From an optimization exercise on the open Yosys and OpenROAD flow, aimed at small area; shortcuts taken in it are not production practice. Only simulation tests tie the RTL to the original design; equivalence was not proved. Some runs may be left out. An edit can pass the tests and still lose a function that they never use. Power figures rest on the tool's default switching activity, not on a simulated workload.

File: design/flow/design.v
`timescale 1ns / 1ps
module Data_memory(mux_ans_dm,RW_dm,ans_ex,B_Bypass,RW_ex,mem_en_ex,mem_rw_ex,mem_mux_sel_ex,clk,reset,ans_dm);
output [7:0] mux_ans_dm;
output reg [4:0] RW_dm;
reg mem_mux_sel_dm;
reg [7:0] ans_reg;
input [7:0] ans_ex,B_Bypass;
input [4:0] RW_ex;
input mem_en_ex,mem_rw_ex,mem_mux_sel_ex,clk,reset;
input [7:0] ans_dm;	 
assign mux_ans_dm=(mem_mux_sel_dm==0)?ans_reg:ans_dm;
always@(posedge clk)	 
begin
		if(reset==1)	 
		begin
			ans_reg<=ans_ex;
			mem_mux_sel_dm<=mem_mux_sel_ex;
			RW_dm<=RW_ex;
		end
		else	 
		begin
			ans_reg<=8'b00000000;
			mem_mux_sel_dm<=0;
			RW_dm<=5'b00000;
		end
end		
endmodule
`timescale 1ns / 1ps
module progcount_im_block(ins,ins_pm,current_address,jmp_loc,pc_mux_sel,stall,stall_pm,reset,clk,mux1,ins_temp);
output [19:0]ins;
output [19:0]ins_pm;
output [7:0]current_address;
reg [7:0] address_hold,next_address;
reg [19:0] reg1;
input [7:0]jmp_loc;
input pc_mux_sel,stall,stall_pm,reset,clk;
wire [7:0]current_address_temp,increment_address;
output [7:0]mux1;	 
input [19:0] ins_temp;	 
assign current_address_temp=(stall==0)?next_address:address_hold;
assign current_address=(pc_mux_sel==0)?current_address_temp:jmp_loc;
assign ins=(stall_pm==1)?reg1:ins_temp;
assign mux1=(reset==1)?current_address:8'b00000000;
assign ins_pm=(reset==1)?ins:20'b00000000000000000000;
assign increment_address = mux1 + 8'b00000001;
always@(posedge clk)   
begin
		if(reset==1)  
		begin
			next_address<=increment_address;
			address_hold<=mux1;
			reg1<=ins;
		end
		else  
		begin
				next_address<=8'b00000000; 
				address_hold<=8'b00000000;
				reg1<=20'b00000000000000000000;
		end
end
endmodule
`timescale 1ns / 1ps
module dependency_check_block(mux_sel_a,mux_sel_b,imm_sel,imm,mem_en_dec,mem_rw_dec,mem_mux_sel_dec,RW_dec,op_dec,ins,clk,reset);
output reg [7:0]imm;
output reg [4:0]op_dec;
output [4:0]RW_dec;
output [1:0]mux_sel_a,mux_sel_b;
output imm_sel,mem_rw_dec,mem_mux_sel_dec,mem_en_dec;
input [19:0]ins;
input clk,reset;
wire ld_st,temp_imm,temp1,temp2,temp3,temp4,temp5,temp7,temp8,temp9,temp10,nor1,comp1,comp2,comp3,comp4,comp5,comp6,D1,D2,D3,D4;
wire [14:0] extend,temp6;
reg [4:0] reg1,reg2,reg3,reg4,reg5,r1;
reg Q1,Q2,Q3,Q4;
and(ld_st,ins[19],~ins[18],ins[17],~ins[16]);  
and(temp_imm,~ins[19],ins[18]);					  
and(temp1,ins[19],~ins[18],ins[17],~ins[16],~ins[15],~Q4);	
and(temp2,ins[19],ins[18],ins[17]);
and(temp3,ins[19],ins[18],~ins[17],~ins[16],~ins[15]);
nor(nor1,temp2,temp3,Q4);	
assign temp6 = ins[14:0]&extend;  
assign extend[14:0]=(nor1==1)?15'b111111111111111:15'b000000000000000;	 
and(temp4,ins[15],~Q1);    
and(temp5,ld_st,~Q2);	  
and(mem_mux_sel_dec,~Q1,Q2);	 
assign comp1=(reg2==reg1)?1:0;
assign comp2=(reg3==reg1)?1:0;
assign comp3=(reg4==reg1)?1:0;
assign comp4=(reg2==reg5)?1:0;
assign comp5=(reg3==reg5)?1:0;
assign comp6=(reg4==reg5)?1:0;
and(temp7,~comp1,comp2);
and(temp8,~comp1,~comp2,comp3);
and(temp9,~comp4,comp5);
and(temp10,~comp4,~comp5,comp6);
assign mux_sel_a=((comp1==1'b1)?2'b01:((temp7==1'b1)?2'b10:((temp8==1'b1)?2'b11:2'b00)));
assign mux_sel_b=((comp4==1'b1)?2'b01:((temp9==1'b1)?2'b10:((temp10==1'b1)?2'b11:2'b00)));
assign D1=temp4;
assign D2=temp5;
assign D3=temp_imm;
assign D4=temp1;
assign mem_en_dec=Q2;
assign mem_rw_dec=Q1;
assign imm_sel=Q3;
assign RW_dec=r1;
always@(posedge clk) 
begin
		if(reset==1)	 
		begin
				Q1<=D1;		 
				Q2<=D2;		 
				Q3<=D3;		 
				Q4<=D4;		 
				imm[4:0]<=ins[4:0];		 
				imm[7:5]<=3'b000;			 
				op_dec<=ins[19:15];		 
				reg1<=temp6[9:5];			 
				r1<=temp6[14:10];			 
				reg2<=r1;					 
				reg3<=reg2;					 
				reg4<=reg3;					 
				reg5<=temp6[4:0];			 
		end
		else		 
		begin
				Q1<=0;
				Q2<=0;
				Q3<=0;
				Q4<=0;
				imm[7:0]<=8'b00000000;
				op_dec<=5'b00000;
				reg1<=5'b00000;
				r1<=5'b00000;
				reg2<=5'b00000;
				reg3<=5'b00000;
				reg4<=5'b00000;
				reg5<=5'b00000;
		end
end
endmodule  
`timescale 1ns / 1ps
module StallControl_Block(stall,stall_pm,ins_pm,clk,reset);
output stall;
output reg stall_pm;
input [19:0]ins_pm;	 
input clk,reset;
wire jump_out,ld_out,hlt_out;
reg Q_temp1,Q_temp2,Q_temp3;
and(jump_out,ins_pm[17],ins_pm[18],ins_pm[19],~(Q_temp2));		 
and(ld_out,ins_pm[19],~(ins_pm[18]),ins_pm[17],~(ins_pm[16]),~(ins_pm[15]),~(Q_temp3));	 
and(hlt_out,ins_pm[19],~(ins_pm[18]),~(ins_pm[17]),~(ins_pm[16]),ins_pm[15]);		 
or(stall,jump_out,ld_out,hlt_out);	 
always@(posedge clk) 
begin
		if(reset==1)	 
		begin
				Q_temp1<=jump_out;  
				Q_temp2<=Q_temp1;  
				Q_temp3<=ld_out;  
				stall_pm<=stall;  
		end
		else	 
		begin
				Q_temp1<=0;
				Q_temp2<=0;
				Q_temp3<=0;
				stall_pm<=0;
		end
end
endmodule  
`timescale 1ns / 1ps
module Register_bank(A,B,ins,RW_dm,ans_ex,mux_ans_dm,ans_wb,imm,mux_sel_a,mux_sel_b,imm_sel,clk,reset);
output [7:0] A,B;
reg [7:0] reg_A,reg_B;
reg [255:0] membyte;	 
input [19:0] ins;
input [4:0] RW_dm;
input [7:0] ans_ex,mux_ans_dm,ans_wb,imm;
input [1:0] mux_sel_a,mux_sel_b;
input imm_sel,clk,reset;
integer i;
wire [4:0] RA,RB;
wire [7:0] temp_B;
assign A=(mux_sel_a==2'b00)?reg_A:(mux_sel_a==2'b01)?ans_ex:(mux_sel_a==2'b10)?mux_ans_dm:ans_wb;
assign temp_B=(mux_sel_b==2'b00)?reg_B:(mux_sel_b==2'b01)?ans_ex:(mux_sel_b==2'b10)?mux_ans_dm:ans_wb;
assign B=(imm_sel==0)?temp_B:imm;
assign RA=ins[9:5];
assign RB=ins[4:0];
always@(posedge clk)	 
begin
		if(reset==1)	 
		begin
				reg_A<=membyte[RA*8 +: 8];	 
				reg_B<=membyte[RB*8 +: 8];	 
				membyte[RW_dm*8 +: 8]<=mux_ans_dm;	 
		end
		else	 
		begin
				reg_A<=0;
				reg_B<=0;
				for(i=0;i<32;i=i+1)
					membyte[i*8 +: 8]<=i[7:0];	 
		end
end										
endmodule  
`timescale 1ns / 1ps
module JumpControl_Block(pc_mux_sel,jmp_loc,ins,clk,interrupt,current_address,flag_ex,reset);
output [7:0] jmp_loc;
output pc_mux_sel;
input [19:0] ins;
input [7:0] current_address;
input [3:0] flag_ex;
input clk,reset,interrupt;
wire JC,JNC,JZ,JNZ,JMP,RET,temp1,temp2,temp3,temp4;
wire [7:0]mux1,mux2;
wire [3:0]mux3,mux4;
reg out_reg1;
reg [7:0]out_reg2;
reg [3:0]out_reg3;
and(JC,~ins[15],~ins[16],ins[17],ins[18],ins[19]);		 
and(JNC,ins[15],~ins[16],ins[17],ins[18],ins[19]);		 
and(JZ,~ins[15],ins[16],ins[17],ins[18],ins[19]);		 
and(JNZ,ins[15],ins[16],ins[17],ins[18],ins[19]);		 
and(JMP,~ins[15],~ins[16],~ins[17],ins[18],ins[19]);	 
and(RET,~ins[15],~ins[16],~ins[17],~ins[18],ins[19]);	 
and(temp1,JC,mux4[0]);
and(temp2,JNC,~mux4[0]);
and(temp3,JZ,mux4[1]);
and(temp4,JNZ,~mux4[1]);
or(pc_mux_sel,temp1,temp2,temp3,RET,temp4,JMP,out_reg1);
assign mux1=(out_reg1==1)?8'hf0:ins[7:0];
assign mux2=(interrupt==1)?current_address:out_reg2;
assign mux3=(interrupt==1)?flag_ex:out_reg3;
assign mux4=(RET==1)?out_reg3:flag_ex;
assign jmp_loc=(RET==1)?out_reg2:mux1;
always@(posedge clk)  
begin
	if(reset==1)	 
   begin
		out_reg1<=interrupt;  
		out_reg2<=mux2;	 
		out_reg3<=mux3;	 
	end
	else	 
	begin
		out_reg1<=0;
		out_reg2<=0;
		out_reg3<=0;
	end
end
endmodule
`timescale 1ns / 1ps
module write_back_block(mux_ans_dm,clk,reset,ans_wb);
input [7:0]mux_ans_dm;
input clk,reset;
output reg [7:0]ans_wb;
always@(posedge clk)	 
begin
		if(reset==1'b1)		 
			ans_wb<=mux_ans_dm;
		else						 
			ans_wb<=8'b00000000;
end
endmodule  
`timescale 1ns / 1ps
module microprocessor(ans_ex, data_out, B_Bypass, mem_en_ex, mem_rw_ex, mem_mux_sel_ex, RW_ex,A, B, data_in, op_dec, clk, mem_en_dec, mem_rw_dec, mem_mux_sel_dec, RW_dec, reset, flag_ex);
output reg [7:0] ans_ex, data_out, B_Bypass;
output [3:0] flag_ex;
output reg mem_en_ex, mem_rw_ex, mem_mux_sel_ex;
output reg [4:0] RW_ex;
input [7:0] A, B, data_in;
input [4:0] op_dec, RW_dec;
input clk, mem_en_dec, mem_rw_dec, mem_mux_sel_dec, reset;
wire [7:0] a0, a1, a2, a3, a4, a5, a6, a7, a8, a9, a10, a11, a12, a13, a14, a15, a16, a17, a18, a19, a20, a21, a22, a23, a24, a25, a26, a27;
wire [3:0] f0, f1, f2, f3, f4, f5, f6, f7, f8, f9, f10, f11, f12, f13, f14, f15, f17, f16, f18, f19, f20, f21, f22, f23, f24, f25, f26, f27;
wire [6:0] cin1, cin2;
wire [7:0] ans_temp, B2, ans_t, B_temp;	
wire [7:0] data_out_buff, data_out_temp;	
wire [4:0] RW_dec_temp;	
wire mem_en_dec_temp, mem_rw_dec_temp, mem_mux_sel_dec_temp;
reg [3:0] flag_temp;
assign ans_temp = (op_dec==5'b00000) ? a0: 
						(op_dec==5'b00001) ? a1: 
						(op_dec==5'b00010) ? a2: 
						(op_dec==5'b00100) ? a3: 
						(op_dec==5'b00101) ? a4: 
						(op_dec==5'b00110) ? a5: 
						(op_dec==5'b00111) ? a6: 
						(op_dec==5'b01000) ? a7: 
						(op_dec==5'b01001) ? a8: 
						(op_dec==5'b01010) ? a9: 
						(op_dec==5'b01100) ? a10: 
						(op_dec==5'b01101) ? a11: 
						(op_dec==5'b01110) ? a12: 
						(op_dec==5'b01111) ? a13: 
						(op_dec==5'b10000) ? a14: 
						(op_dec==5'b10001) ? a15: 
						(op_dec==5'b10100) ? a16: 
						(op_dec==5'b10101) ? a17: 
						(op_dec==5'b10110) ? a18: 
						(op_dec==5'b10111) ? a19: 
						(op_dec==5'b11000) ? a20: 
						(op_dec==5'b11001) ? a21: 
						(op_dec==5'b11010) ? a22: 
						(op_dec==5'b11011) ? a23: 
						(op_dec==5'b11100) ? a24: 
						(op_dec==5'b11101) ? a25: 
						(op_dec==5'b11110) ? a26: 
						(op_dec==5'b11111) ? a27: 0;
assign flag_ex = (op_dec==5'b00000) ? f0: 
					  (op_dec==5'b00001) ? f1:
					  (op_dec==5'b00010) ? f2 : 
					  (op_dec==5'b00100) ? f3 : 
					  (op_dec==5'b00101) ? f4 : 
					  (op_dec==5'b00110) ? f5 : 
					  (op_dec==5'b00111) ? f6 : 
					  (op_dec==5'b01000) ? f7 : 
					  (op_dec==5'b01001) ? f8 : 
					  (op_dec==5'b01010) ? f9 : 
					  (op_dec==5'b01100) ? f10 : 
					  (op_dec==5'b01101) ? f11 : 
					  (op_dec==5'b01110) ? f12 : 
					  (op_dec==5'b01111) ? f13 : 
					  (op_dec==5'b10000) ? f14: 
					  (op_dec==5'b10001) ? f15 : 
					  (op_dec==5'b10100) ? f16 : 
					  (op_dec==5'b10101) ? f17 : 
					  (op_dec==5'b10110) ? f18 : 
					  (op_dec==5'b10111) ? f19 : 
					  (op_dec==5'b11000) ? f20 : 
					  (op_dec==5'b11001) ? f21 : 
					  (op_dec==5'b11010) ? f22 : 
					  (op_dec==5'b11011) ? f23 : 
					  (op_dec==5'b11100) ? f24 : 
					  (op_dec==5'b11101) ? f25 : 
					  (op_dec==5'b11110) ? f26 : 
					  (op_dec==5'b11111) ? f27 : 0;
assign {cin1[0], a0[0]} = A[0] + B[0];
assign {cin1[1], a0[1]} = A[1] + B[1] + cin1[0];
assign {cin1[2], a0[2]} = A[2] + B[2] + cin1[1];
assign {cin1[3], a0[3]} = A[3]+ B[3] + cin1[2];
assign {cin1[4], a0[4]} = A[4]+ B[4] + cin1[3];
assign {cin1[5], a0[5]} = A[5]+ B[5] + cin1[4];
assign {cin1[6], a0[6]} = A[6]+ B[6] + cin1[5];
assign {f0[0], a0[7]} = A[7] + B[7] + cin1[6];								 
assign f0[1] = ~(a0[0]|a0[1]|a0[2]|a0[3]|a0[4]|a0[5]|a0[6]|a0[7]);	 
assign f0[2]= f0[0] ^ cin1[6];													 
assign f0[3] = a0[0]^a0[1]^a0[2]^a0[3]^a0[4]^a0[5]^a0[6]^a0[7];		 
assign B2=~B+1'b1;
assign {cin2[0], a1[0]} = A[0] + B2[0];
assign {cin2[1], a1[1]} = A[1] + B2[1] + cin2[0];
assign {cin2[2], a1[2]} = A[2] + B2[2] + cin2[1];
assign {cin2[3], a1[3]} = A[3]+ B2[3] + cin2[2];
assign {cin2[4], a1[4]} = A[4]+ B2[4] + cin2[3];
assign {cin2[5], a1[5]} = A[5]+ B2[5] + cin2[4];
assign {cin2[6], a1[6]} = A[6]+ B2[6] + cin2[5];
assign {f1[0], a1[7]} = A[7] + B2[7] + cin2[6];								 
assign f1[1] = ~(a1[0]|a1[1]|a1[2]|a1[3]|a1[4]|a1[5]|a1[6]|a1[7]);	 
assign f1[2]= f1[0] ^ cin2[6];													 
assign f1[3] = a1[0]^a1[1]^a1[2]^a1[3]^a1[4]^a1[5]^a1[6]^a1[7];		 
assign a2 = B;
assign f2[0] = 0;																		 
assign f2[1] = ~(a2[0]|a2[1]|a2[2]|a2[3]|a2[4]|a2[5]|a2[6]|a2[7]);	 
assign f2[2] = 0;																		 
assign f2[3] = a2[0]^a2[1]^a2[2]^a2[3]^a2[4]^a2[5]^a2[6]^a2[7];		 
assign a3 = A&B;
assign f3[0] = 0;																		 
assign f3[1] = ~(a3[0]|a3[1]|a3[2]|a3[3]|a3[4]|a3[5]|a3[6]|a3[7]);	 
assign f3[2] = 0;																		 
assign f3[3] = a3[0]^a3[1]^a3[2]^a3[3]^a3[4]^a3[5]^a3[6]^a3[7];		 
assign a4 = A|B;
assign f4[0] = 0;																		 
assign f4[1] = ~(a4[0]|a4[1]|a4[2]|a4[3]|a4[4]|a4[5]|a4[6]|a4[7]);	 
assign f4[2] = 0;																		 
assign f4[3] = a4[0]^a4[1]^a4[2]^a4[3]^a4[4]^a4[5]^a4[6]^a4[7];		 
assign a5 = A^B;
assign f5[0] = 0;																		 
assign f5[1] = ~(a5[0]|a5[1]|a5[2]|a5[3]|a5[4]|a5[5]|a5[6]|a5[7]);	 
assign f5[2] = 0;																		 
assign f5[3] = a5[0]^a5[1]^a5[2]^a5[3]^a5[4]^a5[5]^a5[6]^a5[7];		 
assign a6 = ~B;
assign f6[0] = 0;																		 
assign f6[1] = ~(a6[0]|a6[1]|a6[2]|a6[3]|a6[4]|a6[5]|a6[6]|a6[7]);	 
assign f6[2] = 0;																		 
assign f6[3] = a6[0]^a6[1]^a6[2]^a6[3]^a6[4]^a6[5]^a6[6]^a6[7];		 
assign a7 = a0;
assign f7 = f0;
assign a8 = a1;
assign f8 = f1;
assign a9 = a2;
assign f9 = f2;
assign a10 = a3;
assign f10 = f3;
assign a11 = a4;
assign f11 = f4;
assign a12 = a5;
assign f12 = f5;
assign a13 = a6;
assign f13 = f6;
assign a14 = ans_ex;
assign f14 = 0;
assign a15 = ans_ex;
assign f15 = 0;
assign a16 = A;
assign f16 = flag_temp;
assign a17 = A;
assign f17 = flag_temp;
assign a18 = data_in;
assign f18[0] = 0;																				 
assign f18[1] = ~(a18[0]|a18[1]|a18[2]|a18[3]|a18[4]|a18[5]|a18[6]|a18[7]);	 
assign f18[2] = 0;																				 
assign f18[3] = a18[0]^a18[1]^a18[2]^a18[3]^a18[4]^a18[5]^a18[6]^a18[7];		 
assign a19 = ans_ex;
assign f19 = flag_temp;
assign a20 = ans_ex;
assign f20 = flag_temp;
assign a21 = A<<B;
assign f21[0] = 0;																					 
assign f21[1] = ~(a21[0]|a21[1]|a21[2]|a21[3]|a21[4]|a21[5]|a21[6]|a21[7]);		 
assign f21[2] = 0;																					 
assign f21[3] = a21[0]^a21[1]^a21[2]^a21[3]^a21[4]^a21[5]^a21[6]^a21[7];			 
assign a22 = A>>B;
assign f22[0] = 0;																					 
assign f22[1] = ~(a22[0]|a22[1]|a22[2]|a22[3]|a22[4]|a22[5]|a22[6]|a22[7]);		 
assign f22[2] = 0;																					 
assign f22[3] = a22[0]^a22[1]^a22[2]^a22[3]^a22[4]^a22[5]^a22[6]^a22[7];			 
assign a23 = (B[3:0] == 4'b0000) ?A:
				 (B[3:0] == 4'b0001) ?{A[7],A[7],A[6:1]}:
				 (B[3:0] == 4'b0010) ?{A[7],A[7],A[7],A[6:2]}:
				 (B[3:0] == 4'b0011) ?{A[7],A[7],A[7],A[7],A[6:3]}:
				 (B[3:0] == 4'b0100) ?{A[7],A[7],A[7],A[7],A[7],A[6:4]}:
				 (B[3:0] == 4'b0101) ?{A[7],A[7],A[7],A[7],A[7],A[7],A[6:5]}:
				 (B[3:0] == 4'b0110) ?{A[7],A[7],A[7],A[7],A[7],A[7],A[7],A[6]}:{A[7],A[7],A[7],A[7],A[7],A[7],A[7],A[7]};
assign f23[0] = 0;																					 
assign f23[1] = ~(a23[0]|a23[1]|a23[2]|a23[3]|a23[4]|a23[5]|a23[6]|a23[7]);		 
assign f23[2] = 0;																					 
assign f23[3] = a23[0]^a23[1]^a23[2]^a23[3]^a23[4]^a23[5]^a23[6]^a23[7];			 
assign a24 = ans_ex;
assign f24 = flag_temp;
assign a25 = ans_ex;
assign f25 = flag_temp;
assign a26 = ans_ex;
assign f26 = flag_temp;
assign a27 = ans_ex;
assign f27 = flag_temp;
assign data_out_buff = (op_dec==5'b10111 ? A : data_out);	
assign ans_t = (reset == 1) ? ans_temp : 0;
assign B_temp = (reset == 1) ? B : 0;
assign data_out_temp = (reset == 1) ? data_out_buff : 0;
assign mem_en_dec_temp = (reset == 1) ? mem_en_dec : 0;
assign mem_rw_dec_temp = (reset == 1) ? mem_rw_dec : 0;
assign mem_mux_sel_dec_temp = (reset == 1) ? mem_mux_sel_dec : 0;
assign RW_dec_temp = (reset == 1) ? RW_dec : 0;
always@(posedge clk)  
begin
		flag_temp <= flag_ex;
		ans_ex <= ans_t;
		B_Bypass <= B_temp;
		data_out <= data_out_temp;
		mem_en_ex <= mem_en_dec_temp;
		mem_rw_ex <= mem_rw_dec_temp;
		mem_mux_sel_ex <= mem_mux_sel_dec_temp;
		RW_ex <= RW_dec_temp;
end
endmodule  
`timescale 1ns / 1ps
module main_module(data_out,ins,A,B,current_address,ans_ex,mux_ans_dm,ans_wb,data_in,clk,interrupt,reset,
	imem_addr,imem_rdata,dmem_en,dmem_we,dmem_addr,dmem_wdata,dmem_rdata);
output [19:0] ins;
output [7:0] A,B,current_address,ans_ex,mux_ans_dm,ans_wb,data_out;
input [7:0] data_in;
input clk,interrupt,reset;
output [7:0] imem_addr;
input [19:0] imem_rdata;
output dmem_en,dmem_we;
output [7:0] dmem_addr,dmem_wdata;
input [7:0] dmem_rdata;
wire [19:0]ins_pm;
wire [7:0] B_Bypass,imm,mux_ans_dm,jmp_loc,current_address;
wire [4:0]op_dec,RW_dec,RW_dm,RW_ex;
wire [3:0]flag_ex;
wire [1:0]mux_sel_a,mux_sel_b;
wire mem_en_ex,mem_rw_ex,mem_mux_sel_ex,clk,reset,imm_sel,interrupt,pc_mux_sel,stall,stall_pm,mem_en_dec,mem_rw_dec,mem_mux_sel_dec;
Data_memory dm(mux_ans_dm,RW_dm,ans_ex,B_Bypass,RW_ex,mem_en_ex,mem_rw_ex,mem_mux_sel_ex,clk,reset,dmem_rdata);
progcount_im_block pi(ins,ins_pm,current_address,jmp_loc,pc_mux_sel,stall,stall_pm,reset,clk,imem_addr,imem_rdata);
microprocessor mi(ans_ex, data_out, B_Bypass, mem_en_ex, mem_rw_ex, mem_mux_sel_ex, RW_ex,A, B, data_in, op_dec, clk, mem_en_dec, mem_rw_dec, mem_mux_sel_dec, RW_dec, reset, flag_ex);
dependency_check_block db(mux_sel_a,mux_sel_b,imm_sel,imm,mem_en_dec,mem_rw_dec,mem_mux_sel_dec,RW_dec,op_dec,ins,clk,reset);
StallControl_Block sb(stall,stall_pm,ins_pm,clk,reset);
Register_bank rb(A,B,ins,RW_dm,ans_ex,mux_ans_dm,ans_wb,imm,mux_sel_a,mux_sel_b,imm_sel,clk,reset);
JumpControl_Block jb(pc_mux_sel,jmp_loc,ins,clk,interrupt,current_address,flag_ex,reset);
write_back_block wb(mux_ans_dm,clk,reset,ans_wb);
assign dmem_en=mem_en_ex;
assign dmem_we=mem_rw_ex;
assign dmem_addr=ans_ex;
assign dmem_wdata=B_Bypass;
endmodule  
File: design/flow/run.sh
#!/bin/bash
# synth_recipe.tcl (not shown) runs the flow's synth.tcl, then flattens the netlist and writes it again
# the make line also repeats each setting of config.mk as NAME=value (left out here)
make -C /OpenROAD-flow-scripts/flow DESIGN_CONFIG=/design/flow/config.mk WORK_HOME=/design/flow/orfs CLKGATE_MAP_FILE= SYNTH_SCRIPT=/design/flow/synth_recipe.tcl finish
File: design/flow/config.mk
export PLATFORM = sky130hd
export DESIGN_NAME = main_module
export DESIGN_NICKNAME = main_module
export VERILOG_FILES = /design/flow/design.v
export SDC_FILE = /design/flow/constraint.sdc
export NUM_CORES = 4
export LEC_CHECK = 0
export CAP_MARGIN = 20
export CORE_MARGIN = 8
export CORE_UTILIZATION = 30
export SLEW_MARGIN = 20
File: design/flow/constraint.sdc
create_clock -name core_clock -period 12.5 [get_ports {clk}]
set_input_delay 2.5000 -clock core_clock [delete_from_list [all_inputs] [get_ports {clk}]]
set_output_delay 2.5000 -clock core_clock [all_outputs]
set_load 0.01 [all_outputs]
==> impl_results.md, run 1 <==
* Clk buf depth at 3
* Rows at 102
* Critical Path Sink Type: output port
* Crit path required time at 10.00 ns
* Die ar. at 86500 um2
* Min Tclk post-route at 12.22 ns
* Fin util at 0.358
* Final ANT Viol Nets at 0
* Post-DP HPWL at 63100 um
* First-pass GRT wire length at 143000 um
* Tightest Pin Transition at 1.17 ns
* WP data arrival at 9.72 ns
* Worst setup SP type: input pin
* Status: complete, no violations
* Max reg flops at 256
* Final Hold Fails at 0
* Worst skew pair latency at 0.62 ns
* Number of flops mapped to enable cells by yosys at 0
* Worst path most repeated cell: fa_1
* Max-slew headroom at 0.209
* Fin Setup TNS at 0 ns
* Post-synth cell types at 87
* GRT overflow at 0
* Post-route non-filler standard cell count at 4277
* Seq. cell area at 8150 um2
* Largest registers: rb.membyte: 256 flops, pi.reg1: 20 flops
* Most frequent cells in the layout: 773 x nand2_1, 405 x dfxtp_1, 359 x nor2_1
* Port buffer count at 140
* Area taken by multi-input logic gates at 13900 um2
* H-tree levels at 2
* Starting Density at 0.301
* CTS Root Cell: clkbuf_16
* Post-synth ARST share at 0
* Largest net degree at the start of global routing at 118
* Synth Warn # at 8
* CTS Buf Count at 48
* Max VDD drop at 0.000115 V
* FILL cells at 8166
* CP Max Fanout at 9
* Count of final setup violators at 0
* Avg Cell Area, Syn at 7.27 um2
* Max Fclk at 81.8 MHz
* Number of synthesized register bits at 407
* HP Class: reg2reg
* Cell family with most CP delay: adder cells
* GRT Overall Usage at 0.211
* Most used DFF post-synth: dfxtp_1
* Max-slew violation count at 0
* Die Wd at 294 um
* TritonCTS clock tree: built
* Ports at 141
* Flop2flop setup slack at 4.06 ns
* Final worst-path cycle share at 0.978
* CP max-delay cell: clkdlybuf4s50_1
* DRC at 0
* GPL Wtd Cong at 0.994
* RSZ-0062 raised after global routing: true
* Max-Cap Viols at 0
* Initial antenna violation count at 3
* Per-cell routed wire length at 22.4 um
* Layout cells sized above 1 at 0.0871
* Cells after DPL at 4183
* Crit-path max cell delay at 0.53 ns
* Total core area at 77100 um2
* Final nets at 3270
* CP Class: in2out
* Synthesized Nets at 3265
* Number of diodes at 0
* Mapped Cells at 3192
* DRT iter0 DRCs at 2911
* Pleak at 10.0 nW
* Biggest register: rb.membyte
[run 1: where the power goes]
part	internal, mW	total (mW)	leakage [nW]	switching [mW]
Sequential	1.34	1.40	3.31	0.0556
Combinational	0.512	1.45	5.86	0.936
Clock	0.947	1.56	0.879	0.612
[run 1: stage by stage]
stage	total power, mW	setup slack (ns)	area (um2)	hold WS (ns)
finish	4.41	0.279	27600	0.422
global route	4.57	-0.0682	27600	0.436
CTS	4.37	0.0448	27500	0.420
detailed placement	2.80	-0.0933	25700	0.405
global placement	2.81	0.0311	25700	0.403
floorplan	2.23	1.06	23200	0.384
[run 1: kinds of logic (layout without fill, tap and decap cells)]
| kind of cell | Yosys count | in the layout | share of synthesized area |
|---|---|---|---|
| AOI/OAI and AO/OA | 740 | 740 | 0.228 |
| adders and majority gates | 34 | 34 | 0.0225 |
| and+or+nand+nor | 1541 | 1541 | 0.287 |
| muxes | 68 | 68 | 0.0317 |
| xor gates and xnor gates | 46 | 46 | 0.0177 |
| buffers and inverters | 356 | 401 | 0.0624 |
| DFF | 407 | 407 | 0.351 |
[run 1: cells in the mapped netlist, drive strengths merged, types with 44 or more instances]
cell / instances / area [um2]
o21ai: 127 / 636
nand3: 101 / 510
clkbuf: 217 / 815
and2: 50 / 313
dfxtp: 407 / 8150
a21oi: 91 / 459
a211oi: 194 / 1460
nor3: 47 / 262
mux2i: 57 / 602
nand2: 773 / 2900
buf: 69 / 369
inv: 65 / 246
a31oi: 44 / 275
and3: 114 / 713
a311oi: 102 / 900
nor2: 372 / 1400
[run 1: area by class of cell]
cell class | instances | share of cell area
clock buffer | 70 | 0.0534
clock inverter | 20 | 0.0111
inverter | 70 | 0.0101
multi-input combinational | 2429 | 0.504
sequential | 407 | 0.295
tap | 1040 | 0.0471
timing repair buffer | 241 | 0.0792
[run 1: worst reg2reg max path, delay by kind of cell, from the launching register on]
kind,cells,cell delay [ns]
adder cells (fa/ha/maj),9,2.58
AO/OA/AOI/OAI,9,2.25
AND/OR/NAND/NOR,9,1.59
flip-flops,1,0.67
buffers and inverters,6,0.51
XOR/XNOR,3,0.48
multiplexers,1,0.27
[run 1: layer usage]
metal / vias up / routed length, um / GRT usage
met4: 2 / 4120 / 0.0896
met1: 11459 / 40600 / 0.285
met2: 1245 / 41800 / 0.326
li1: 11261 / - / -
met5: - / 13 / 0
met3: 256 / 9040 / 0.0397
[run 1: repair_timing]
action,in CTS,in global routing
endpoints found under the hold margin,0,0
hold buffers,0,0
endpoints found under the setup margin,12,16
setup buffers,0,2
cloned,0,0
pin swaps,0,4
resized for setup,3,23
[run 1: final timing paths]
kind              cells after the start           from                 end
setup / recovery                     32  dmem_rdata[0]        imem_addr[4]
hold / removal                        1     sb.Q_temp3          sb.Q_temp3
setup reg to reg                     37     db.reg3[0]  pi.next_address[6]
hold reg to reg                       1     sb.Q_temp3          sb.Q_temp3
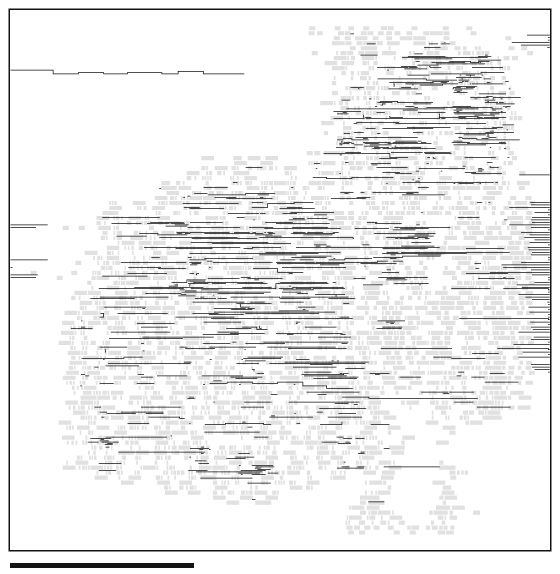
(run_1/met3.png)
Bar = 100 um.
- main direction: horizontal
- nets with wire on the layer: 395
- longest straight run: 78.0 um
via count: 24223
overall routed net length: 95600 um
GRT met3 Usage: 0.0397

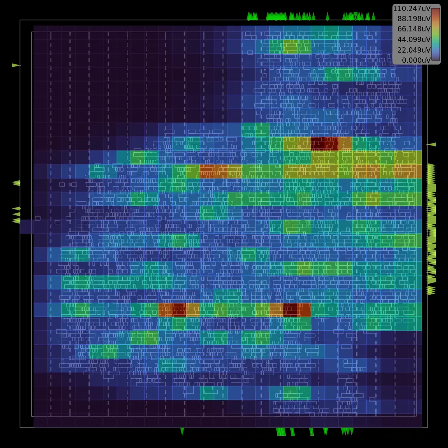
(run_1/final_ir_drop.png)
Pwr Total: 4.41 mW
sw power: 1.60 mW
P_int: 2.80 mW
P per Cell Area: 160 nW/um2

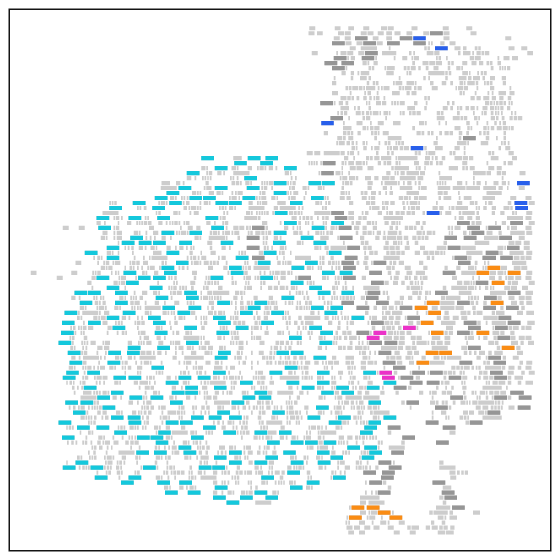
(run_1/registers.png)
- magenta: db.reg1 (flops 5)
- orange: pi.reg1 (flops 20)
- blue: mi.ans_ex (flops 8)
- cyan: rb.membyte (flops 256)
- not coloured: 118

## Run 2: files that changed since run 1, shown whole
==> design/flow/design.v <==
`timescale 1ns / 1ps
module rf_a22o(input a1, input a2, input b1, input b2, output x);
assign x = (a1 & a2) | (b1 & b2);
endmodule
module rf_a22oi(input a1, input a2, input b1, input b2, output y);
assign y = ~((a1 & a2) | (b1 & b2));
endmodule
module rf_a222oi(input a1, input a2, input b1, input b2, input c1, input c2, output y);
assign y = ~((a1 & a2) | (b1 & b2) | (c1 & c2));
endmodule
module rf_rdbit(input [31:0] d, input [31:0] s, output q);
wire [10:0] y;
genvar k;
generate
	for (k = 0; k < 10; k = k + 1) begin : g
		rf_a222oi u(.a1(d[3*k]), .a2(s[3*k]), .b1(d[3*k+1]), .b2(s[3*k+1]), .c1(d[3*k+2]), .c2(s[3*k+2]), .y(y[k]));
	end
endgenerate
rf_a22oi ul(.a1(d[30]), .a2(s[30]), .b1(d[31]), .b2(s[31]), .y(y[10]));
assign q = ~&y;
endmodule
module regfile(clk, reset, waddr, wdata, ra, rb, qa, qb);
input clk, reset;
input [4:0] waddr, ra, rb;
input [7:0] wdata;
output [7:0] qa, qb;
reg [255:0] bank;
wire [255:0] bank_d;
wire [31:0] en  = {32{~reset}} | (32'b1 << waddr);
wire [31:0] enn = ~en;
wire [7:0] wd0 = wdata & {8{reset}};     
wire [7:0] wd1 = wdata | {8{~reset}};    
genvar r, b;
generate
	for (r = 0; r < 32; r = r + 1) begin : row
		for (b = 0; b < 8; b = b + 1) begin : bt
			wire wd = ((r >> b) & 1) ? wd1[b] : wd0[b];
			rf_a22o u(.a1(en[r]), .a2(wd), .b1(enn[r]), .b2(bank[r*8+b]), .x(bank_d[r*8+b]));
		end
	end
endgenerate
always @(posedge clk)
	bank <= bank_d;
wire [31:0] sa = 32'b1 << ra;
wire [31:0] sb = 32'b1 << rb;
generate
	for (b = 0; b < 8; b = b + 1) begin : rd
		wire [31:0] col;
		for (r = 0; r < 32; r = r + 1) begin : c
			assign col[r] = bank[r*8+b];
		end
		rf_rdbit ua(.d(col), .s(sa), .q(qa[b]));
		rf_rdbit ub(.d(col), .s(sb), .q(qb[b]));
	end
endgenerate
endmodule
`timescale 1ns / 1ps
module main_module(data_out,ins,A,B,current_address,ans_ex,mux_ans_dm,ans_wb,data_in,clk,interrupt,reset,
	imem_addr,imem_rdata,dmem_en,dmem_we,dmem_addr,dmem_wdata,dmem_rdata);
output [19:0] ins;
output [7:0] A,B,current_address,ans_ex,mux_ans_dm,ans_wb,data_out;
input [7:0] data_in;
input clk,interrupt,reset;
output [7:0] imem_addr;
input [19:0] imem_rdata;
output dmem_en,dmem_we;
output [7:0] dmem_addr,dmem_wdata;
input [7:0] dmem_rdata;
reg        rd;                  
reg  [7:0] hold;                
reg [19:0] ins_hold;            
reg        stall_pm, qt1, qt2;
reg        Q1, Q2, Q3, Q4;      
reg  [4:0] op_dec;
reg  [4:0] RA_reg, RB_reg, RW_reg;
reg        nm;                  
reg  [4:0] reg2, reg3, reg4;    
reg        out_reg1;
reg  [7:0] out_reg2;
reg  [1:0] flag_temp;
reg  [7:0] ans_ex_r, B_Bypass, data_out_r;
reg        mem_en_ex, mem_rw_ex;
reg  [7:0] ans_reg;
reg        msel_dm;
reg  [7:0] ans_wb_r;
wire [4:0] op = ins[19:15];
assign ins = stall_pm ? ins_hold : imem_rdata;
wire op_jcc = (op[4:2] == 3'b111);
wire op_ld  = (op == 5'b10100);
wire op_hlt = (op == 5'b10001);
wire op_ret = (op == 5'b10000);
wire op_jmp = (op == 5'b11000);
wire jump_out = op_jcc & ~qt2;
wire ld_out   = op_ld & ~Q4;
wire stall    = reset & (jump_out | ld_out | op_hlt);
wire c_flag, z_flag;
wire cond = op[1] ? z_flag : c_flag;
wire pc_mux_sel = (op_jcc & (cond ^ op[0])) | op_ret | op_jmp | out_reg1;
wire [7:0] jmp_loc = op_ret ? out_reg2 : (out_reg1 ? 8'hf0 : ins[7:0]);
wire [7:0] cur_tmp = hold + {7'b0, rd & ~stall};
assign current_address = pc_mux_sel ? jmp_loc : cur_tmp;
assign imem_addr = reset ? current_address : 8'b0;
wire nor1 = ~(op_jcc | op_jmp | Q4);
always @(posedge clk) begin
	rd <= reset;
	hold <= imem_addr;
	ins_hold <= ins;
	stall_pm <= stall;
	qt1 <= reset & jump_out;
	qt2 <= reset & qt1;
	Q1 <= reset & ins[15] & ~Q1;
	Q2 <= reset & (op[4:1] == 4'b1010) & ~Q2;
	Q3 <= reset & (op[4:3] == 2'b01);
	Q4 <= reset & ld_out;
	op_dec <= reset ? op : 5'b0;
	RA_reg <= ins[9:5];
	RB_reg <= ins[4:0];
	RW_reg <= ins[14:10];
	nm <= reset & nor1;
	out_reg1 <= reset & interrupt;
	if (!reset)
		out_reg2 <= 8'b0;
	else if (interrupt)
		out_reg2 <= current_address;
end
wire [4:0] reg1 = RA_reg & {5{nm}};
wire [4:0] reg5 = RB_reg & {5{nm}};
wire [4:0] r1   = RW_reg & {5{nm}};
wire [7:0] bankA, bankB;
regfile rf(.clk(clk), .reset(reset), .waddr(reg4), .wdata(ans_wb_r), .ra(RA_reg), .rb(RB_reg), .qa(bankA), .qb(bankB));
assign A = (reg2 == reg1) ? ans_ex_r :
           (reg3 == reg1) ? mux_ans_dm :
           (reg4 == reg1) ? ans_wb_r : bankA;
wire [7:0] tB = (reg2 == reg5) ? ans_ex_r :
                (reg3 == reg5) ? mux_ans_dm :
                (reg4 == reg5) ? ans_wb_r : bankB;
assign B = Q3 ? {3'b0, RB_reg} : tB;
wire [4:0] o = op_dec;
wire sub = o[0];
wire [8:0] sum = {1'b0, A} + {1'b0, B ^ {8{sub}}} + {8'b0, sub};
wire b_nz = |B;
wire rev = ~o[1];
wire ars = o[1] & o[0];
wire [7:0] xa = rev ? {A[0],A[1],A[2],A[3],A[4],A[5],A[6],A[7]} : A;
wire fill = ars & A[7];
wire big = ars ? B[3] : (|B[7:3]);
wire [15:0] sx = {{8{fill}}, xa} >> B[2:0];
wire [7:0] y = big ? {8{fill}} : sx[7:0];
wire [7:0] sh = rev ? {y[0],y[1],y[2],y[3],y[4],y[5],y[6],y[7]} : y;
reg [7:0] res;
reg zen, hold_f, cy;
always @* begin
	res = 8'b0; zen = 1'b0; hold_f = 1'b0; cy = 1'b0;
	if (!o[4]) begin
		zen = 1'b1;
		case (o[2:0])
			3'b000: begin res = sum[7:0]; cy = sum[8]; end
			3'b001: begin res = sum[7:0]; cy = sum[8] & b_nz; end
			3'b010: res = B;
			3'b011: zen = 1'b0;
			3'b100: res = A & B;
			3'b101: res = A | B;
			3'b110: res = A ^ B;
			3'b111: res = ~B;
		endcase
	end else if (!o[3]) begin
		case (o[2:0])
			3'b000, 3'b001: res = ans_ex_r;
			3'b100, 3'b101: begin res = A; hold_f = 1'b1; end
			3'b110: begin res = data_in; zen = 1'b1; end
			3'b111: begin res = ans_ex_r; hold_f = 1'b1; end
			default: ;
		endcase
	end else begin
		case (o[2:0])
			3'b000: begin res = ans_ex_r; hold_f = 1'b1; end
			3'b001, 3'b010, 3'b011: begin res = sh; zen = 1'b1; end
			default: begin res = ans_ex_r; hold_f = 1'b1; end
		endcase
	end
end
assign c_flag = hold_f ? flag_temp[0] : cy;
assign z_flag = hold_f ? flag_temp[1] : (zen & ~(|res));
always @(posedge clk) begin
	flag_temp <= {z_flag, c_flag};
	ans_ex_r <= reset ? res : 8'b0;
	B_Bypass <= B;
	data_out_r <= reset ? ((o == 5'b10111) ? A : data_out_r) : 8'b0;
	mem_en_ex <= reset & Q2;
	mem_rw_ex <= Q1;
	reg2 <= reset ? r1 : 5'b0;
	reg3 <= reset ? reg2 : 5'b0;
	reg4 <= reset ? reg3 : 5'b0;
	ans_reg <= reset ? ans_ex_r : 8'b0;
	msel_dm <= reset & mem_en_ex & ~mem_rw_ex;
	ans_wb_r <= reset ? mux_ans_dm : 8'b0;
end
assign mux_ans_dm = msel_dm ? dmem_rdata : ans_reg;
assign ans_ex = ans_ex_r;
assign ans_wb = ans_wb_r;
assign data_out = data_out_r;
assign dmem_en = mem_en_ex;
assign dmem_we = mem_rw_ex;
assign dmem_addr = ans_ex_r;
assign dmem_wdata = B_Bypass;
endmodule
==> design/flow/config.mk <==
export PLATFORM = sky130hd
export DESIGN_NAME = main_module
export DESIGN_NICKNAME = main_module
export VERILOG_FILES = /design/flow/design.v
export SDC_FILE = /design/flow/constraint.sdc
export NUM_CORES = 4
export LEC_CHECK = 0
export CAP_MARGIN = 20
export CORE_MARGIN = 8
export CORE_UTILIZATION = 30
export SLEW_MARGIN = 20
export SYNTH_HIERARCHICAL = 1
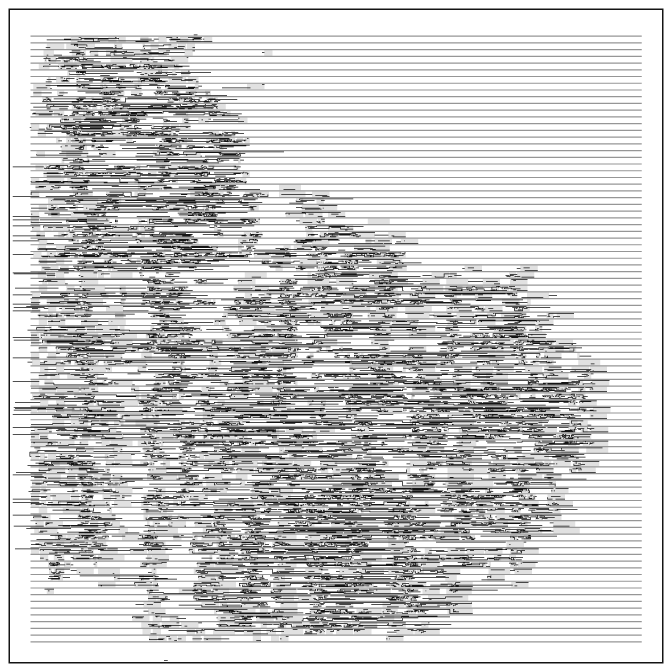
(run_2/met1.png)
Supply wires on this layer in grey.
- share of all routed wire: 41%
- nets with wire on the layer: 1943
- main direction: horizontal
- longest straight run: 84.6 um
via count: 17960
overall routed net length: 76500 um
grt met1 use: 0.266

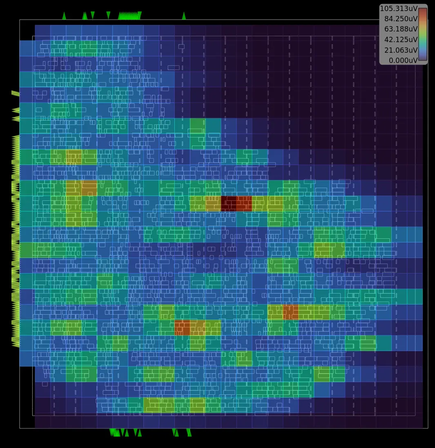
(run_2/final_ir_drop.png)
Pwr Total: 3.75 mW
P_int: 2.49 mW
sw power: 1.26 mW

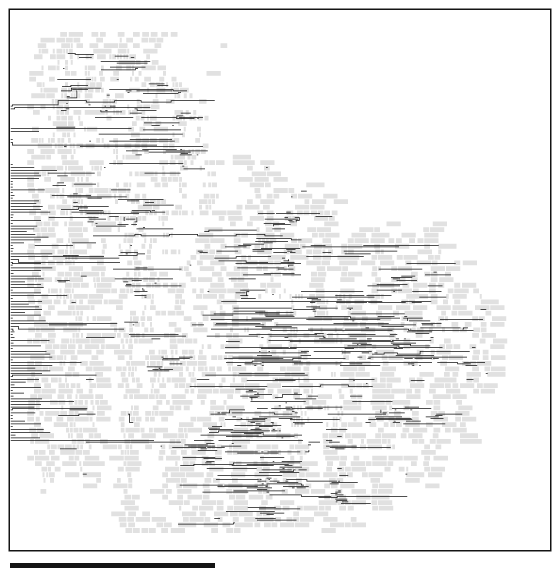
(run_2/met3.png)
Bar = 100 um.
- wire length on this layer: 8140 um
- share of all routed wire: 11%
- nets with wire on the layer: 435

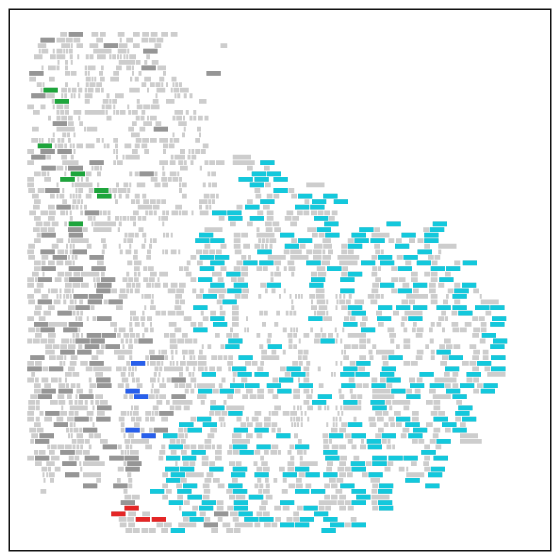
(run_2/registers.png)
- cyan: rf.bank (flops 256)
- green: ans_ex_r (flops 8)
- blue: reg3 (flops 5)
- red: RW_reg (flops 4; where south-west)
- not coloured: 94
Sequential Power: 1.39 mW
Seq/total area: 0.336
Seq. cell area: 7350 um2

==> run 2 against run 1 <==
Compared with the run above: clock skew down 0.010 ns; setup slack better by 0.91 ns; synthesized area down 21%; sequential power is essentially flat; final cell count down 35%; fmax up 8.1%; critical path type is now reg2out; combinational power shrank 32%; flip-flop and latch count shrank 40; die area down 20%; first-iteration DRC count is 12% lower; register-to-register slack better by 0.61 ns; highest routed layer is now met4.
==> impl_results.md, run 2 <==
* Status: complete, no violations (unchanged)
* H-tree levels at 2 (unchanged)
* Buffer and inverter count on the worst path at 2 (was 8)
* Post-synthesis sequential area ratio at 0.400 (was 0.351)
* Ports at 141 (unchanged)
* Vias in the first global route at 17439 (was 22343)
* Synth Warn # at 8 (unchanged)
* CP Class: reg2out (was in2out)
* Max VDD drop at 0.000121 V (was 0.000115 V)
* Post-route non-filler standard cell count at 2799 (was 4277)
* Fin Setup TNS at 0 ns (unchanged)
* Number of flops mapped to enable cells by yosys at 0 (unchanged)
* Die ar. at 69400 um2 (was 86500 um2)
* Die Ht at 264 um (was 294 um)
* Max-slew headroom at 0.171 (was 0.209)
* Area share of the largest cell type after synthesis at 0.400 (was 0.351)
* Max Fclk at 88.4 MHz (was 81.8 MHz)
* Layout area overhead at 18.9% (was 19.0%)
* TritonCTS clock tree: built (unchanged)
* Final worst-path cycle share at 0.904 (was 0.978)
* Crit path required time at 10.00 ns (about the same)
* Rows at 90 (was 102)
* DRC at 0 (unchanged)
* Top post-synthesis cells by count: 367 x dfxtp_1, 258 x a22o_1, 160 x a222oi_1 (was 773 x nand2_1, 407 x dfxtp_1, 371 x nor2_1)
* Flop2flop setup slack at 4.67 ns (was 4.06 ns)
* CTS Root Cell: clkbuf_16 (unchanged)
* GRT overflow at 0 (unchanged)
* P per Cell Area at 172 nW/um2 (was 160 nW/um2)
* CP Max Fanout at 18 (was 9)
* Post-synth cell types at 103 (was 87)
* FILL cells at 5997 (was 8166)
* Avg Cell Area, Syn at 9.81 um2 (was 7.27 um2)
* Post-synth ARST share at 0 (unchanged)
* Hold-fix buffers at CTS at 0 (unchanged)
* Tightest Pin Transition at 1.24 ns (was 1.17 ns)
* Number of synthesized register bits at 367 (was 407)
* Final ANT Viol Nets at 0 (unchanged)
* Final Hold Fails at 0 (unchanged)
* Initial antenna violation count at 2 (was 3)
* Largest net degree at the start of global routing at 93 (was 118)
* GRT Overall Usage at 0.208 (was 0.211)
* Layout cells sized above 1 at 0.0997 (was 0.0871)
* First-pass GRT wire length at 113000 um (was 143000 um)
* Synth Cell Area at 18400 um2 (was 23200 um2)
* Max reg flops at 256 (unchanged)
* Starting Density at 0.304 (was 0.301)
* Min Tclk post-route at 11.31 ns (was 12.22 ns)
* Die Wd at 264 um (was 294 um)
* Pleak at 7.95 nW (was 10.0 nW)
* RSZ-0062 raised after global routing: false (was true)
* Most frequent cells in the layout: 366 x dfxtp_1, 258 x a22o_1, 160 x a222oi_1 (was 773 x nand2_1, 405 x dfxtp_1, 359 x nor2_1)
* Area leader, netlist: dfxtp_1 (unchanged)
* Synthesized Nets at 1939 (was 3265)
* HP Class: reg2reg (unchanged)
* Setup bufs post-CTS at 0 (unchanged)
* Count of final setup violators at 0 (unchanged)
* Dominant cells by area after synthesis: dfxtp_1 40%, a22o_1 12%, a222oi_1 8.7%, nor2_1 2.9%, mux2_2 2.0% (was dfxtp_1 35%, nand2_1 12%, a211oi_1 6.3%, nor2_1 6.0%, a311oi_1 3.8%)
* Setup Skew at 0.0253 ns (was 0.0358 ns)
* Max-Cap Viols at 0 (unchanged)
* Clk buf depth at 3 (unchanged)
* Most numerous cell in the Yosys netlist: dfxtp_1 (was nand2_1)
* Crit-path max cell delay at 0.66 ns (was 0.53 ns)
* Final nets at 2047 (was 3270)
* Worst setup SP type: flop (was input pin)
* Clock-pin slew on the worst setup and hold paths at 0.06 ns (about the same)
* Cells after DPL at 2719 (was 4183)
* Critical Path Sink Type: output port (unchanged)
* Worst skew pair latency at 0.58 ns (was 0.62 ns)
* Max-slew violation count at 0 (unchanged)
* 1st-pass router iterations at 12 (was 6)
* GPL Wtd Cong at 1.01 (was 0.994)
* Most used DFF post-synth: dfxtp_1 (unchanged)
* Cell family with most CP delay: compound AO/OA/AOI/OAI gates (was adder cells)
* Biggest register: rf.bank (was rb.membyte)
* Port buffer count at 140 (unchanged)
* Commonest non-fill, non-tap cell in the layout: dfxtp_1 (was nand2_1)
* DRT iter0 DRCs at 2554 (was 2911)
* Per-cell routed wire length at 27.3 um (was 22.4 um)
* CTS Buf Count at 43 (was 48)
* Post-DP HPWL at 54800 um (was 63100 um)
* Total core area at 60500 um2 (was 77100 um2)
* Mapped Cells at 1874 (was 3192)
* WP data arrival at 8.81 ns (was 9.72 ns)
* Cts repair resizes at 0 (was 3)
* Drt via density at 6.42 (was 5.66)
* CP max-delay cell: mux2i_4 (was clkdlybuf4s50_1)
* Critical Path, Cell by Cell: nand2b_1, nor2_1, a222oi_1, nand4_1, or3_1, mux2_2, o211ai_1, and2_1, inv_1, ha_1, a21o_1, a21oi_1, o21bai_1, a21oi_1, xnor2_1, a22oi_1, o221a_2, a2111oi_4, nor4b_2, nand4_2, mux2i_4, mux2i_1, and2_1, clkdlybuf4s50_1
* CTS sink cnt at 367 (was 407)
run 2: cell families after synthesis:
kind of cell,share of synthesized area
compound gates,0.341
fa+ha+maj,0.0181
buf+inv,0.0382
simple gates,0.147
xor+xnor,0.0186
mux,0.0368
flops,0.400
run 2: stage by stage:
step | worst slack, ns | area (um2) | utilization | hold slack (ns)
CTS | 1.39 | 21800 | 0.361 | 0.362
global route | 0.901 | 21800 | 0.361 | 0.378
finish | 1.19 | 21800 | 0.361 | 0.361
detailed placement | 1.43 | 20300 | 0.336 | 0.349
floorplan | 3.04 | 18400 | - | 0.331
global placement | 1.51 | 20300 | 0.336 | 0.340
run 2: path summary, 6_finish.rpt:
| kind | start | to | cells after the start |
|---|---|---|---|
| setup / recovery | ins_hold[9] | imem_addr[4] | 24 |
| hold / removal | Q1 | mem_rw_ex | 0 |
| setup reg to reg | ins_hold[9] | hold[0] | 23 |
| hold reg to reg | Q1 | mem_rw_ex | 0 |
run 2: report_power, final:
| part | internal (mW) | switching (mW) | total [mW] | leakage, nW |
|---|---|---|---|---|
| Clock | 0.825 | 0.539 | 1.36 | 0.753 |
| Combinational | 0.392 | 0.601 | 0.992 | 4.19 |
| Sequential | 1.27 | 0.122 | 1.39 | 3.01 |
run 2: area by class of cell:
cell class | instances | area (um2) | area share
Antenna cell | 1 | 2.50 | 0.000115
Clock buffer | 56 | 1190 | 0.0547
Clock inverter | 23 | 343 | 0.0157
Inverter | 39 | 149 | 0.00681
Multi-Input combinational cell | 1378 | 10300 | 0.473
Sequential cell | 367 | 7350 | 0.336
Tap cell | 782 | 978 | 0.0448
Timing Repair Buffer | 153 | 1500 | 0.0685
run 2: Yosys stat by module (local to each module, per instance):
module | copies in the design | cell area, um2
rf_rdbit | 16 | 23.8
rf_a22o | 256 | 8.76
regfile | 1 | 6210
rf_a22oi | 16 | 12.5
main_module | 1 | 7750
rf_a222oi | 160 | 10.0
run 2: worst reg2reg max path: cells and delay by family (launching register included):
kind            cells  cell delay [ns]
xor+xnor            1             0.16
compound gates      9             2.60
flops               1             0.62
buf+inv             1             0.15
simple gates        8             2.38
mux                 3             1.40
fa+ha+maj           1             0.41
run 2: metal layers:
metal / track usage / wire length, um / vias up
li1: - / - / 7873
met1: 0.266 / 31000 / 8826
met2: 0.332 / 34300 / 1082
met3: 0.0557 / 8140 / 179
met4: 0.0764 / 3030 / 0
met5: 0 / 0 / -
==> run 3, diff against run 2 <==
--- a/design/flow/design.v
+++ b/design/flow/design.v
@@ -97,7 +97,16 @@
 wire cond = op[1] ? z_flag : c_flag;
 wire pc_mux_sel = (op_jcc & (cond ^ op[0])) | op_ret | op_jmp | out_reg1;
 wire [7:0] jmp_loc = op_ret ? out_reg2 : (out_reg1 ? 8'hf0 : ins[7:0]);
-wire [7:0] cur_tmp = hold + {7'b0, rd & ~stall};
+wire inc = rd & ~stall;
+wire [8:0] ic;
+assign ic[0] = inc;
+genvar n;
+generate
+	for (n = 0; n < 8; n = n + 1) begin : incr
+		assign ic[n+1] = ic[n] & hold[n];
+	end
+endgenerate
+wire [7:0] cur_tmp = hold ^ ic[7:0];
 assign current_address = pc_mux_sel ? jmp_loc : cur_tmp;
 assign imem_addr = reset ? current_address : 8'b0;
 wire nor1 = ~(op_jcc | op_jmp | Q4);
@@ -136,9 +145,45 @@
                 (reg4 == reg5) ? ans_wb_r : bankB;
 assign B = Q3 ? {3'b0, RB_reg} : tB;
 wire [4:0] o = op_dec;
-wire sub = o[0];
-wire [8:0] sum = {1'b0, A} + {1'b0, B ^ {8{sub}}} + {8'b0, sub};
+wire o_alu  = ~o[4];                        
+wire arith  = o_alu & (o[2:1] == 2'b00);    
+wire sub    = o[0];
+wire o_mem  = (o[4:1] == 4'b1010);          
+wire o_in   = (o == 5'b10110);
+wire o_sh   = (o[4:3] == 2'b11) & (o[2] == 1'b0) & (o[1:0] != 2'b00);   
+wire o_keep = (o[4:1] == 4'b1000) | (o == 5'b10111) | (o == 5'b11000) | (o[4:2] == 3'b111);
+wire hold_f = o_mem | (o == 5'b10111) | (o == 5'b11000) | (o[4:2] == 3'b111);
+wire zen    = (o_alu & (o[2:0] != 3'b011)) | o_in | o_sh;
+reg [3:0] tt;
+always @* begin
+	tt = 4'b0000;
+	if (o_alu)
+		case (o[2:0])
+			3'b000: tt = 4'b0110;    
+			3'b001: tt = 4'b1001;    
+			3'b010: tt = 4'b1010;    
+			3'b100: tt = 4'b1000;    
+			3'b101: tt = 4'b1110;    
+			3'b110: tt = 4'b0110;    
+			3'b111: tt = 4'b0101;    
+			default: tt = 4'b0000;
+		endcase
+	else if (o_mem)
+		tt = 4'b1100;                
+end
+wire [7:0] p;
+wire [8:0] cy;
+assign cy[0] = arith & sub;
+genvar k;
+generate
+	for (k = 0; k < 8; k = k + 1) begin : lu
+		alu_mux4 m(.s1(A[k]), .s0(B[k]), .d(tt), .x(p[k]));
+		assign cy[k+1] = p[k] ? cy[k] : (A[k] & arith);
+	end
+endgenerate
+wire [7:0] r_lu = p ^ cy[7:0];
 wire b_nz = |B;
+wire cy_flag = arith & cy[8] & (b_nz | ~sub);
 wire rev = ~o[1];
 wire ars = o[1] & o[0];
 wire [7:0] xa = rev ? {A[0],A[1],A[2],A[3],A[4],A[5],A[6],A[7]} : A;
@@ -147,39 +192,8 @@
 wire [15:0] sx = {{8{fill}}, xa} >> B[2:0];
 wire [7:0] y = big ? {8{fill}} : sx[7:0];
 wire [7:0] sh = rev ? {y[0],y[1],y[2],y[3],y[4],y[5],y[6],y[7]} : y;
-reg [7:0] res;
-reg zen, hold_f, cy;
-always @* begin
-	res = 8'b0; zen = 1'b0; hold_f = 1'b0; cy = 1'b0;
-	if (!o[4]) begin
-		zen = 1'b1;
-		case (o[2:0])
-			3'b000: begin res = sum[7:0]; cy = sum[8]; end
-			3'b001: begin res = sum[7:0]; cy = sum[8] & b_nz; end
-			3'b010: res = B;
-			3'b011: zen = 1'b0;
-			3'b100: res = A & B;
-			3'b101: res = A | B;
-			3'b110: res = A ^ B;
-			3'b111: res = ~B;
-		endcase
-	end else if (!o[3]) begin
-		case (o[2:0])
-			3'b000, 3'b001: res = ans_ex_r;
-			3'b100, 3'b101: begin res = A; hold_f = 1'b1; end
-			3'b110: begin res = data_in; zen = 1'b1; end
-			3'b111: begin res = ans_ex_r; hold_f = 1'b1; end
-			default: ;
-		endcase
-	end else begin
-		case (o[2:0])
-			3'b000: begin res = ans_ex_r; hold_f = 1'b1; end
-			3'b001, 3'b010, 3'b011: begin res = sh; zen = 1'b1; end
-			default: begin res = ans_ex_r; hold_f = 1'b1; end
-		endcase
-	end
-end
-assign c_flag = hold_f ? flag_temp[0] : cy;
+wire [7:0] res = r_lu | (ans_ex_r & {8{o_keep}}) | (data_in & {8{o_in}}) | (sh & {8{o_sh}});
+assign c_flag = hold_f ? flag_temp[0] : cy_flag;
 assign z_flag = hold_f ? flag_temp[1] : (zen & ~(|res));
 always @(posedge clk) begin
 	flag_temp <= {z_flag, c_flag};
@@ -204,3 +218,6 @@
 assign dmem_addr = ans_ex_r;
 assign dmem_wdata = B_Bypass;
 endmodule
+module alu_mux4(input s1, input s0, input [3:0] d, output x);
+assign x = s1 ? (s0 ? d[3] : d[2]) : (s0 ? d[1] : d[0]);
+endmodule
--- a/design/flow/config.mk
+++ b/design/flow/config.mk
@@ -7,6 +7,7 @@
 export LEC_CHECK = 0
 export CAP_MARGIN = 20
 export CORE_MARGIN = 8
-export CORE_UTILIZATION = 30
+export CORE_UTILIZATION = 50
+export CTS_BUF_LIST = sky130_fd_sc_hd__clkbuf_4
 export SLEW_MARGIN = 20
 export SYNTH_HIERARCHICAL = 1
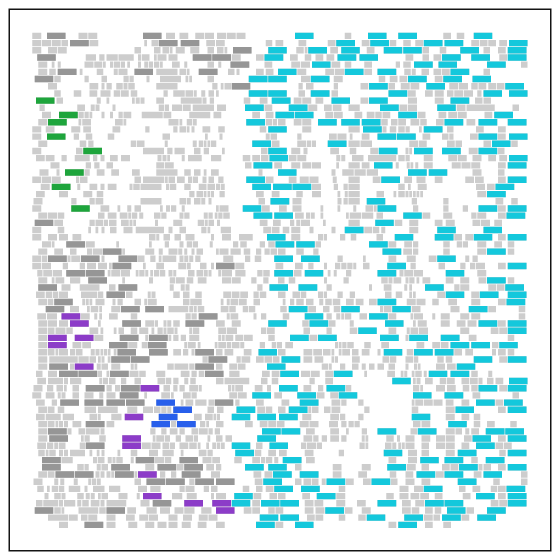
(run_3/registers.png)
- purple: ins_hold (flops 15)
- green: ans_ex_r (flops 8; where north-west)
- blue: reg3 (flops 5)
- cyan: rf.bank (flops 256)
- not coloured: 83
fin util: 0.584
Seq/total area: 0.357
Sequential Power: 1.41 mW

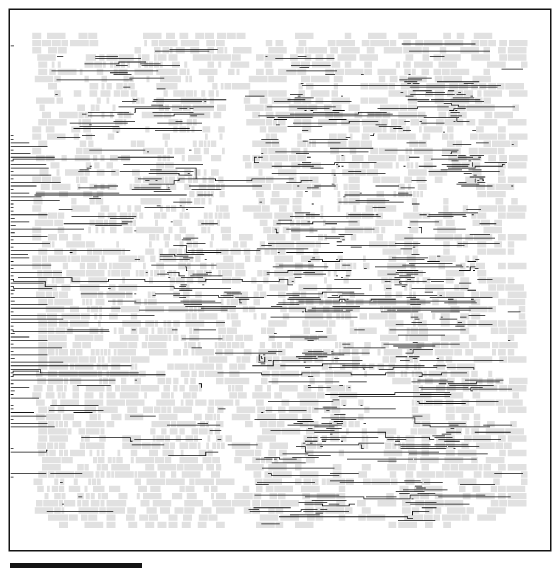
(run_3/met3.png)
Bar = 50 um.
- longest straight run: 80.7 um
- nets with wire on the layer: 450

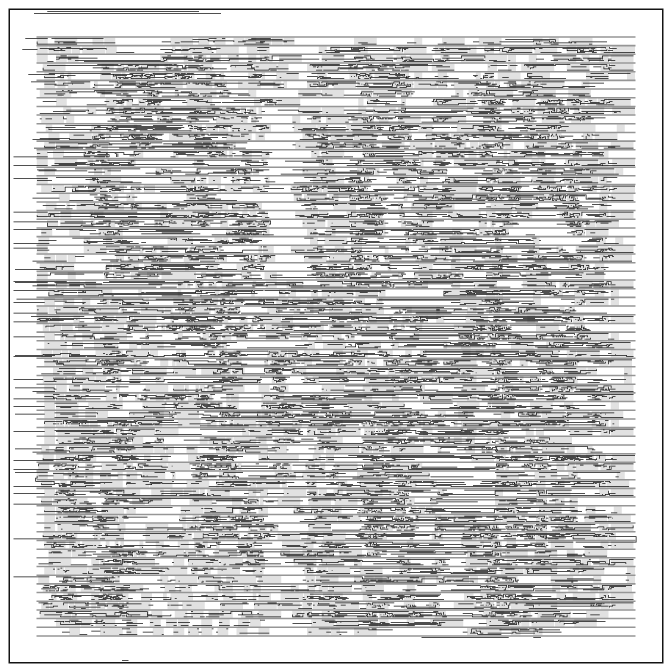
(run_3/met1.png)
Supply wires on this layer in grey.
- longest straight run: 58.4 um
- share of all routed wire: 39%
grt met1 use: 0.409
via count: 17622
overall routed net length: 71100 um

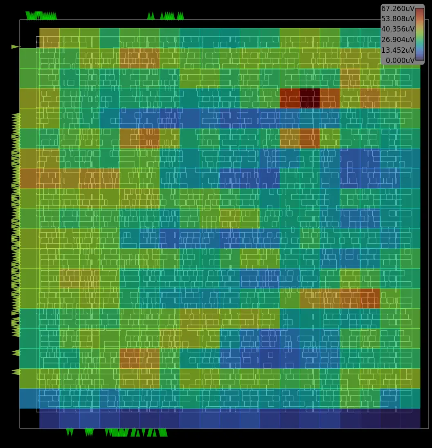
(run_3/final_ir_drop.png)
P_int: 2.23 mW
Pwr Total: 3.40 mW
sw power: 1.17 mW
P per Cell Area: 165 nW/um2

==> run 3 against run 2 <==
Compared with the run above: synthesized cell count down 6.1%; via count decreased by 1.9%; wire length fell by 7.1%; power fell by 9.3%; sequential power is essentially flat; critical path type unchanged.
==> impl_results.md, run 3 <==
* Pleak at 7.67 nW (was 7.95 nW)
* Post-synth cell types at 93 (was 103)
* Min Tclk post-route at 11.42 ns (was 11.31 ns)
* Mapped Cells at 1760 (was 1874)
* Largest registers: rf.bank: 256 flops, ins_hold: 15 flops
* Clock group share of total power at 0.314 (was 0.364)
* Crit-path max cell delay at 0.80 ns (was 0.66 ns)
* Count of final setup violators at 0 (unchanged)
* Total core area at 35200 um2 (was 60500 um2)
* Drt via density at 7.18 (was 6.42)
* DRT iter0 DRCs at 2778 (was 2554)
* Gate power share at 0.271 (was 0.265)
* CP max-delay cell: dfxtp_1 (was mux2i_4)
* Number of flops mapped to enable cells by yosys at 0 (unchanged)
* Initial antenna violation count at 2 (unchanged)
* Layout cells sized above 1 at 0.129 (was 0.0997)
* CTS Buf Count at 96 (was 43)
* Final worst-path cycle share at 0.914 (was 0.904)
* Cts repair resizes at 0 (unchanged)
* Post-synthesis sequential area ratio at 0.414 (was 0.400)
* Worst skew pair latency at 0.83 ns (was 0.58 ns)
* Port buffer count at 140 (unchanged)
* DRC at 0 (unchanged)
* Hold-fix buffers at CTS at 0 (unchanged)
* Synthesized Nets at 1806 (was 1939)
* TritonCTS clock tree: built (unchanged)
* Clk buf depth at 3 (unchanged)
* Max-slew headroom at 0.227 (was 0.171)
* Biggest register: rf.bank (unchanged)
* Per-cell routed wire length at 29.0 um (was 27.3 um)
* Setup bufs post-CTS at 0 (unchanged)
* Max reg flops at 256 (unchanged)
* Commonest non-fill, non-tap cell in the layout: dfxtp_1 (unchanged)
* Cell family with most CP delay: compound AO/OA/AOI/OAI gates (unchanged)
* Most used DFF post-synth: dfxtp_1 (unchanged)
* Avg Cell Area, Syn at 10.1 um2 (was 9.81 um2)
* Cell area after placement at 19400 um2 (was 20300 um2)
* GRT Overall Usage at 0.326 (was 0.208)
* Rows at 69 (was 90)
* Status: complete, no violations (unchanged)
* CTS sink cnt at 367 (unchanged)
* Area share of the largest cell type after synthesis at 0.414 (was 0.400)
* First-pass GRT wire length at 104000 um (was 113000 um)
* Flop2flop setup slack at 4.86 ns (was 4.67 ns)
* Most numerous cell in the Yosys netlist: dfxtp_1 (unchanged)
* GPL Wtd Cong at 0.997 (was 1.01)
* Most frequent cells in the layout: 367 x dfxtp_1, 257 x a22o_1, 161 x a222oi_1 (was 366 x dfxtp_1, 258 x a22o_1, 160 x a222oi_1)
* GRT overflow at 0 (unchanged)
==> run 3: cell types whose count changed in the layout (fill, tap and decap cells not counted), moves of 10 or more <==
| cell | change |
|---|---|
| a211oi_1 | +15 |
| a21oi_1 | -20 |
| mux2_2 | -15 |
| clkbuf_4 | +133 |
| clkinv_1 | +11 |
| nand2_1 | -16 |
| o21ai_0 | -24 |
| ha_1 | -18 |
| mux4_2 | +11 |
| a32oi_1 | -11 |
| clkbuf_16 | -43 |
| nor3_1 | +13 |
| xnor2_1 | -12 |
| nor2_1 | -10 |
==> run 3: final cells by class <==
| type | count | area [um2] |
|---|---|---|
| clock buffers | 133 | 998 |
| multi-input cells | 1271 | 9790 |
| flip-flops and latches | 367 | 7350 |
| inverters | 39 | 146 |
| clock inverters | 24 | 205 |
| diodes | 2 | 5.00 |
| fillers | 3137 | 14600 |
| well taps | 461 | 577 |
| repair buffers | 156 | 1520 |
==> run 3: worst reg2reg max path: cells and delay by family, from the launching register on <==
| kind | cells | cell delay, ns |
|---|---|---|
| multiplexers | 1 | 0.57 |
| AO/OA/AOI/OAI | 10 | 2.98 |
| AND/OR/NAND/NOR | 11 | 2.91 |
| flip-flops | 1 | 0.80 |
| buffers and inverters | 1 | 0.27 |
==> run 3: metal layers <==
layer	share of wire	track usage	up-vias
met5	0	0	-
met4	0.053	0.164	0
met3	0.11	0.0907	262
met2	0.44	0.509	1235
met1	0.39	0.409	8447
li1	-	-	7678
==> run 3: power groups by stage <==
stage	Sequential [mW]	Clock (mW)	Combinational (mW)
after floorplan	1.38	0	0.576
after global placement	1.43	0	0.897
after detailed placement	1.43	0	0.896
after CTS	1.40	1.09	0.903
after global routing	1.42	1.15	0.975
final	1.41	1.07	0.922
==> run 3: modules after synthesis (local to each module, per instance) <==
module | flops+latches | cell area, um2 | cells | times used
alu_mux4 | 0 | 22.5 | 1 | 8
rf_a222oi | 0 | 10.0 | 1 | 160
regfile | 256 | 6210 | 456 | 1
rf_rdbit | 0 | 23.8 | 4 | 16
main_module | 111 | 6910 | 800 | 1
rf_a22o | 0 | 8.76 | 1 | 256
rf_a22oi | 0 | 12.5 | 1 | 16
==> run 3: worst paths after layout <==
check                                 start           end  cells after the start
worst min register to register           Q1     mem_rw_ex                      0
worst max-delay path            ins_hold[2]  imem_addr[4]                     24
worst max register to register  ins_hold[2]       hold[4]                     23
worst min-delay path                     Q1     mem_rw_ex                      0
==> run 3: logic make-up (layout without fill, tap and decap cells) <==
logic type / Yosys count / after routing / share of synthesized area
compound gates: 701 / 701 / 0.342
xor+xnor: 25 / 25 / 0.0124
fa+ha+maj: 7 / 7 / 0.00494
buf+inv: 122 / 352 / 0.0335
flops: 367 / 367 / 0.414
mux: 55 / 55 / 0.0412
other cells: 0 / 2 / 0
simple gates: 483 / 483 / 0.152
==> run 3: stage by stage <==
stage,worst slack (ns),power [mW],util,hold WS [ns]
after floorplan,3.09,1.96,-,0.331
after global placement,1.55,2.32,0.550,0.341
after detailed placement,1.43,2.32,0.550,0.341
after CTS,1.25,3.39,0.584,0.355
after global routing,0.676,3.54,0.584,0.373
final,1.08,3.40,0.584,0.354
==> run 4, diff against run 3 <==
==> design/flow/flow/run.sh (new file) <==
#!/bin/bash
# Standard layout, except: ports are buffered with the smallest buffer, and
# clock tree synthesis uses clkbuf_4 without dummy loads.
set -euo pipefail
bash standard.sh finish \
  "BUFFER_PORTS_ARGS=-buffer_cell sky130_fd_sc_hd__buf_1" \
  "CTS_ARGS=-sink_clustering_enable -repair_clock_nets -dont_use_dummy_load -buf_list sky130_fd_sc_hd__clkbuf_4" \
  > standard.log 2>&1
==> design/flow/standard.sh (new file) <==
#!/bin/bash
# synth_recipe.tcl (not shown) runs the flow's synth.tcl, then flattens the netlist and writes it again
# the make line also repeats each setting of config.mk as NAME=value (left out here)
make -C /OpenROAD-flow-scripts/flow DESIGN_CONFIG=/design/flow/config.mk WORK_HOME=/design/flow/orfs CLKGATE_MAP_FILE= SYNTH_SCRIPT=/design/flow/synth_recipe.tcl "${@:-finish}"
--- a/design/flow/config.mk
+++ b/design/flow/config.mk
@@ -8,6 +8,5 @@
 export CAP_MARGIN = 20
 export CORE_MARGIN = 8
 export CORE_UTILIZATION = 50
-export CTS_BUF_LIST = sky130_fd_sc_hd__clkbuf_4
 export SLEW_MARGIN = 20
 export SYNTH_HIERARCHICAL = 1
removed: design/flow/run.sh
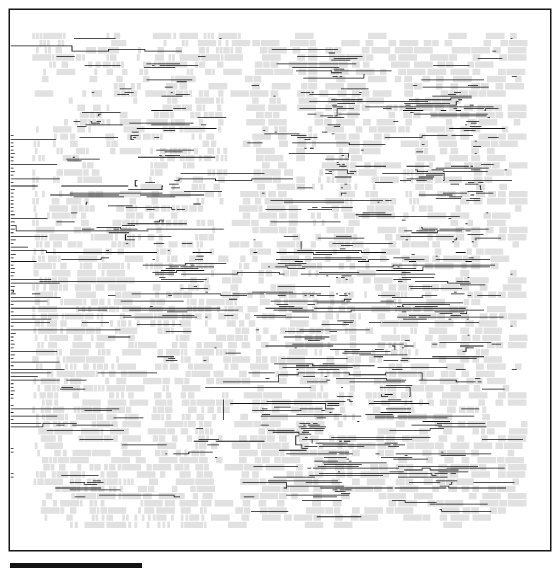
(run_4/met3.png)
Bar = 50 um.
- share of all routed wire: 10%
- wire length on this layer: 7010 um

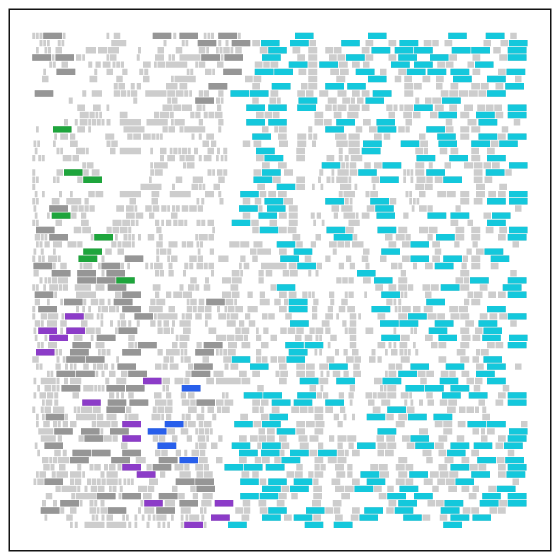
(run_4/registers.png)
- blue: reg3 (flops 5)
- purple: ins_hold (flops 15; where south-west)
- green: ans_ex_r (flops 8; where west)
- cyan: rf.bank (flops 256)

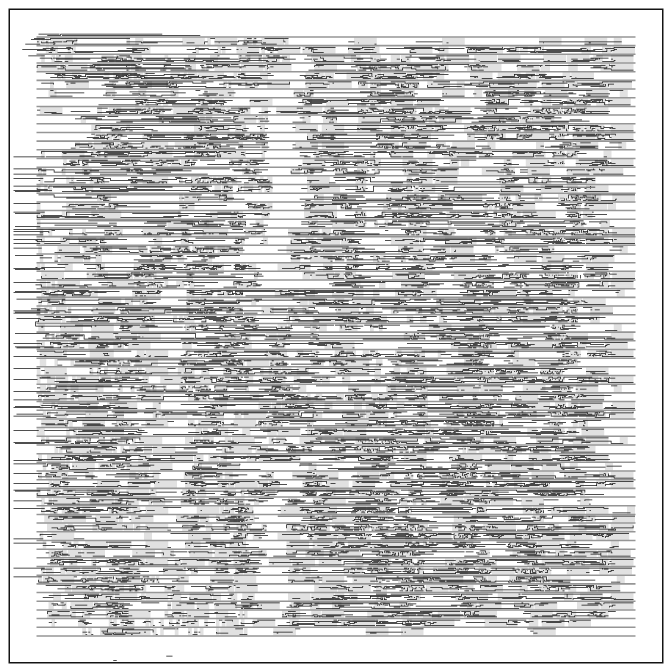
(run_4/met1.png)
Supply wires on this layer in grey.
- wire length on this layer: 28.1 mm
- nets with wire on the layer: 1900
- share of all routed wire: 40%
- longest straight run: 49.0 um
- main direction: horizontal

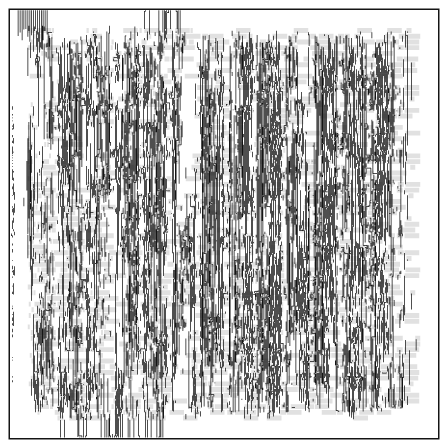
(run_4/met2.png)
- main direction: vertical
- share of all routed wire: 44%
- wire length on this layer: 30.7 mm
- longest straight run: 118 um

==> run 4 against run 3 <==
Compared with the run above: global-route usage down 0.24 points; wire length down 1.4%; core utilization down 3.8 points; critical path type unchanged; critical endpoint is now imem_addr[7]; largest cell class unchanged; largest power group unchanged; highest routed layer unchanged.
==> impl_results.md, run 4 <==
* Post-synthesis sequential area ratio at 0.414 (unchanged)
* Drt via density at 7.28 (was 7.18)
* Cts repair resizes at 0 (unchanged)
* Crit path required time at 10.00 ns (about the same)
* HP Class: reg2reg (unchanged)
* Final nets at 1977 (unchanged)
* GPL Wtd Cong at 0.999 (was 0.997)
* RSZ-0062 raised after global routing: false (unchanged)
* Synth Warn # at 8 (unchanged)
* Hold-fix buffers at CTS at 0 (unchanged)
* Crit. path cell count at 24 (unchanged)
* GRT overflow at 0 (unchanged)
* CP Max Fanout at 17 (unchanged)
* Setup Skew at 0.0696 ns (was 0.0625 ns)
* CTS sink cnt at 367 (unchanged)
* Pleak at 7.06 nW (was 7.67 nW)
* Final ANT Viol Nets at 0 (unchanged)
* Gate power share at 0.275 (was 0.271)
* Most used DFF post-synth: dfxtp_1 (unchanged)
* Crit-path max cell delay at 0.79 ns (was 0.80 ns)
* Synthesized Nets at 1806 (unchanged)
* TritonCTS clock tree: built (unchanged)
* Switching Share at 0.364 (was 0.344)
* R2r worst-path depth at 23 (unchanged)
* Final worst-path cycle share at 0.874 (was 0.914)
* Die Wd at 204 um (unchanged)
* H-tree levels at 3 (unchanged)
* Vias in the first global route at 16885 (was 16923)
* Fin util at 0.547 (was 0.584)
* Worst setup SP type: flop (unchanged)
* Layout area overhead at 8.62% (was 16.1%)
* Via count at 17424 (was 17622)
* Largest net degree at the start of global routing at 84 (was 85)
* Clk buf depth at 3 (unchanged)
* DRT iter0 DRCs at 2747 (was 2778)
* Rows at 69 (unchanged)
* Number of flops mapped to enable cells by yosys at 0 (unchanged)
* CP max-delay cell: dfxtp_1 (unchanged)
* Area share of the largest cell type after synthesis at 0.414 (unchanged)
* Hold depth at 0 (unchanged)
* Die Ht at 204 um (unchanged)
* CP Class: reg2out (unchanged)
* Min Tclk post-route at 10.93 ns (was 11.42 ns)
* 1st-pass router iterations at 14 (was 12)
* Cell family with most CP delay: compound AO/OA/AOI/OAI gates (unchanged)
* Commonest non-fill, non-tap cell in the layout: dfxtp_1 (unchanged)
* Layout cells sized above 1 at 0.107 (was 0.129)
* Status: complete, no violations (unchanged)
* Dpl ws at 2.23 ns (was 1.43 ns)
* Final setup margin at 1.57 ns (was 1.08 ns)
* Dominant cells by area after synthesis: dfxtp_1 41%, a22o_1 13%, a222oi_1 9.1%, nor2_1 2.8%, and2_1 1.7% (unchanged)
* Clock group share of total power at 0.260 (was 0.314)
* Biggest register: rf.bank (unchanged)
* Buffer and inverter count on the worst path at 2 (unchanged)
* Max Fclk at 91.5 MHz (was 87.5 MHz)
* Largest registers: rf.bank: 256 flops, ins_hold: 15 flops (unchanged)
* Post-synth ARST share at 0 (unchanged)
* Overall routed net length at 70100 um (was 71100 um)
* Flop pwr share at 0.465 (was 0.414)
* Tightest Pin Transition at 1.24 ns (was 1.16 ns)
* Setup bufs post-CTS at 0 (unchanged)
* First-pass GRT wire length at 104000 um (about the same)
* Max-slew headroom at 0.173 (was 0.227)
* Final Hold Fails at 0 (unchanged)
* Ports at 141 (unchanged)
* Most frequent cells in the layout: 367 x dfxtp_1, 257 x a22o_1, 161 x a222oi_1 (unchanged)
* Max reg flops at 256 (unchanged)
* DRC at 0 (unchanged)
* Number of synthesized register bits at 367 (unchanged)
* CTS Buf Count at 98 (was 96)
* Per-cell routed wire length at 29.3 um (was 29.0 um)
* Max VDD drop at 0.0000930 V (was 0.000110 V)
* Starting Density at 0.503 (unchanged)
* Critical Path Sink Type: output port (unchanged)
* Sw power at 1.11 mW (was 1.17 mW)
* Most numerous cell in the Yosys netlist: dfxtp_1 (unchanged)
* Cells after DPL at 2292 (was 2294)
* Post-route non-filler standard cell count at 2393 (was 2453)
* Clock-pin slew on the worst setup and hold paths at 0.06 ns (was 0.07 ns)
* Post-synth cell types at 93 (unchanged)
* Area leader, netlist: dfxtp_1 (unchanged)
* Port buffer count at 140 (unchanged)
* Worst skew pair latency at 0.79 ns (was 0.83 ns)
* WP data arrival at 8.43 ns (was 8.92 ns)
* GRT Overall Usage at 0.324 (was 0.326)
* Critical Path, Cell by Cell: nand3b_1, nor2_1, a222oi_1, nand4_1, or3_1, a211oi_1, nor4_4, nor2_4, inv_1, mux4_2, nand2_1, nand2_1, a21oi_1, a221oi_2, o211ai_1, a21oi_2, or4b_1, o2111ai_1, nor4_1, a31o_2, o211ai_4, a211oi_2, a2111oi_2, buf_1 (was nand3b_1, nor2_1, a222oi_1, nand4_1, or3_1, a211oi_1, nor4_4, nor2_4, inv_1, mux4_2, nand2_1, nand2_1, a21oi_1, a221oi_2, o211ai_1, a21oi_2, or4b_1, o2111ai_1, nor4_1, a31o_2, o211ai_4, nand2_1, a211oi_1, clkdlybuf4s50_1)
* Synth Cell Area at 17700 um2 (unchanged)
* P_int at 1.93 mW (was 2.23 mW)
* Avg Cell Area, Syn at 10.1 um2 (unchanged)
* Mapped Cells at 1760 (unchanged)
* Fin Setup TNS at 0 ns (unchanged)
* Post-DP HPWL at 49700 um (about the same)
* Worst path most repeated cell: nand2_1 (unchanged)
* Max-slew violation count at 0 (unchanged)
* CTS Root Cell: clkbuf_4 (unchanged)
* Top post-synthesis cells by count: 367 x dfxtp_1, 257 x a22o_1, 161 x a222oi_1 (unchanged)
* P per Cell Area at 158 nW/um2 (was 165 nW/um2)
* Initial antenna violation count at 3 (was 2)
* Count of final setup violators at 0 (unchanged)
* Die ar. at 41700 um2 (unchanged)
* Max-Cap Viols at 0 (unchanged)
* Total core area at 35200 um2 (unchanged)
-- run 4: cell type report --
class                      instances  area [um2]
inverter                          39         146
clock buffer                      98         736
timing repair buffer             154         654
antenna                            3        7.51
fill                            3233       16000
multi-input combinational       1271        9790
tap                              461         577
sequential                       367        7350
-- run 4: power groups by stage --
stage | clock, mW | combinational, mW | sequential, mW
final | 0.790 | 0.834 | 1.41
after global routing | 0.871 | 0.887 | 1.42
after CTS | 0.815 | 0.817 | 1.41
after detailed placement | 0 | 0.813 | 1.43
after global placement | 0 | 0.815 | 1.43
after floorplan | 0 | 0.576 | 1.38
-- run 4: metal layers --
metal  track usage  up-vias  part of all wire
met5             0        -                 0
li1              -     7591                 -
met2         0.486     1162              0.44
met4         0.196        0             0.061
met1         0.416     8435              0.40
met3        0.0778      236              0.10
-- run 4: path summary, 6_finish.rpt --
path                    start           end  slack (ns)
setup / recovery  ins_hold[2]  imem_addr[7]        1.57
setup reg to reg  ins_hold[2]       hold[7]        4.92
hold reg to reg            Q1     mem_rw_ex        0.37
hold / removal             Q1     mem_rw_ex        0.37
-- run 4: worst reg2reg max path: cells and delay by family (launching register included) --
kind / cells / cell delay (ns)
muxes: 1 / 0.56
DFF: 1 / 0.79
buffers and inverters: 1 / 0.26
AOI/OAI and AO/OA: 11 / 3.13
and+or+nand+nor: 10 / 2.70
-- run 4: cell families after synthesis --
| logic type | after synthesis | share of synthesized area |
|---|---|---|
| AO/OA/AOI/OAI | 701 | 0.342 |
| adder cells (fa/ha/maj) | 7 | 0.00494 |
| AND/OR/NAND/NOR | 483 | 0.152 |
| flip-flops | 367 | 0.414 |
| buffers and inverters | 122 | 0.0335 |
| multiplexers | 55 | 0.0412 |
| XOR/XNOR | 25 | 0.0124 |
-- run 4: stage by stage --
stage / power [mW] / hold slack (ns) / area (um2)
after CTS: 3.04 / 0.362 / 19200
after floorplan: 1.96 / 0.331 / 17700
final: 3.04 / 0.370 / 19300
after global placement: 2.24 / 0.356 / 18500
after detailed placement: 2.24 / 0.342 / 18500
after global routing: 3.18 / 0.371 / 19300
-- run 4: modules after synthesis, one instance, submodules excluded, a selection --
module       cells inside  area (um2)
main_module           800        6910
regfile               456        6210
rf_rdbit                4        23.8
alu_mux4                1        22.5
rf_a22oi                1        12.5
rf_a222oi               1        10.0
==> run 5: a larger rewrite; changed files in full <==
==> design/flow/design.v <==
`timescale 1ns / 1ps
module rf_a22o(input a1, input a2, input b1, input b2, output x);
assign x = (a1 & a2) | (b1 & b2);
endmodule
module rf_a221o(input a1, input a2, input b1, input b2, input c1, output x);
assign x = (a1 & a2) | (b1 & b2) | c1;
endmodule
module rf_mux2(input s, input a, input b, output x);
assign x = s ? b : a;
endmodule
module rf_a21oi(input a1, input a2, input b1, output y);
assign y = ~((a1 & a2) | b1);
endmodule
module rf_a22oi(input a1, input a2, input b1, input b2, output y);
assign y = ~((a1 & a2) | (b1 & b2));
endmodule
module rf_a222oi(input a1, input a2, input b1, input b2, input c1, input c2, output y);
assign y = ~((a1 & a2) | (b1 & b2) | (c1 & c2));
endmodule
module rf_rdbit36(input [35:0] d, input [35:0] s, output q);
wire [11:0] y;
genvar k;
generate
	for (k = 0; k < 12; k = k + 1) begin : g
		rf_a222oi u(.a1(d[3*k]), .a2(s[3*k]), .b1(d[3*k+1]), .b2(s[3*k+1]), .c1(d[3*k+2]), .c2(s[3*k+2]), .y(y[k]));
	end
endgenerate
assign q = ~&y;
endmodule
module rf_rdbit35(input [34:0] d, input [34:0] s, output q);
wire [11:0] y;
genvar k;
generate
	for (k = 0; k < 11; k = k + 1) begin : g
		rf_a222oi u(.a1(d[3*k]), .a2(s[3*k]), .b1(d[3*k+1]), .b2(s[3*k+1]), .c1(d[3*k+2]), .c2(s[3*k+2]), .y(y[k]));
	end
endgenerate
assign y[11] = ~((d[33] & s[33]) | (d[34] & s[34]));
assign q = ~&y;
endmodule
module regfile(clk, reset, waddr, wdata, ra, rb, fa, fb, imm_sel, f1, f2, f3, qa, qb);
input clk, reset;
input [4:0] waddr, ra, rb;
input [7:0] wdata;
input [3:0] fa, fb;         
input imm_sel;              
input [7:0] f1, f2, f3;     
output [7:0] qa, qb;
reg [255:0] bank;
wire [255:0] bank_d;
wire [31:0] en, enn;
rf_wdec uw(.a(waddr), .reset(reset), .en(en), .enn(enn));
wire [7:0] wd0 = wdata & {8{reset}};     
wire [7:0] wd1 = wdata | {8{~reset}};    
genvar r, b;
generate
	for (r = 0; r < 32; r = r + 1) begin : row
		for (b = 0; b < 8; b = b + 1) begin : bt
			wire wd = ((r >> b) & 1) ? wd1[b] : wd0[b];
			rf_a22o u(.a1(en[r]), .a2(wd), .b1(enn[r]), .b2(bank[r*8+b]), .x(bank_d[r*8+b]));
		end
	end
endgenerate
always @(posedge clk)
	bank <= bank_d;
wire [31:0] sa, sb;
rf_rdec uda(.a(ra), .e(fa[0]), .y(sa));
rf_rdec udb(.a(rb), .e(fb[0]), .y(sb));
generate
	for (b = 0; b < 8; b = b + 1) begin : rd
		wire [31:0] col;
		for (r = 0; r < 32; r = r + 1) begin : c
			assign col[r] = bank[r*8+b];
		end
		rf_rdbit35 ua(.d({f3[b], f2[b], f1[b], col}), .s({fa[3:1], sa}), .q(qa[b]));
		if (b < 5) begin : im
			rf_rdbit36 ub(.d({rb[b], f3[b], f2[b], f1[b], col}), .s({imm_sel, fb[3:1], sb}), .q(qb[b]));
		end else begin : nim
			rf_rdbit35 ub(.d({f3[b], f2[b], f1[b], col}), .s({fb[3:1], sb}), .q(qb[b]));
		end
	end
endgenerate
endmodule
module rf_rdec(input [4:0] a, input e, output [31:0] y);
wire [3:0] p = (4'b1 << a[1:0]) & {4{e}};
wire [7:0] q = 8'b1 << a[4:2];
genvar j;
generate
	for (j = 0; j < 32; j = j + 1) begin : g
		assign y[j] = p[j % 4] & q[j / 4];
	end
endgenerate
endmodule
module rf_nand2(input a, input b, output y);
assign y = ~(a & b);
endmodule
module rf_inv(input a, output y);
assign y = ~a;
endmodule
module rf_wdec(input [4:0] a, input reset, output [31:0] en, output [31:0] enn);
wire [3:0] p = (4'b1 << a[1:0]) | {4{~reset}};
wire [7:0] q = (8'b1 << a[4:2]) | {8{~reset}};
genvar j;
generate
	for (j = 0; j < 32; j = j + 1) begin : g
		rf_nand2 un(.a(p[j % 4]), .b(q[j / 4]), .y(enn[j]));
		rf_inv ui(.a(enn[j]), .y(en[j]));
	end
endgenerate
endmodule
`timescale 1ns / 1ps
module main_module(data_out,ins,A,B,current_address,ans_ex,mux_ans_dm,ans_wb,data_in,clk,interrupt,reset,
	imem_addr,imem_rdata,dmem_en,dmem_we,dmem_addr,dmem_wdata,dmem_rdata);
output [19:0] ins;
output [7:0] A,B,current_address,ans_ex,mux_ans_dm,ans_wb,data_out;
input [7:0] data_in;
input clk,interrupt,reset;
output [7:0] imem_addr;
input [19:0] imem_rdata;
output dmem_en,dmem_we;
output [7:0] dmem_addr,dmem_wdata;
input [7:0] dmem_rdata;
reg        rd;                  
reg  [7:0] hold;                
reg [19:0] ins_hold;            
reg        stall_pm, qt1, qt2;
reg        Q1, Q2, Q3, Q4;      
reg  [4:0] op_dec;
reg  [4:0] RA_reg, RB_reg, RW_reg;
reg        nm;                  
reg  [4:0] reg2, reg3, reg4;    
reg        out_reg1;
reg  [7:0] out_reg2;
reg  [1:0] flag_temp;
reg  [7:0] ans_ex_r, B_Bypass, data_out_r;
reg        mem_en_ex, mem_rw_ex;
reg  [7:0] ans_reg;
reg        msel_dm;
reg  [7:0] ans_wb_r;
wire [4:0] op = ins[19:15];
wire stall_pm_n = ~stall_pm;
generate
	for (q = 0; q < 20; q = q + 1) begin : insm
		rf_a22o u(.a1(stall_pm), .a2(ins_hold[q]), .b1(stall_pm_n), .b2(imem_rdata[q]), .x(ins[q]));
	end
endgenerate
wire op_jcc = (op[4:2] == 3'b111);
wire op_ld  = (op == 5'b10100);
wire op_hlt = (op == 5'b10001);
wire op_ret = (op == 5'b10000);
wire op_jmp = (op == 5'b11000);
wire jump_out = op_jcc & ~qt2;
wire ld_out   = op_ld & ~Q4;
wire stall    = reset & (jump_out | ld_out | op_hlt);
wire c_flag, z_flag;
wire cond = op[1] ? z_flag : c_flag;
wire pc_mux_sel = (op_jcc & (cond ^ op[0])) | op_ret | op_jmp | out_reg1;
wire j_ins = ~op_ret & ~out_reg1;
wire j_f0  = ~op_ret & out_reg1;
wire [7:0] jmp_loc;
genvar q;
generate
	for (q = 0; q < 8; q = q + 1) begin : jl
		if (q >= 4) begin : hi
			rf_a221o u(.a1(op_ret), .a2(out_reg2[q]), .b1(j_ins), .b2(ins[q]), .c1(j_f0), .x(jmp_loc[q]));
		end else begin : lo
			rf_a22o u(.a1(op_ret), .a2(out_reg2[q]), .b1(j_ins), .b2(ins[q]), .x(jmp_loc[q]));
		end
	end
endgenerate
wire inc = rd & ~stall;
wire [8:0] ic;
assign ic[0] = inc;
genvar n;
generate
	for (n = 0; n < 8; n = n + 1) begin : incr
		assign ic[n+1] = ic[n] & hold[n];
	end
endgenerate
wire [7:0] cur_tmp = hold ^ ic[7:0];
wire pc_mux_sel_n = ~pc_mux_sel;
generate
	for (q = 0; q < 8; q = q + 1) begin : curm
		rf_a22o u(.a1(pc_mux_sel), .a2(jmp_loc[q]), .b1(pc_mux_sel_n), .b2(cur_tmp[q]), .x(current_address[q]));
	end
endgenerate
assign imem_addr = reset ? current_address : 8'b0;
wire nor1 = ~(op_jcc | op_jmp | Q4);
always @(posedge clk) begin
	rd <= reset;
	hold <= imem_addr;
	ins_hold <= ins;
	stall_pm <= stall;
	qt1 <= reset & jump_out;
	qt2 <= reset & qt1;
	Q1 <= reset & ins[15] & ~Q1;
	Q2 <= reset & (op[4:1] == 4'b1010) & ~Q2;
	Q3 <= reset & (op[4:3] == 2'b01);
	Q4 <= reset & ld_out;
	op_dec <= reset ? op : 5'b0;
	RA_reg <= ins[9:5];
	RB_reg <= ins[4:0];
	RW_reg <= ins[14:10];
	nm <= reset & nor1;
	out_reg1 <= reset & interrupt;
end
wire [4:0] reg1 = RA_reg & {5{nm}};
wire [4:0] reg5 = RB_reg & {5{nm}};
wire [4:0] r1   = RW_reg & {5{nm}};
wire ca1 = (reg2 == reg1), ca2 = (reg3 == reg1), ca3 = (reg4 == reg1);
wire cb1 = (reg2 == reg5), cb2 = (reg3 == reg5), cb3 = (reg4 == reg5);
wire [3:0] fa, fb;
assign fa[1] = ca1;
assign fa[2] = ~ca1 & ca2;
assign fa[3] = ~ca1 & ~ca2 & ca3;
assign fa[0] = ~ca1 & ~ca2 & ~ca3;
assign fb[1] = ~Q3 & cb1;
assign fb[2] = ~Q3 & ~cb1 & cb2;
assign fb[3] = ~Q3 & ~cb1 & ~cb2 & cb3;
assign fb[0] = ~Q3 & ~cb1 & ~cb2 & ~cb3;
regfile rf(.clk(clk), .reset(reset), .waddr(reg4), .wdata(ans_wb_r),
	.ra(RA_reg), .rb(RB_reg), .fa(fa), .fb(fb), .imm_sel(Q3),
	.f1(ans_ex_r), .f2(mux_ans_dm), .f3(ans_wb_r), .qa(A), .qb(B));
wire [4:0] o = op_dec;
wire [7:0] res;
alu ua(.o(op_dec), .A(A), .B(B), .ans_ex_r(ans_ex_r), .data_in(data_in), .flag_temp(flag_temp), .res(res), .c_flag(c_flag), .z_flag(z_flag));
always @(posedge clk) begin
	flag_temp <= {z_flag, c_flag};
	ans_ex_r <= reset ? res : 8'b0;
	B_Bypass <= B;
	mem_en_ex <= reset & Q2;
	mem_rw_ex <= Q1;
	reg2 <= reset ? r1 : 5'b0;
	reg3 <= reset ? reg2 : 5'b0;
	reg4 <= reset ? reg3 : 5'b0;
	ans_reg <= reset ? ans_ex_r : 8'b0;
	msel_dm <= reset & mem_en_ex & ~mem_rw_ex;
	ans_wb_r <= reset ? mux_ans_dm : 8'b0;
end
wire do_ld  = reset & (o == 5'b10111);
wire do_kp  = reset & ~(o == 5'b10111);
wire or_ld  = reset & interrupt;
wire or_kp  = reset & ~interrupt;
wire msel_n = ~msel_dm;
wire [7:0] data_out_d, out_reg2_d;
generate
	for (q = 0; q < 8; q = q + 1) begin : pm
		rf_a22o ud(.a1(do_ld), .a2(A[q]), .b1(do_kp), .b2(data_out_r[q]), .x(data_out_d[q]));
		rf_a22o uo(.a1(or_ld), .a2(current_address[q]), .b1(or_kp), .b2(out_reg2[q]), .x(out_reg2_d[q]));
		rf_a22o um(.a1(msel_dm), .a2(dmem_rdata[q]), .b1(msel_n), .b2(ans_reg[q]), .x(mux_ans_dm[q]));
	end
endgenerate
always @(posedge clk) begin
	data_out_r <= data_out_d;
	out_reg2 <= out_reg2_d;
end
assign ans_ex = ans_ex_r;
assign ans_wb = ans_wb_r;
assign data_out = data_out_r;
assign dmem_en = mem_en_ex;
assign dmem_we = mem_rw_ex;
assign dmem_addr = ans_ex_r;
assign dmem_wdata = B_Bypass;
endmodule
module alu_mux4(input s1, input s0, input [3:0] d, output x);
assign x = s1 ? (s0 ? d[3] : d[2]) : (s0 ? d[1] : d[0]);
endmodule
module alu(input [4:0] o, input [7:0] A, input [7:0] B, input [7:0] ans_ex_r, input [7:0] data_in, input [1:0] flag_temp, output [7:0] res, output c_flag, output z_flag);
wire o_alu  = ~o[4];                        
wire arith  = o_alu & (o[2:1] == 2'b00);    
wire sub    = o[0];
wire o_mem  = (o[4:1] == 4'b1010);          
wire o_in   = (o == 5'b10110);
wire o_sh   = (o[4:3] == 2'b11) & (o[2] == 1'b0) & (o[1:0] != 2'b00);   
wire o_keep = (o[4:1] == 4'b1000) | (o == 5'b10111) | (o == 5'b11000) | (o[4:2] == 3'b111);
wire hold_f = o_mem | (o == 5'b10111) | (o == 5'b11000) | (o[4:2] == 3'b111);
wire zen    = (o_alu & (o[2:0] != 3'b011)) | o_in | o_sh;
reg [3:0] tt;
always @* begin
	tt = 4'b0000;
	if (o_alu)
		case (o[2:0])
			3'b000: tt = 4'b0110;    
			3'b001: tt = 4'b1001;    
			3'b010: tt = 4'b1010;    
			3'b100: tt = 4'b1000;    
			3'b101: tt = 4'b1110;    
			3'b110: tt = 4'b0110;    
			3'b111: tt = 4'b0101;    
			default: tt = 4'b0000;
		endcase
	else if (o_mem)
		tt = 4'b1100;                
end
wire [7:0] p;
wire [8:0] cy;
wire [7:0] ga = A & {8{arith}};
assign cy[0] = arith & sub;
genvar k;
generate
	for (k = 0; k < 8; k = k + 1) begin : lu
		alu_mux4 m(.s1(A[k]), .s0(B[k]), .d(tt), .x(p[k]));
		assign cy[k+1] = p[k] ? cy[k] : ga[k];
	end
endgenerate
wire [7:0] r_lu = p ^ cy[7:0];
wire b_nz = |B;
wire cy_flag = arith & cy[8] & (b_nz | ~sub);
wire o_ls = o_sh & ~o[1];
wire o_rs = o_sh & o[1];
wire ars = o[1] & o[0];
wire fill = ars & A[7];
wire big = ars ? B[3] : (|B[7:3]);
wire big2 = big | B[2];
wire [8:0] x;
wire [9:0] t1;
wire [11:0] t2;
wire [7:0] u, t3;
assign x[8] = fill;
assign t1[9:8] = {fill, fill};
assign t2[11:8] = {4{fill}};
generate
	for (k = 0; k < 8; k = k + 1) begin : sh
		assign x[k] = o_ls ? A[7-k] : A[k];
		assign t1[k] = B[0] ? x[k+1] : x[k];
		assign t2[k] = B[1] ? t1[k+2] : t1[k];
		if (k >= 4) begin : hi
			assign t3[k] = big2 ? fill : t2[k];
		end else begin : lo
			assign u[k] = B[2] ? t2[k+4] : t2[k];
			assign t3[k] = big ? fill : u[k];
		end
		wire y1, y2;
		rf_a222oi ua(.a1(o_keep), .a2(ans_ex_r[k]), .b1(o_in), .b2(data_in[k]), .c1(o_rs), .c2(t3[k]), .y(y1));
		rf_a21oi ub(.a1(o_ls), .a2(t3[7-k]), .b1(r_lu[k]), .y(y2));
		rf_nand2 uc(.a(y1), .b(y2), .y(res[k]));
	end
endgenerate
assign c_flag = hold_f ? flag_temp[0] : cy_flag;
assign z_flag = hold_f ? flag_temp[1] : (zen & ~(|res));
endmodule
==> design/flow/flow/run.sh <==
#!/bin/bash
# Standard layout, except: ports are buffered with the smallest buffer, and
# clock tree synthesis uses larger sink clusters without dummy loads.
set -euo pipefail
bash standard.sh finish \
  "BUFFER_PORTS_ARGS=-buffer_cell sky130_fd_sc_hd__buf_1" \
  "CTS_ARGS=-sink_clustering_enable -repair_clock_nets -dont_use_dummy_load -buf_list sky130_fd_sc_hd__clkbuf_4 -sink_clustering_size 8 -sink_clustering_max_diameter 40" \
  > standard.log 2>&1
==> design/flow/config.mk <==
export PLATFORM = sky130hd
export DESIGN_NAME = main_module
export DESIGN_NICKNAME = main_module
export VERILOG_FILES = /design/flow/design.v
export SDC_FILE = /design/flow/constraint.sdc
export NUM_CORES = 4
export LEC_CHECK = 0
export CAP_MARGIN = 20
export CORE_MARGIN = 4
export CORE_UTILIZATION = 45
export SLEW_MARGIN = 20
export SYNTH_HIERARCHICAL = 1
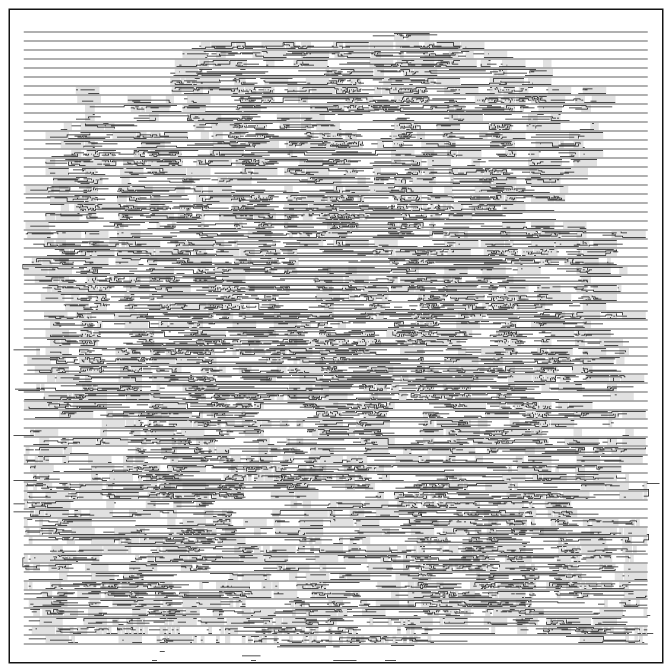
(run_5/met1.png)
Supply wires on this layer in grey.
- main direction: horizontal
- wire length on this layer: 26.0 mm
- share of all routed wire: 42%
via count: 15507
grt met1 use: 0.439
overall routed net length: 62200 um

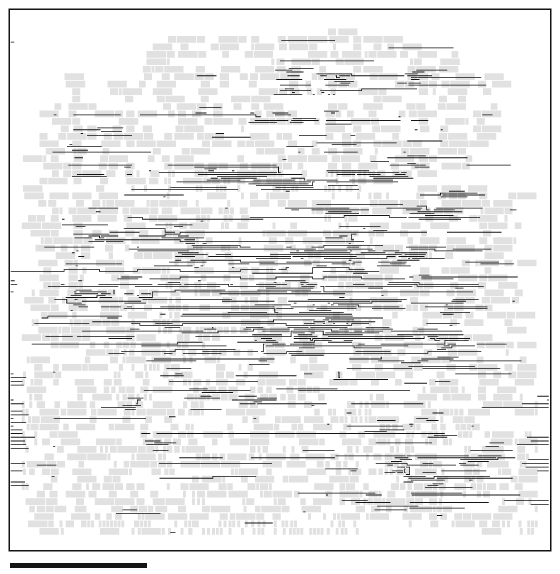
(run_5/met3.png)
Bar = 50 um.
- share of all routed wire: 12%
- main direction: horizontal

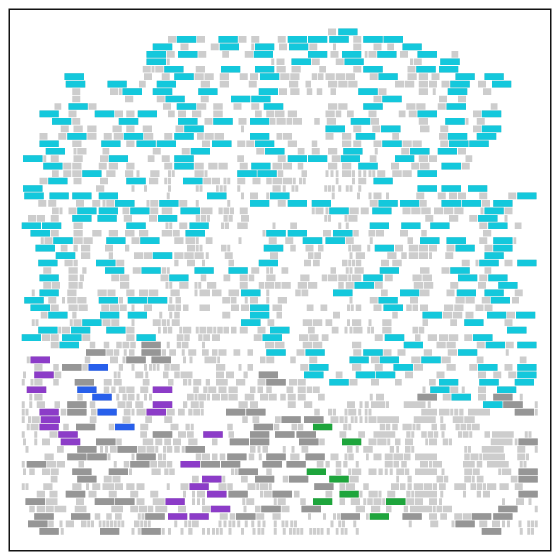
(run_5/registers.png)
- purple: ins_hold (flops 20)
- green: ans_ex_r (flops 8)
- cyan: rf.bank (flops 256)
- blue: reg3 (flops 5; where south-west)
- not coloured: 78

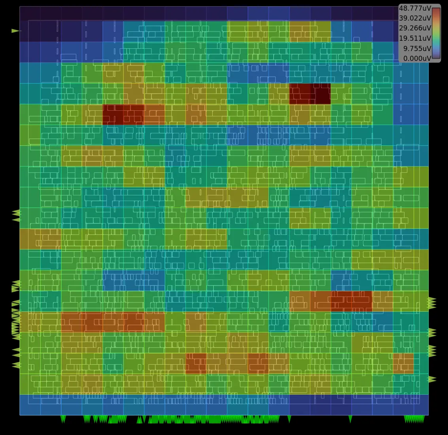
(run_5/final_ir_drop.png)
sw power: 873 uW
P_int: 1.68 mW

==> run 5 against run 4 <==
Compared with the run above: clock-buffer cell count down 40; combinational power down 32%; synthesized area down 9.3%; fmax down 9.2%; non-clock buffer count down 7; core utilization down 4.6 points; sequential share of layout area up 3.9 points; synthesized cell count down 13%; first-iteration DRC count up 22%; worst hold slack worse by 0.0060 ns.
==> impl_results.md, run 5 <==
* Status: complete, no violations (unchanged)
* Met3 wire length at 7590 um (was 7010 um)
* P per Cell Area at 146 nW/um2 (was 158 nW/um2)
* Most used DFF post-synth: dfxtp_1 (unchanged)
* Max Fclk at 83.1 MHz (was 91.5 MHz)
* Hold endpoint: mem_rw_ex (unchanged)
* 1st-pass router iterations at 13 (was 14)
* Seq. cell area at 7350 um2 (unchanged)
* Area taken by multi-input logic gates at 8340 um2 (was 9790 um2)
* Max-slew violation count at 0 (unchanged)
* Synth Warn # at 9 (was 8)
* Post-DP HPWL at 44200 um (was 49700 um)
* CP Max Fanout at 30 (was 17)
* Setup Skew at 0.0521 ns (was 0.0696 ns)
* Mapped Cells at 1524 (was 1760)
* Max-slew headroom at 0.103 (was 0.173)
* Port buffer count at 140 (unchanged)
* Max-Cap Viols at 0 (unchanged)
* Hold-fix buffers at CTS at 0 (unchanged)
* H-tree levels at 2 (was 3)
* Top post-synthesis cells by count: 367 x dfxtp_1, 326 x a22o_1, 190 x a222oi_1 (was 367 x dfxtp_1, 257 x a22o_1, 161 x a222oi_1)
* Number of flops mapped to enable cells by yosys at 0 (unchanged)
* Total core area at 34900 um2 (was 35200 um2)
* Most frequent cells in the layout: 367 x dfxtp_1, 326 x a22o_1, 190 x a222oi_1 (was 367 x dfxtp_1, 257 x a22o_1, 161 x a222oi_1)
* CTS Root Cell: clkbuf_4 (unchanged)
* Commonest non-fill, non-tap cell in the layout: dfxtp_1 (unchanged)
* Setup bufs post-CTS at 0 (unchanged)
* Reg2reg start: nm (was ins_hold[2])
* Die Wd at 197 um (was 204 um)
* Cts repair resizes at 0 (unchanged)
* Pwr Total at 2.56 mW (was 3.04 mW)
* Most numerous cell in the Yosys netlist: dfxtp_1 (unchanged)
* Crit-path max cell delay at 0.98 ns (was 0.79 ns)
* R2r worst-path depth at 28 (was 23)
* CP max-delay cell: nor3b_1 (was dfxtp_1)
* Die ar. at 38800 um2 (was 41700 um2)
* Hold path start: Q1 (unchanged)
* Largest net degree at the start of global routing at 82 (was 84)
* Flop2flop setup slack at 3.77 ns (was 4.92 ns)
* Worst hold slack at 0.364 ns (was 0.370 ns)
* Number of synthesized register bits at 367 (unchanged)
* CTS Buf Count at 58 (was 98)
* Crit. path cell count at 29 (was 24)
* Dpl ws at 1.62 ns (was 2.23 ns)
* Finished Cell Area at 17500 um2 (was 19300 um2)
* Cell area after placement at 17000 um2 (was 18500 um2)
* Count of final setup violators at 0 (unchanged)
* Final setup margin at 0.469 ns (was 1.57 ns)
* Post-synthesis sequential area ratio at 0.457 (was 0.414)
* Fin Setup TNS at 0 ns (unchanged)
* Ports at 141 (unchanged)
* Synth Cell Area at 16100 um2 (was 17700 um2)
==> run 5: metrics by stage <==
step / instances / utilization
5_1_grt: 2146 / 0.501
4_1_cts: 2145 / 0.501
6_report: 2147 / 0.501
3_5_place_dp: 2087 / 0.488
2_1_floorplan: 1524 / -
3_3_place_gp: 2087 / 0.488
==> run 5: cells by family (layout without fill, tap and decap cells) <==
group | count (synthesis) | count (layout) | share of synthesized area
flops | 367 | 367 | 0.457
fa+ha+maj | 7 | 7 | 0.00545
other cells | 0 | 2 | 0
xor+xnor | 27 | 27 | 0.0147
buf+inv | 89 | 255 | 0.0251
compound gates | 620 | 620 | 0.341
simple gates | 391 | 391 | 0.132
mux | 23 | 23 | 0.0253
==> run 5: area by class of cell <==
class / count / share of cell area
multi-input combinational: 1068 / 0.478
sequential: 367 / 0.421
timing repair buffer: 147 / 0.0332
tap: 455 / 0.0326
clock buffer: 58 / 0.0249
inverter: 50 / 0.0109
antenna: 2 / 0.000287
==> run 5: worst max path at each step <==
stage                             start      endpoint
after CTS                            nm  imem_addr[3]
after global routing                 nm  imem_addr[6]
after floorplan           dmem_rdata[0]  imem_addr[1]
after detailed placement             nm  imem_addr[3]
after global placement    dmem_rdata[0]  imem_addr[1]
final                                nm  imem_addr[3]
==> run 5: where the power goes <==
part	switching, mW	internal, mW
Clock	0.397	0.211
Combinational	0.362	0.205
Sequential	0.114	1.27
Total	0.873	1.68
==> run 5: per-module statistics from Yosys, one instance, submodules excluded, a selection <==
module,flops+latches,cell area [um2],cells
alu_mux4,0,22.5,1
main_module,111,3650,333
regfile,256,5220,270
rf_a21oi,0,8.76,1
rf_a221o,0,10.0,1
rf_a222oi,0,10.0,1
rf_inv,0,3.75,1
rf_nand2,0,3.75,1
rf_rdbit35,0,33.8,5
rf_rdbit36,0,25.0,4
rf_rdec,0,230,47
==> run 5: metal layers <==
layer  GRT usage  vias up
li1            -     6729
met1       0.439     7518
met2       0.434     1084
met3      0.0791      176
met4       0.127        0
met5           0        -
==> run 6, diff against run 5 <==
==> design/flow/flow/run.sh (replaced) <==
#!/bin/bash
# Standard layout, except: ports are buffered with the smallest buffer, and
# clock tree synthesis uses larger sink clusters without dummy loads.
set -euo pipefail
bash standard.sh finish \
  "BUFFER_PORTS_ARGS=-buffer_cell sky130_fd_sc_hd__buf_1" \
  "CTS_ARGS=-sink_clustering_enable -repair_clock_nets -dont_use_dummy_load -buf_list sky130_fd_sc_hd__clkbuf_8 -sink_clustering_size 12 -sink_clustering_max_diameter 50" \
  > standard.log 2>&1
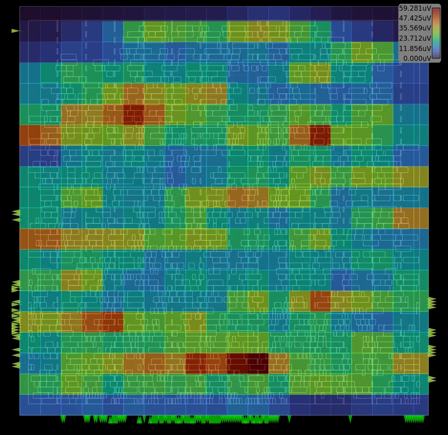
(run_6/final_ir_drop.png)
Pwr Total: 2.65 mW
sw power: 882 uW
P per Cell Area: 151 nW/um2
P_int: 1.77 mW

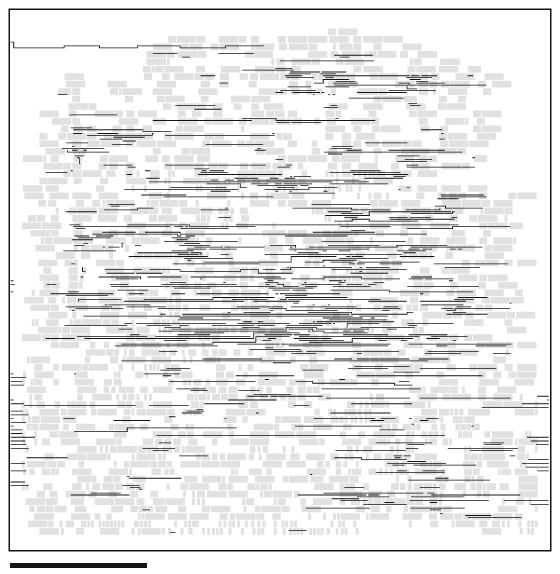
(run_6/met3.png)
Bar = 50 um.
- share of all routed wire: 12%
- wire length on this layer: 7690 um
overall routed net length: 62100 um
GRT met3 Usage: 0.0744
via count: 15309

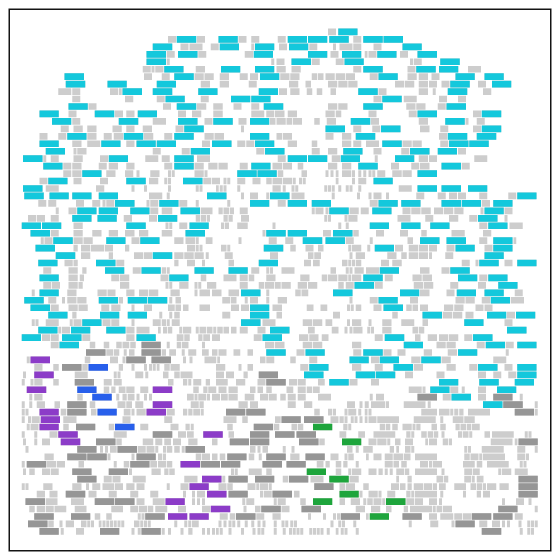
(run_6/registers.png)
- blue: reg3 (flops 5; where south-west)
- cyan: rf.bank (flops 256)
- green: ans_ex_r (flops 8)
- purple: ins_hold (flops 20)
- not coloured: 78

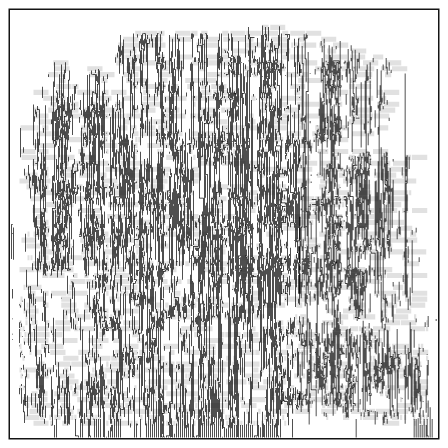
(run_6/met2.png)
- share of all routed wire: 42%
- wire length on this layer: 25.9 mm
M2 GR Usage: 0.438

==> run 6 against run 5 <==
Compared with the run above: still clean; non-clock buffer count stayed put; die area did not move; sequential power hardly changed; core utilization grew 0.40 points; critical path type unchanged; setup slack gained 0.20 ns.
==> impl_results.md, run 6 <==
* Final ANT Viol Nets at 0 (unchanged)
* Synth Cell Area at 16100 um2 (unchanged)
* Min Tclk post-route at 11.83 ns (was 12.03 ns)
* Area share of the largest cell type after synthesis at 0.457 (unchanged)
* Hold-fix buffers at CTS at 0 (unchanged)
* Most used DFF post-synth: dfxtp_1 (unchanged)
* DRC at 0 (unchanged)
* Ports at 141 (unchanged)
* Dpl ws at 1.62 ns (unchanged)
* CTS Root Cell: clkbuf_8 (was clkbuf_4)
* Final worst-path cycle share at 0.946 (was 0.962)
* Vias in the first global route at 13966 (was 14186)
* Synth Warn # at 9 (unchanged)
* GPL Wtd Cong at 1.03 (unchanged)
* First-pass GRT wire length at 91900 um (was 91800 um)
* DRT iter0 DRCs at 3501 (was 3355)
* Count of final setup violators at 0 (unchanged)
* Post-synth ARST share at 0 (unchanged)
* Clk buf depth at 3 (unchanged)
* RSZ-0062 raised after global routing: false (unchanged)
* Area leader, netlist: dfxtp_1 (unchanged)
* HP Class: reg2reg (unchanged)
* Top post-synthesis cells by count: 367 x dfxtp_1, 326 x a22o_1, 190 x a222oi_1 (unchanged)
* Biggest register: rf.bank (unchanged)
* Final setup margin at 0.673 ns (was 0.469 ns)
* Dominant cells by area after synthesis: dfxtp_1 46%, a22o_1 18%, a222oi_1 12%, nor2_1 2.4%, and2_1 2.3% (unchanged)
* Max reg flops at 256 (unchanged)
* Layout area overhead at 9.48% (was 8.61%)
* Most numerous cell in the Yosys netlist: dfxtp_1 (unchanged)
* Max-Cap Viols at 0 (unchanged)
* Port buffer count at 140 (unchanged)
* Max-slew headroom at 0.125 (was 0.103)
* CP Max Fanout at 30 (unchanged)
* CTS Buf Count at 42 (was 58)
* Tightest Pin Transition at 1.30 ns (was 1.34 ns)
* Die Wd at 197 um (unchanged)
* Setup Skew at 0.0553 ns (was 0.0521 ns)
* Avg Cell Area, Syn at 10.6 um2 (unchanged)
* Worst skew pair latency at 0.62 ns (was 0.80 ns)
* Die ar. at 38800 um2 (unchanged)
* Crit path required time at 10.00 ns (about the same)
* Commonest non-fill, non-tap cell in the layout: dfxtp_1 (unchanged)
* CP Class: reg2out (unchanged)
* GRT Overall Usage at 0.306 (was 0.305)
* Die Ht at 197 um (unchanged)
* TritonCTS clock tree: built (unchanged)
* Setup bufs post-CTS at 0 (unchanged)
* Fin Setup TNS at 0 ns (unchanged)
* Post-DP HPWL at 44200 um (unchanged)
* Max Fclk at 84.5 MHz (was 83.1 MHz)
* 1st-pass router iterations at 15 (was 13)
* Critical Path Sink Type: output port (unchanged)
* Status: complete, no violations (unchanged)
* Post-synth cell types at 73 (unchanged)
* Cell family with most CP delay: simple AND/OR/NAND/NOR gates (unchanged)
* Clock-pin slew on the worst setup and hold paths at 0.08 ns (was 0.09 ns)
* Final Hold Fails at 0 (unchanged)
* Layout cells sized above 1 at 0.0550 (was 0.0639)
* Number of synthesized register bits at 367 (unchanged)
* Max VDD drop at 0.0000869 V (was 0.0000806 V)
* Number of flops mapped to enable cells by yosys at 0 (unchanged)
* Max-slew violation count at 0 (unchanged)
* Per-cell routed wire length at 29.2 um (was 29.0 um)
* Mapped Cells at 1524 (unchanged)
* GRT overflow at 0 (unchanged)
* Synthesized Nets at 1570 (unchanged)
* Starting Density at 0.461 (unchanged)
* H-tree levels at 2 (unchanged)
* Pleak at 6.77 nW (was 6.73 nW)
* Largest registers: rf.bank: 256 flops, ins_hold: 20 flops (unchanged)
* CTS sink cnt at 367 (unchanged)
* Initial antenna violation count at 3 (unchanged)
* Total core area at 34900 um2 (unchanged)
* Rows at 68 (unchanged)
* Worst setup SP type: flop (unchanged)
* Worst path most repeated cell: xnor2_1 (unchanged)
* Most frequent cells in the layout: 367 x dfxtp_1, 326 x a22o_1, 190 x a222oi_1 (unchanged)
* Buffer and inverter count on the worst path at 3 (unchanged)
* Post-synthesis sequential area ratio at 0.457 (unchanged)
* Final nets at 1722 (was 1738)
* WP data arrival at 9.33 ns (was 9.53 ns)
* Drt via density at 7.19 (was 7.22)
* Fin util at 0.505 (was 0.501)
* Crit-path max cell delay at 0.96 ns (was 0.98 ns)
* Largest net degree at the start of global routing at 82 (unchanged)
* CP max-delay cell: nor3b_1 (unchanged)
* Cts repair resizes at 0 (unchanged)
-- run 6: cell types whose count changed in the layout (fill, tap and decap cells not counted), sizes merged --
cell,before,now
diode,2,1
clkbuf,59,43
-- run 6: report_power, final --
group | total [mW] | internal (mW) | switching (mW)
registers | 1.38 | 1.27 | 0.115
logic | 0.566 | 0.205 | 0.361
clock network | 0.704 | 0.299 | 0.406
total | 2.65 | 1.77 | 0.882
-- run 6: per-layer routing --
layer / vias to the layer above / GRT usage / wire (um)
met1: 7389 / 0.446 / 26000
met4: 0 / 0.116 / 2490
met5: - / 0 / 0
met2: 1075 / 0.438 / 25900
li1: 6683 / - / -
met3: 162 / 0.0744 / 7690
-- run 6: kinds of logic after synthesis --
logic type,count (synthesis),synth area share
AO/OA/AOI/OAI,620,0.341
flip-flops,367,0.457
AND/OR/NAND/NOR,391,0.132
buffers and inverters,89,0.0251
XOR/XNOR,27,0.0147
adder cells (fa/ha/maj),7,0.00545
multiplexers,23,0.0253
-- run 6: layout make-up --
| type | instances | area, um2 |
|---|---|---|
| sequential | 367 | 7350 |
| clock buffer | 42 | 578 |
| multi-input combinational | 1068 | 8340 |
| antenna | 1 | 2.50 |
| inverter | 50 | 190 |
| fill | 3200 | 17300 |
| timing repair buffer | 147 | 579 |
| tap | 455 | 569 |
-- run 6: per-module statistics from Yosys (local to each module, per instance), a selection --
| module | cells inside | times used | flip-flops and latches |
|---|---|---|---|
| regfile | 270 | 1 | 256 |
| alu | 140 | 1 | 0 |
| rf_rdec | 47 | 2 | 0 |
| rf_wdec | 19 | 1 | 0 |
| rf_rdbit35 | 5 | 11 | 0 |
| rf_rdbit36 | 4 | 5 | 0 |
| rf_a221o | 1 | 4 | 0 |
| rf_a222oi | 1 | 189 | 0 |
| rf_a22o | 1 | 312 | 0 |
| rf_a21oi | 1 | 8 | 0 |
| rf_nand2 | 1 | 40 | 0 |
| rf_inv | 1 | 32 | 0 |
-- run 6: through the flow --
step	instance area [um2]	hold slack, ns	std cells
after floorplan	16100	0.331	1524
after global placement	17000	0.338	2087
after detailed placement	17000	0.337	2087
after CTS	17600	0.360	2129
after global routing	17600	0.366	2129
final	17600	0.362	2130
-- run 6: final timing paths --
| kind | from | end | slack (ns) | depth (start not counted) |
|---|---|---|---|---|
| setup / recovery | nm | imem_addr[3] | 0.67 | 29 |
| setup reg to reg | nm | out_reg2[3] | 3.78 | 28 |
| hold reg to reg | Q1 | mem_rw_ex | 0.36 | 0 |
| hold / removal | Q1 | mem_rw_ex | 0.36 | 0 |

==> notes/layouts.md <==
Pictures saved along the way, in no particular order.

Metal 2.
picture 1
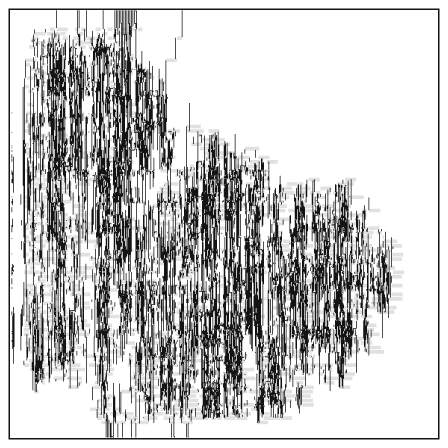
picture 2
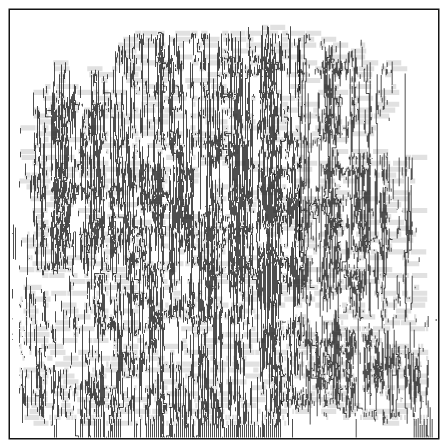
picture 3
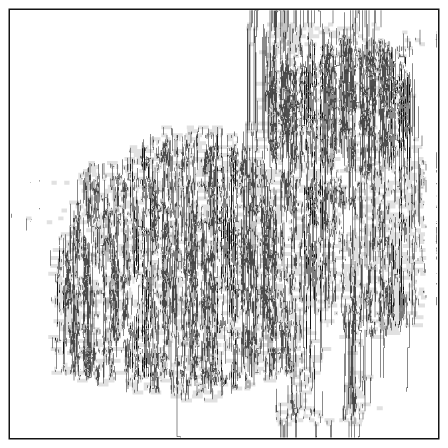
- picture 1 = run 2
- picture 2 = run 5
- picture 3 = run 1

re-timing with driven ports:
Ports are ideal in the flow. The routed layouts listed here were re-timed in OpenROAD. Step 1 assumes that a clkbuf_16 drives the clock port and a buf_2 every other input. Step 2 adds t to the input delays and takes it off the output delays; t is the mean of the earliest and latest rising clock arrival at the registers after step 1. Input paths then give back, and output paths get back, about the clock's delay inside the block. Three values: ideal, step 1, step 2; two values: the first two.
run	t (ns)	slack for setup (ns)	worst setup path after step 2	latest minus earliest clock arrival (ns)	worst slew at a driven data input, ns
run 1	0.661	0.279 / 0.241 / 0.241	input to output	0.037 / 0.036	0.08
run 2	0.629	1.194 / 1.136 / 1.332	input to output	0.025 / 0.026	0.06
run 3	0.856	1.075 / 1.026 / 1.258	input to output	0.076 / 0.076	0.06
run 4	0.808	1.573 / 1.518 / 2.102	input to output	0.070 / 0.069	0.06
run 5	0.824	0.469 / 0.422 / 1.246	register to output	0.067 / 0.067	0.04
run 6	0.639	0.673 / 0.624 / 1.264	register to output	0.061 / 0.061	0.04
After both steps setup and hold are still met in every run listed. The setup slack of run 1, which loses most, moves by -0.038 ns with the drivers and by -0.038 ns with both steps.
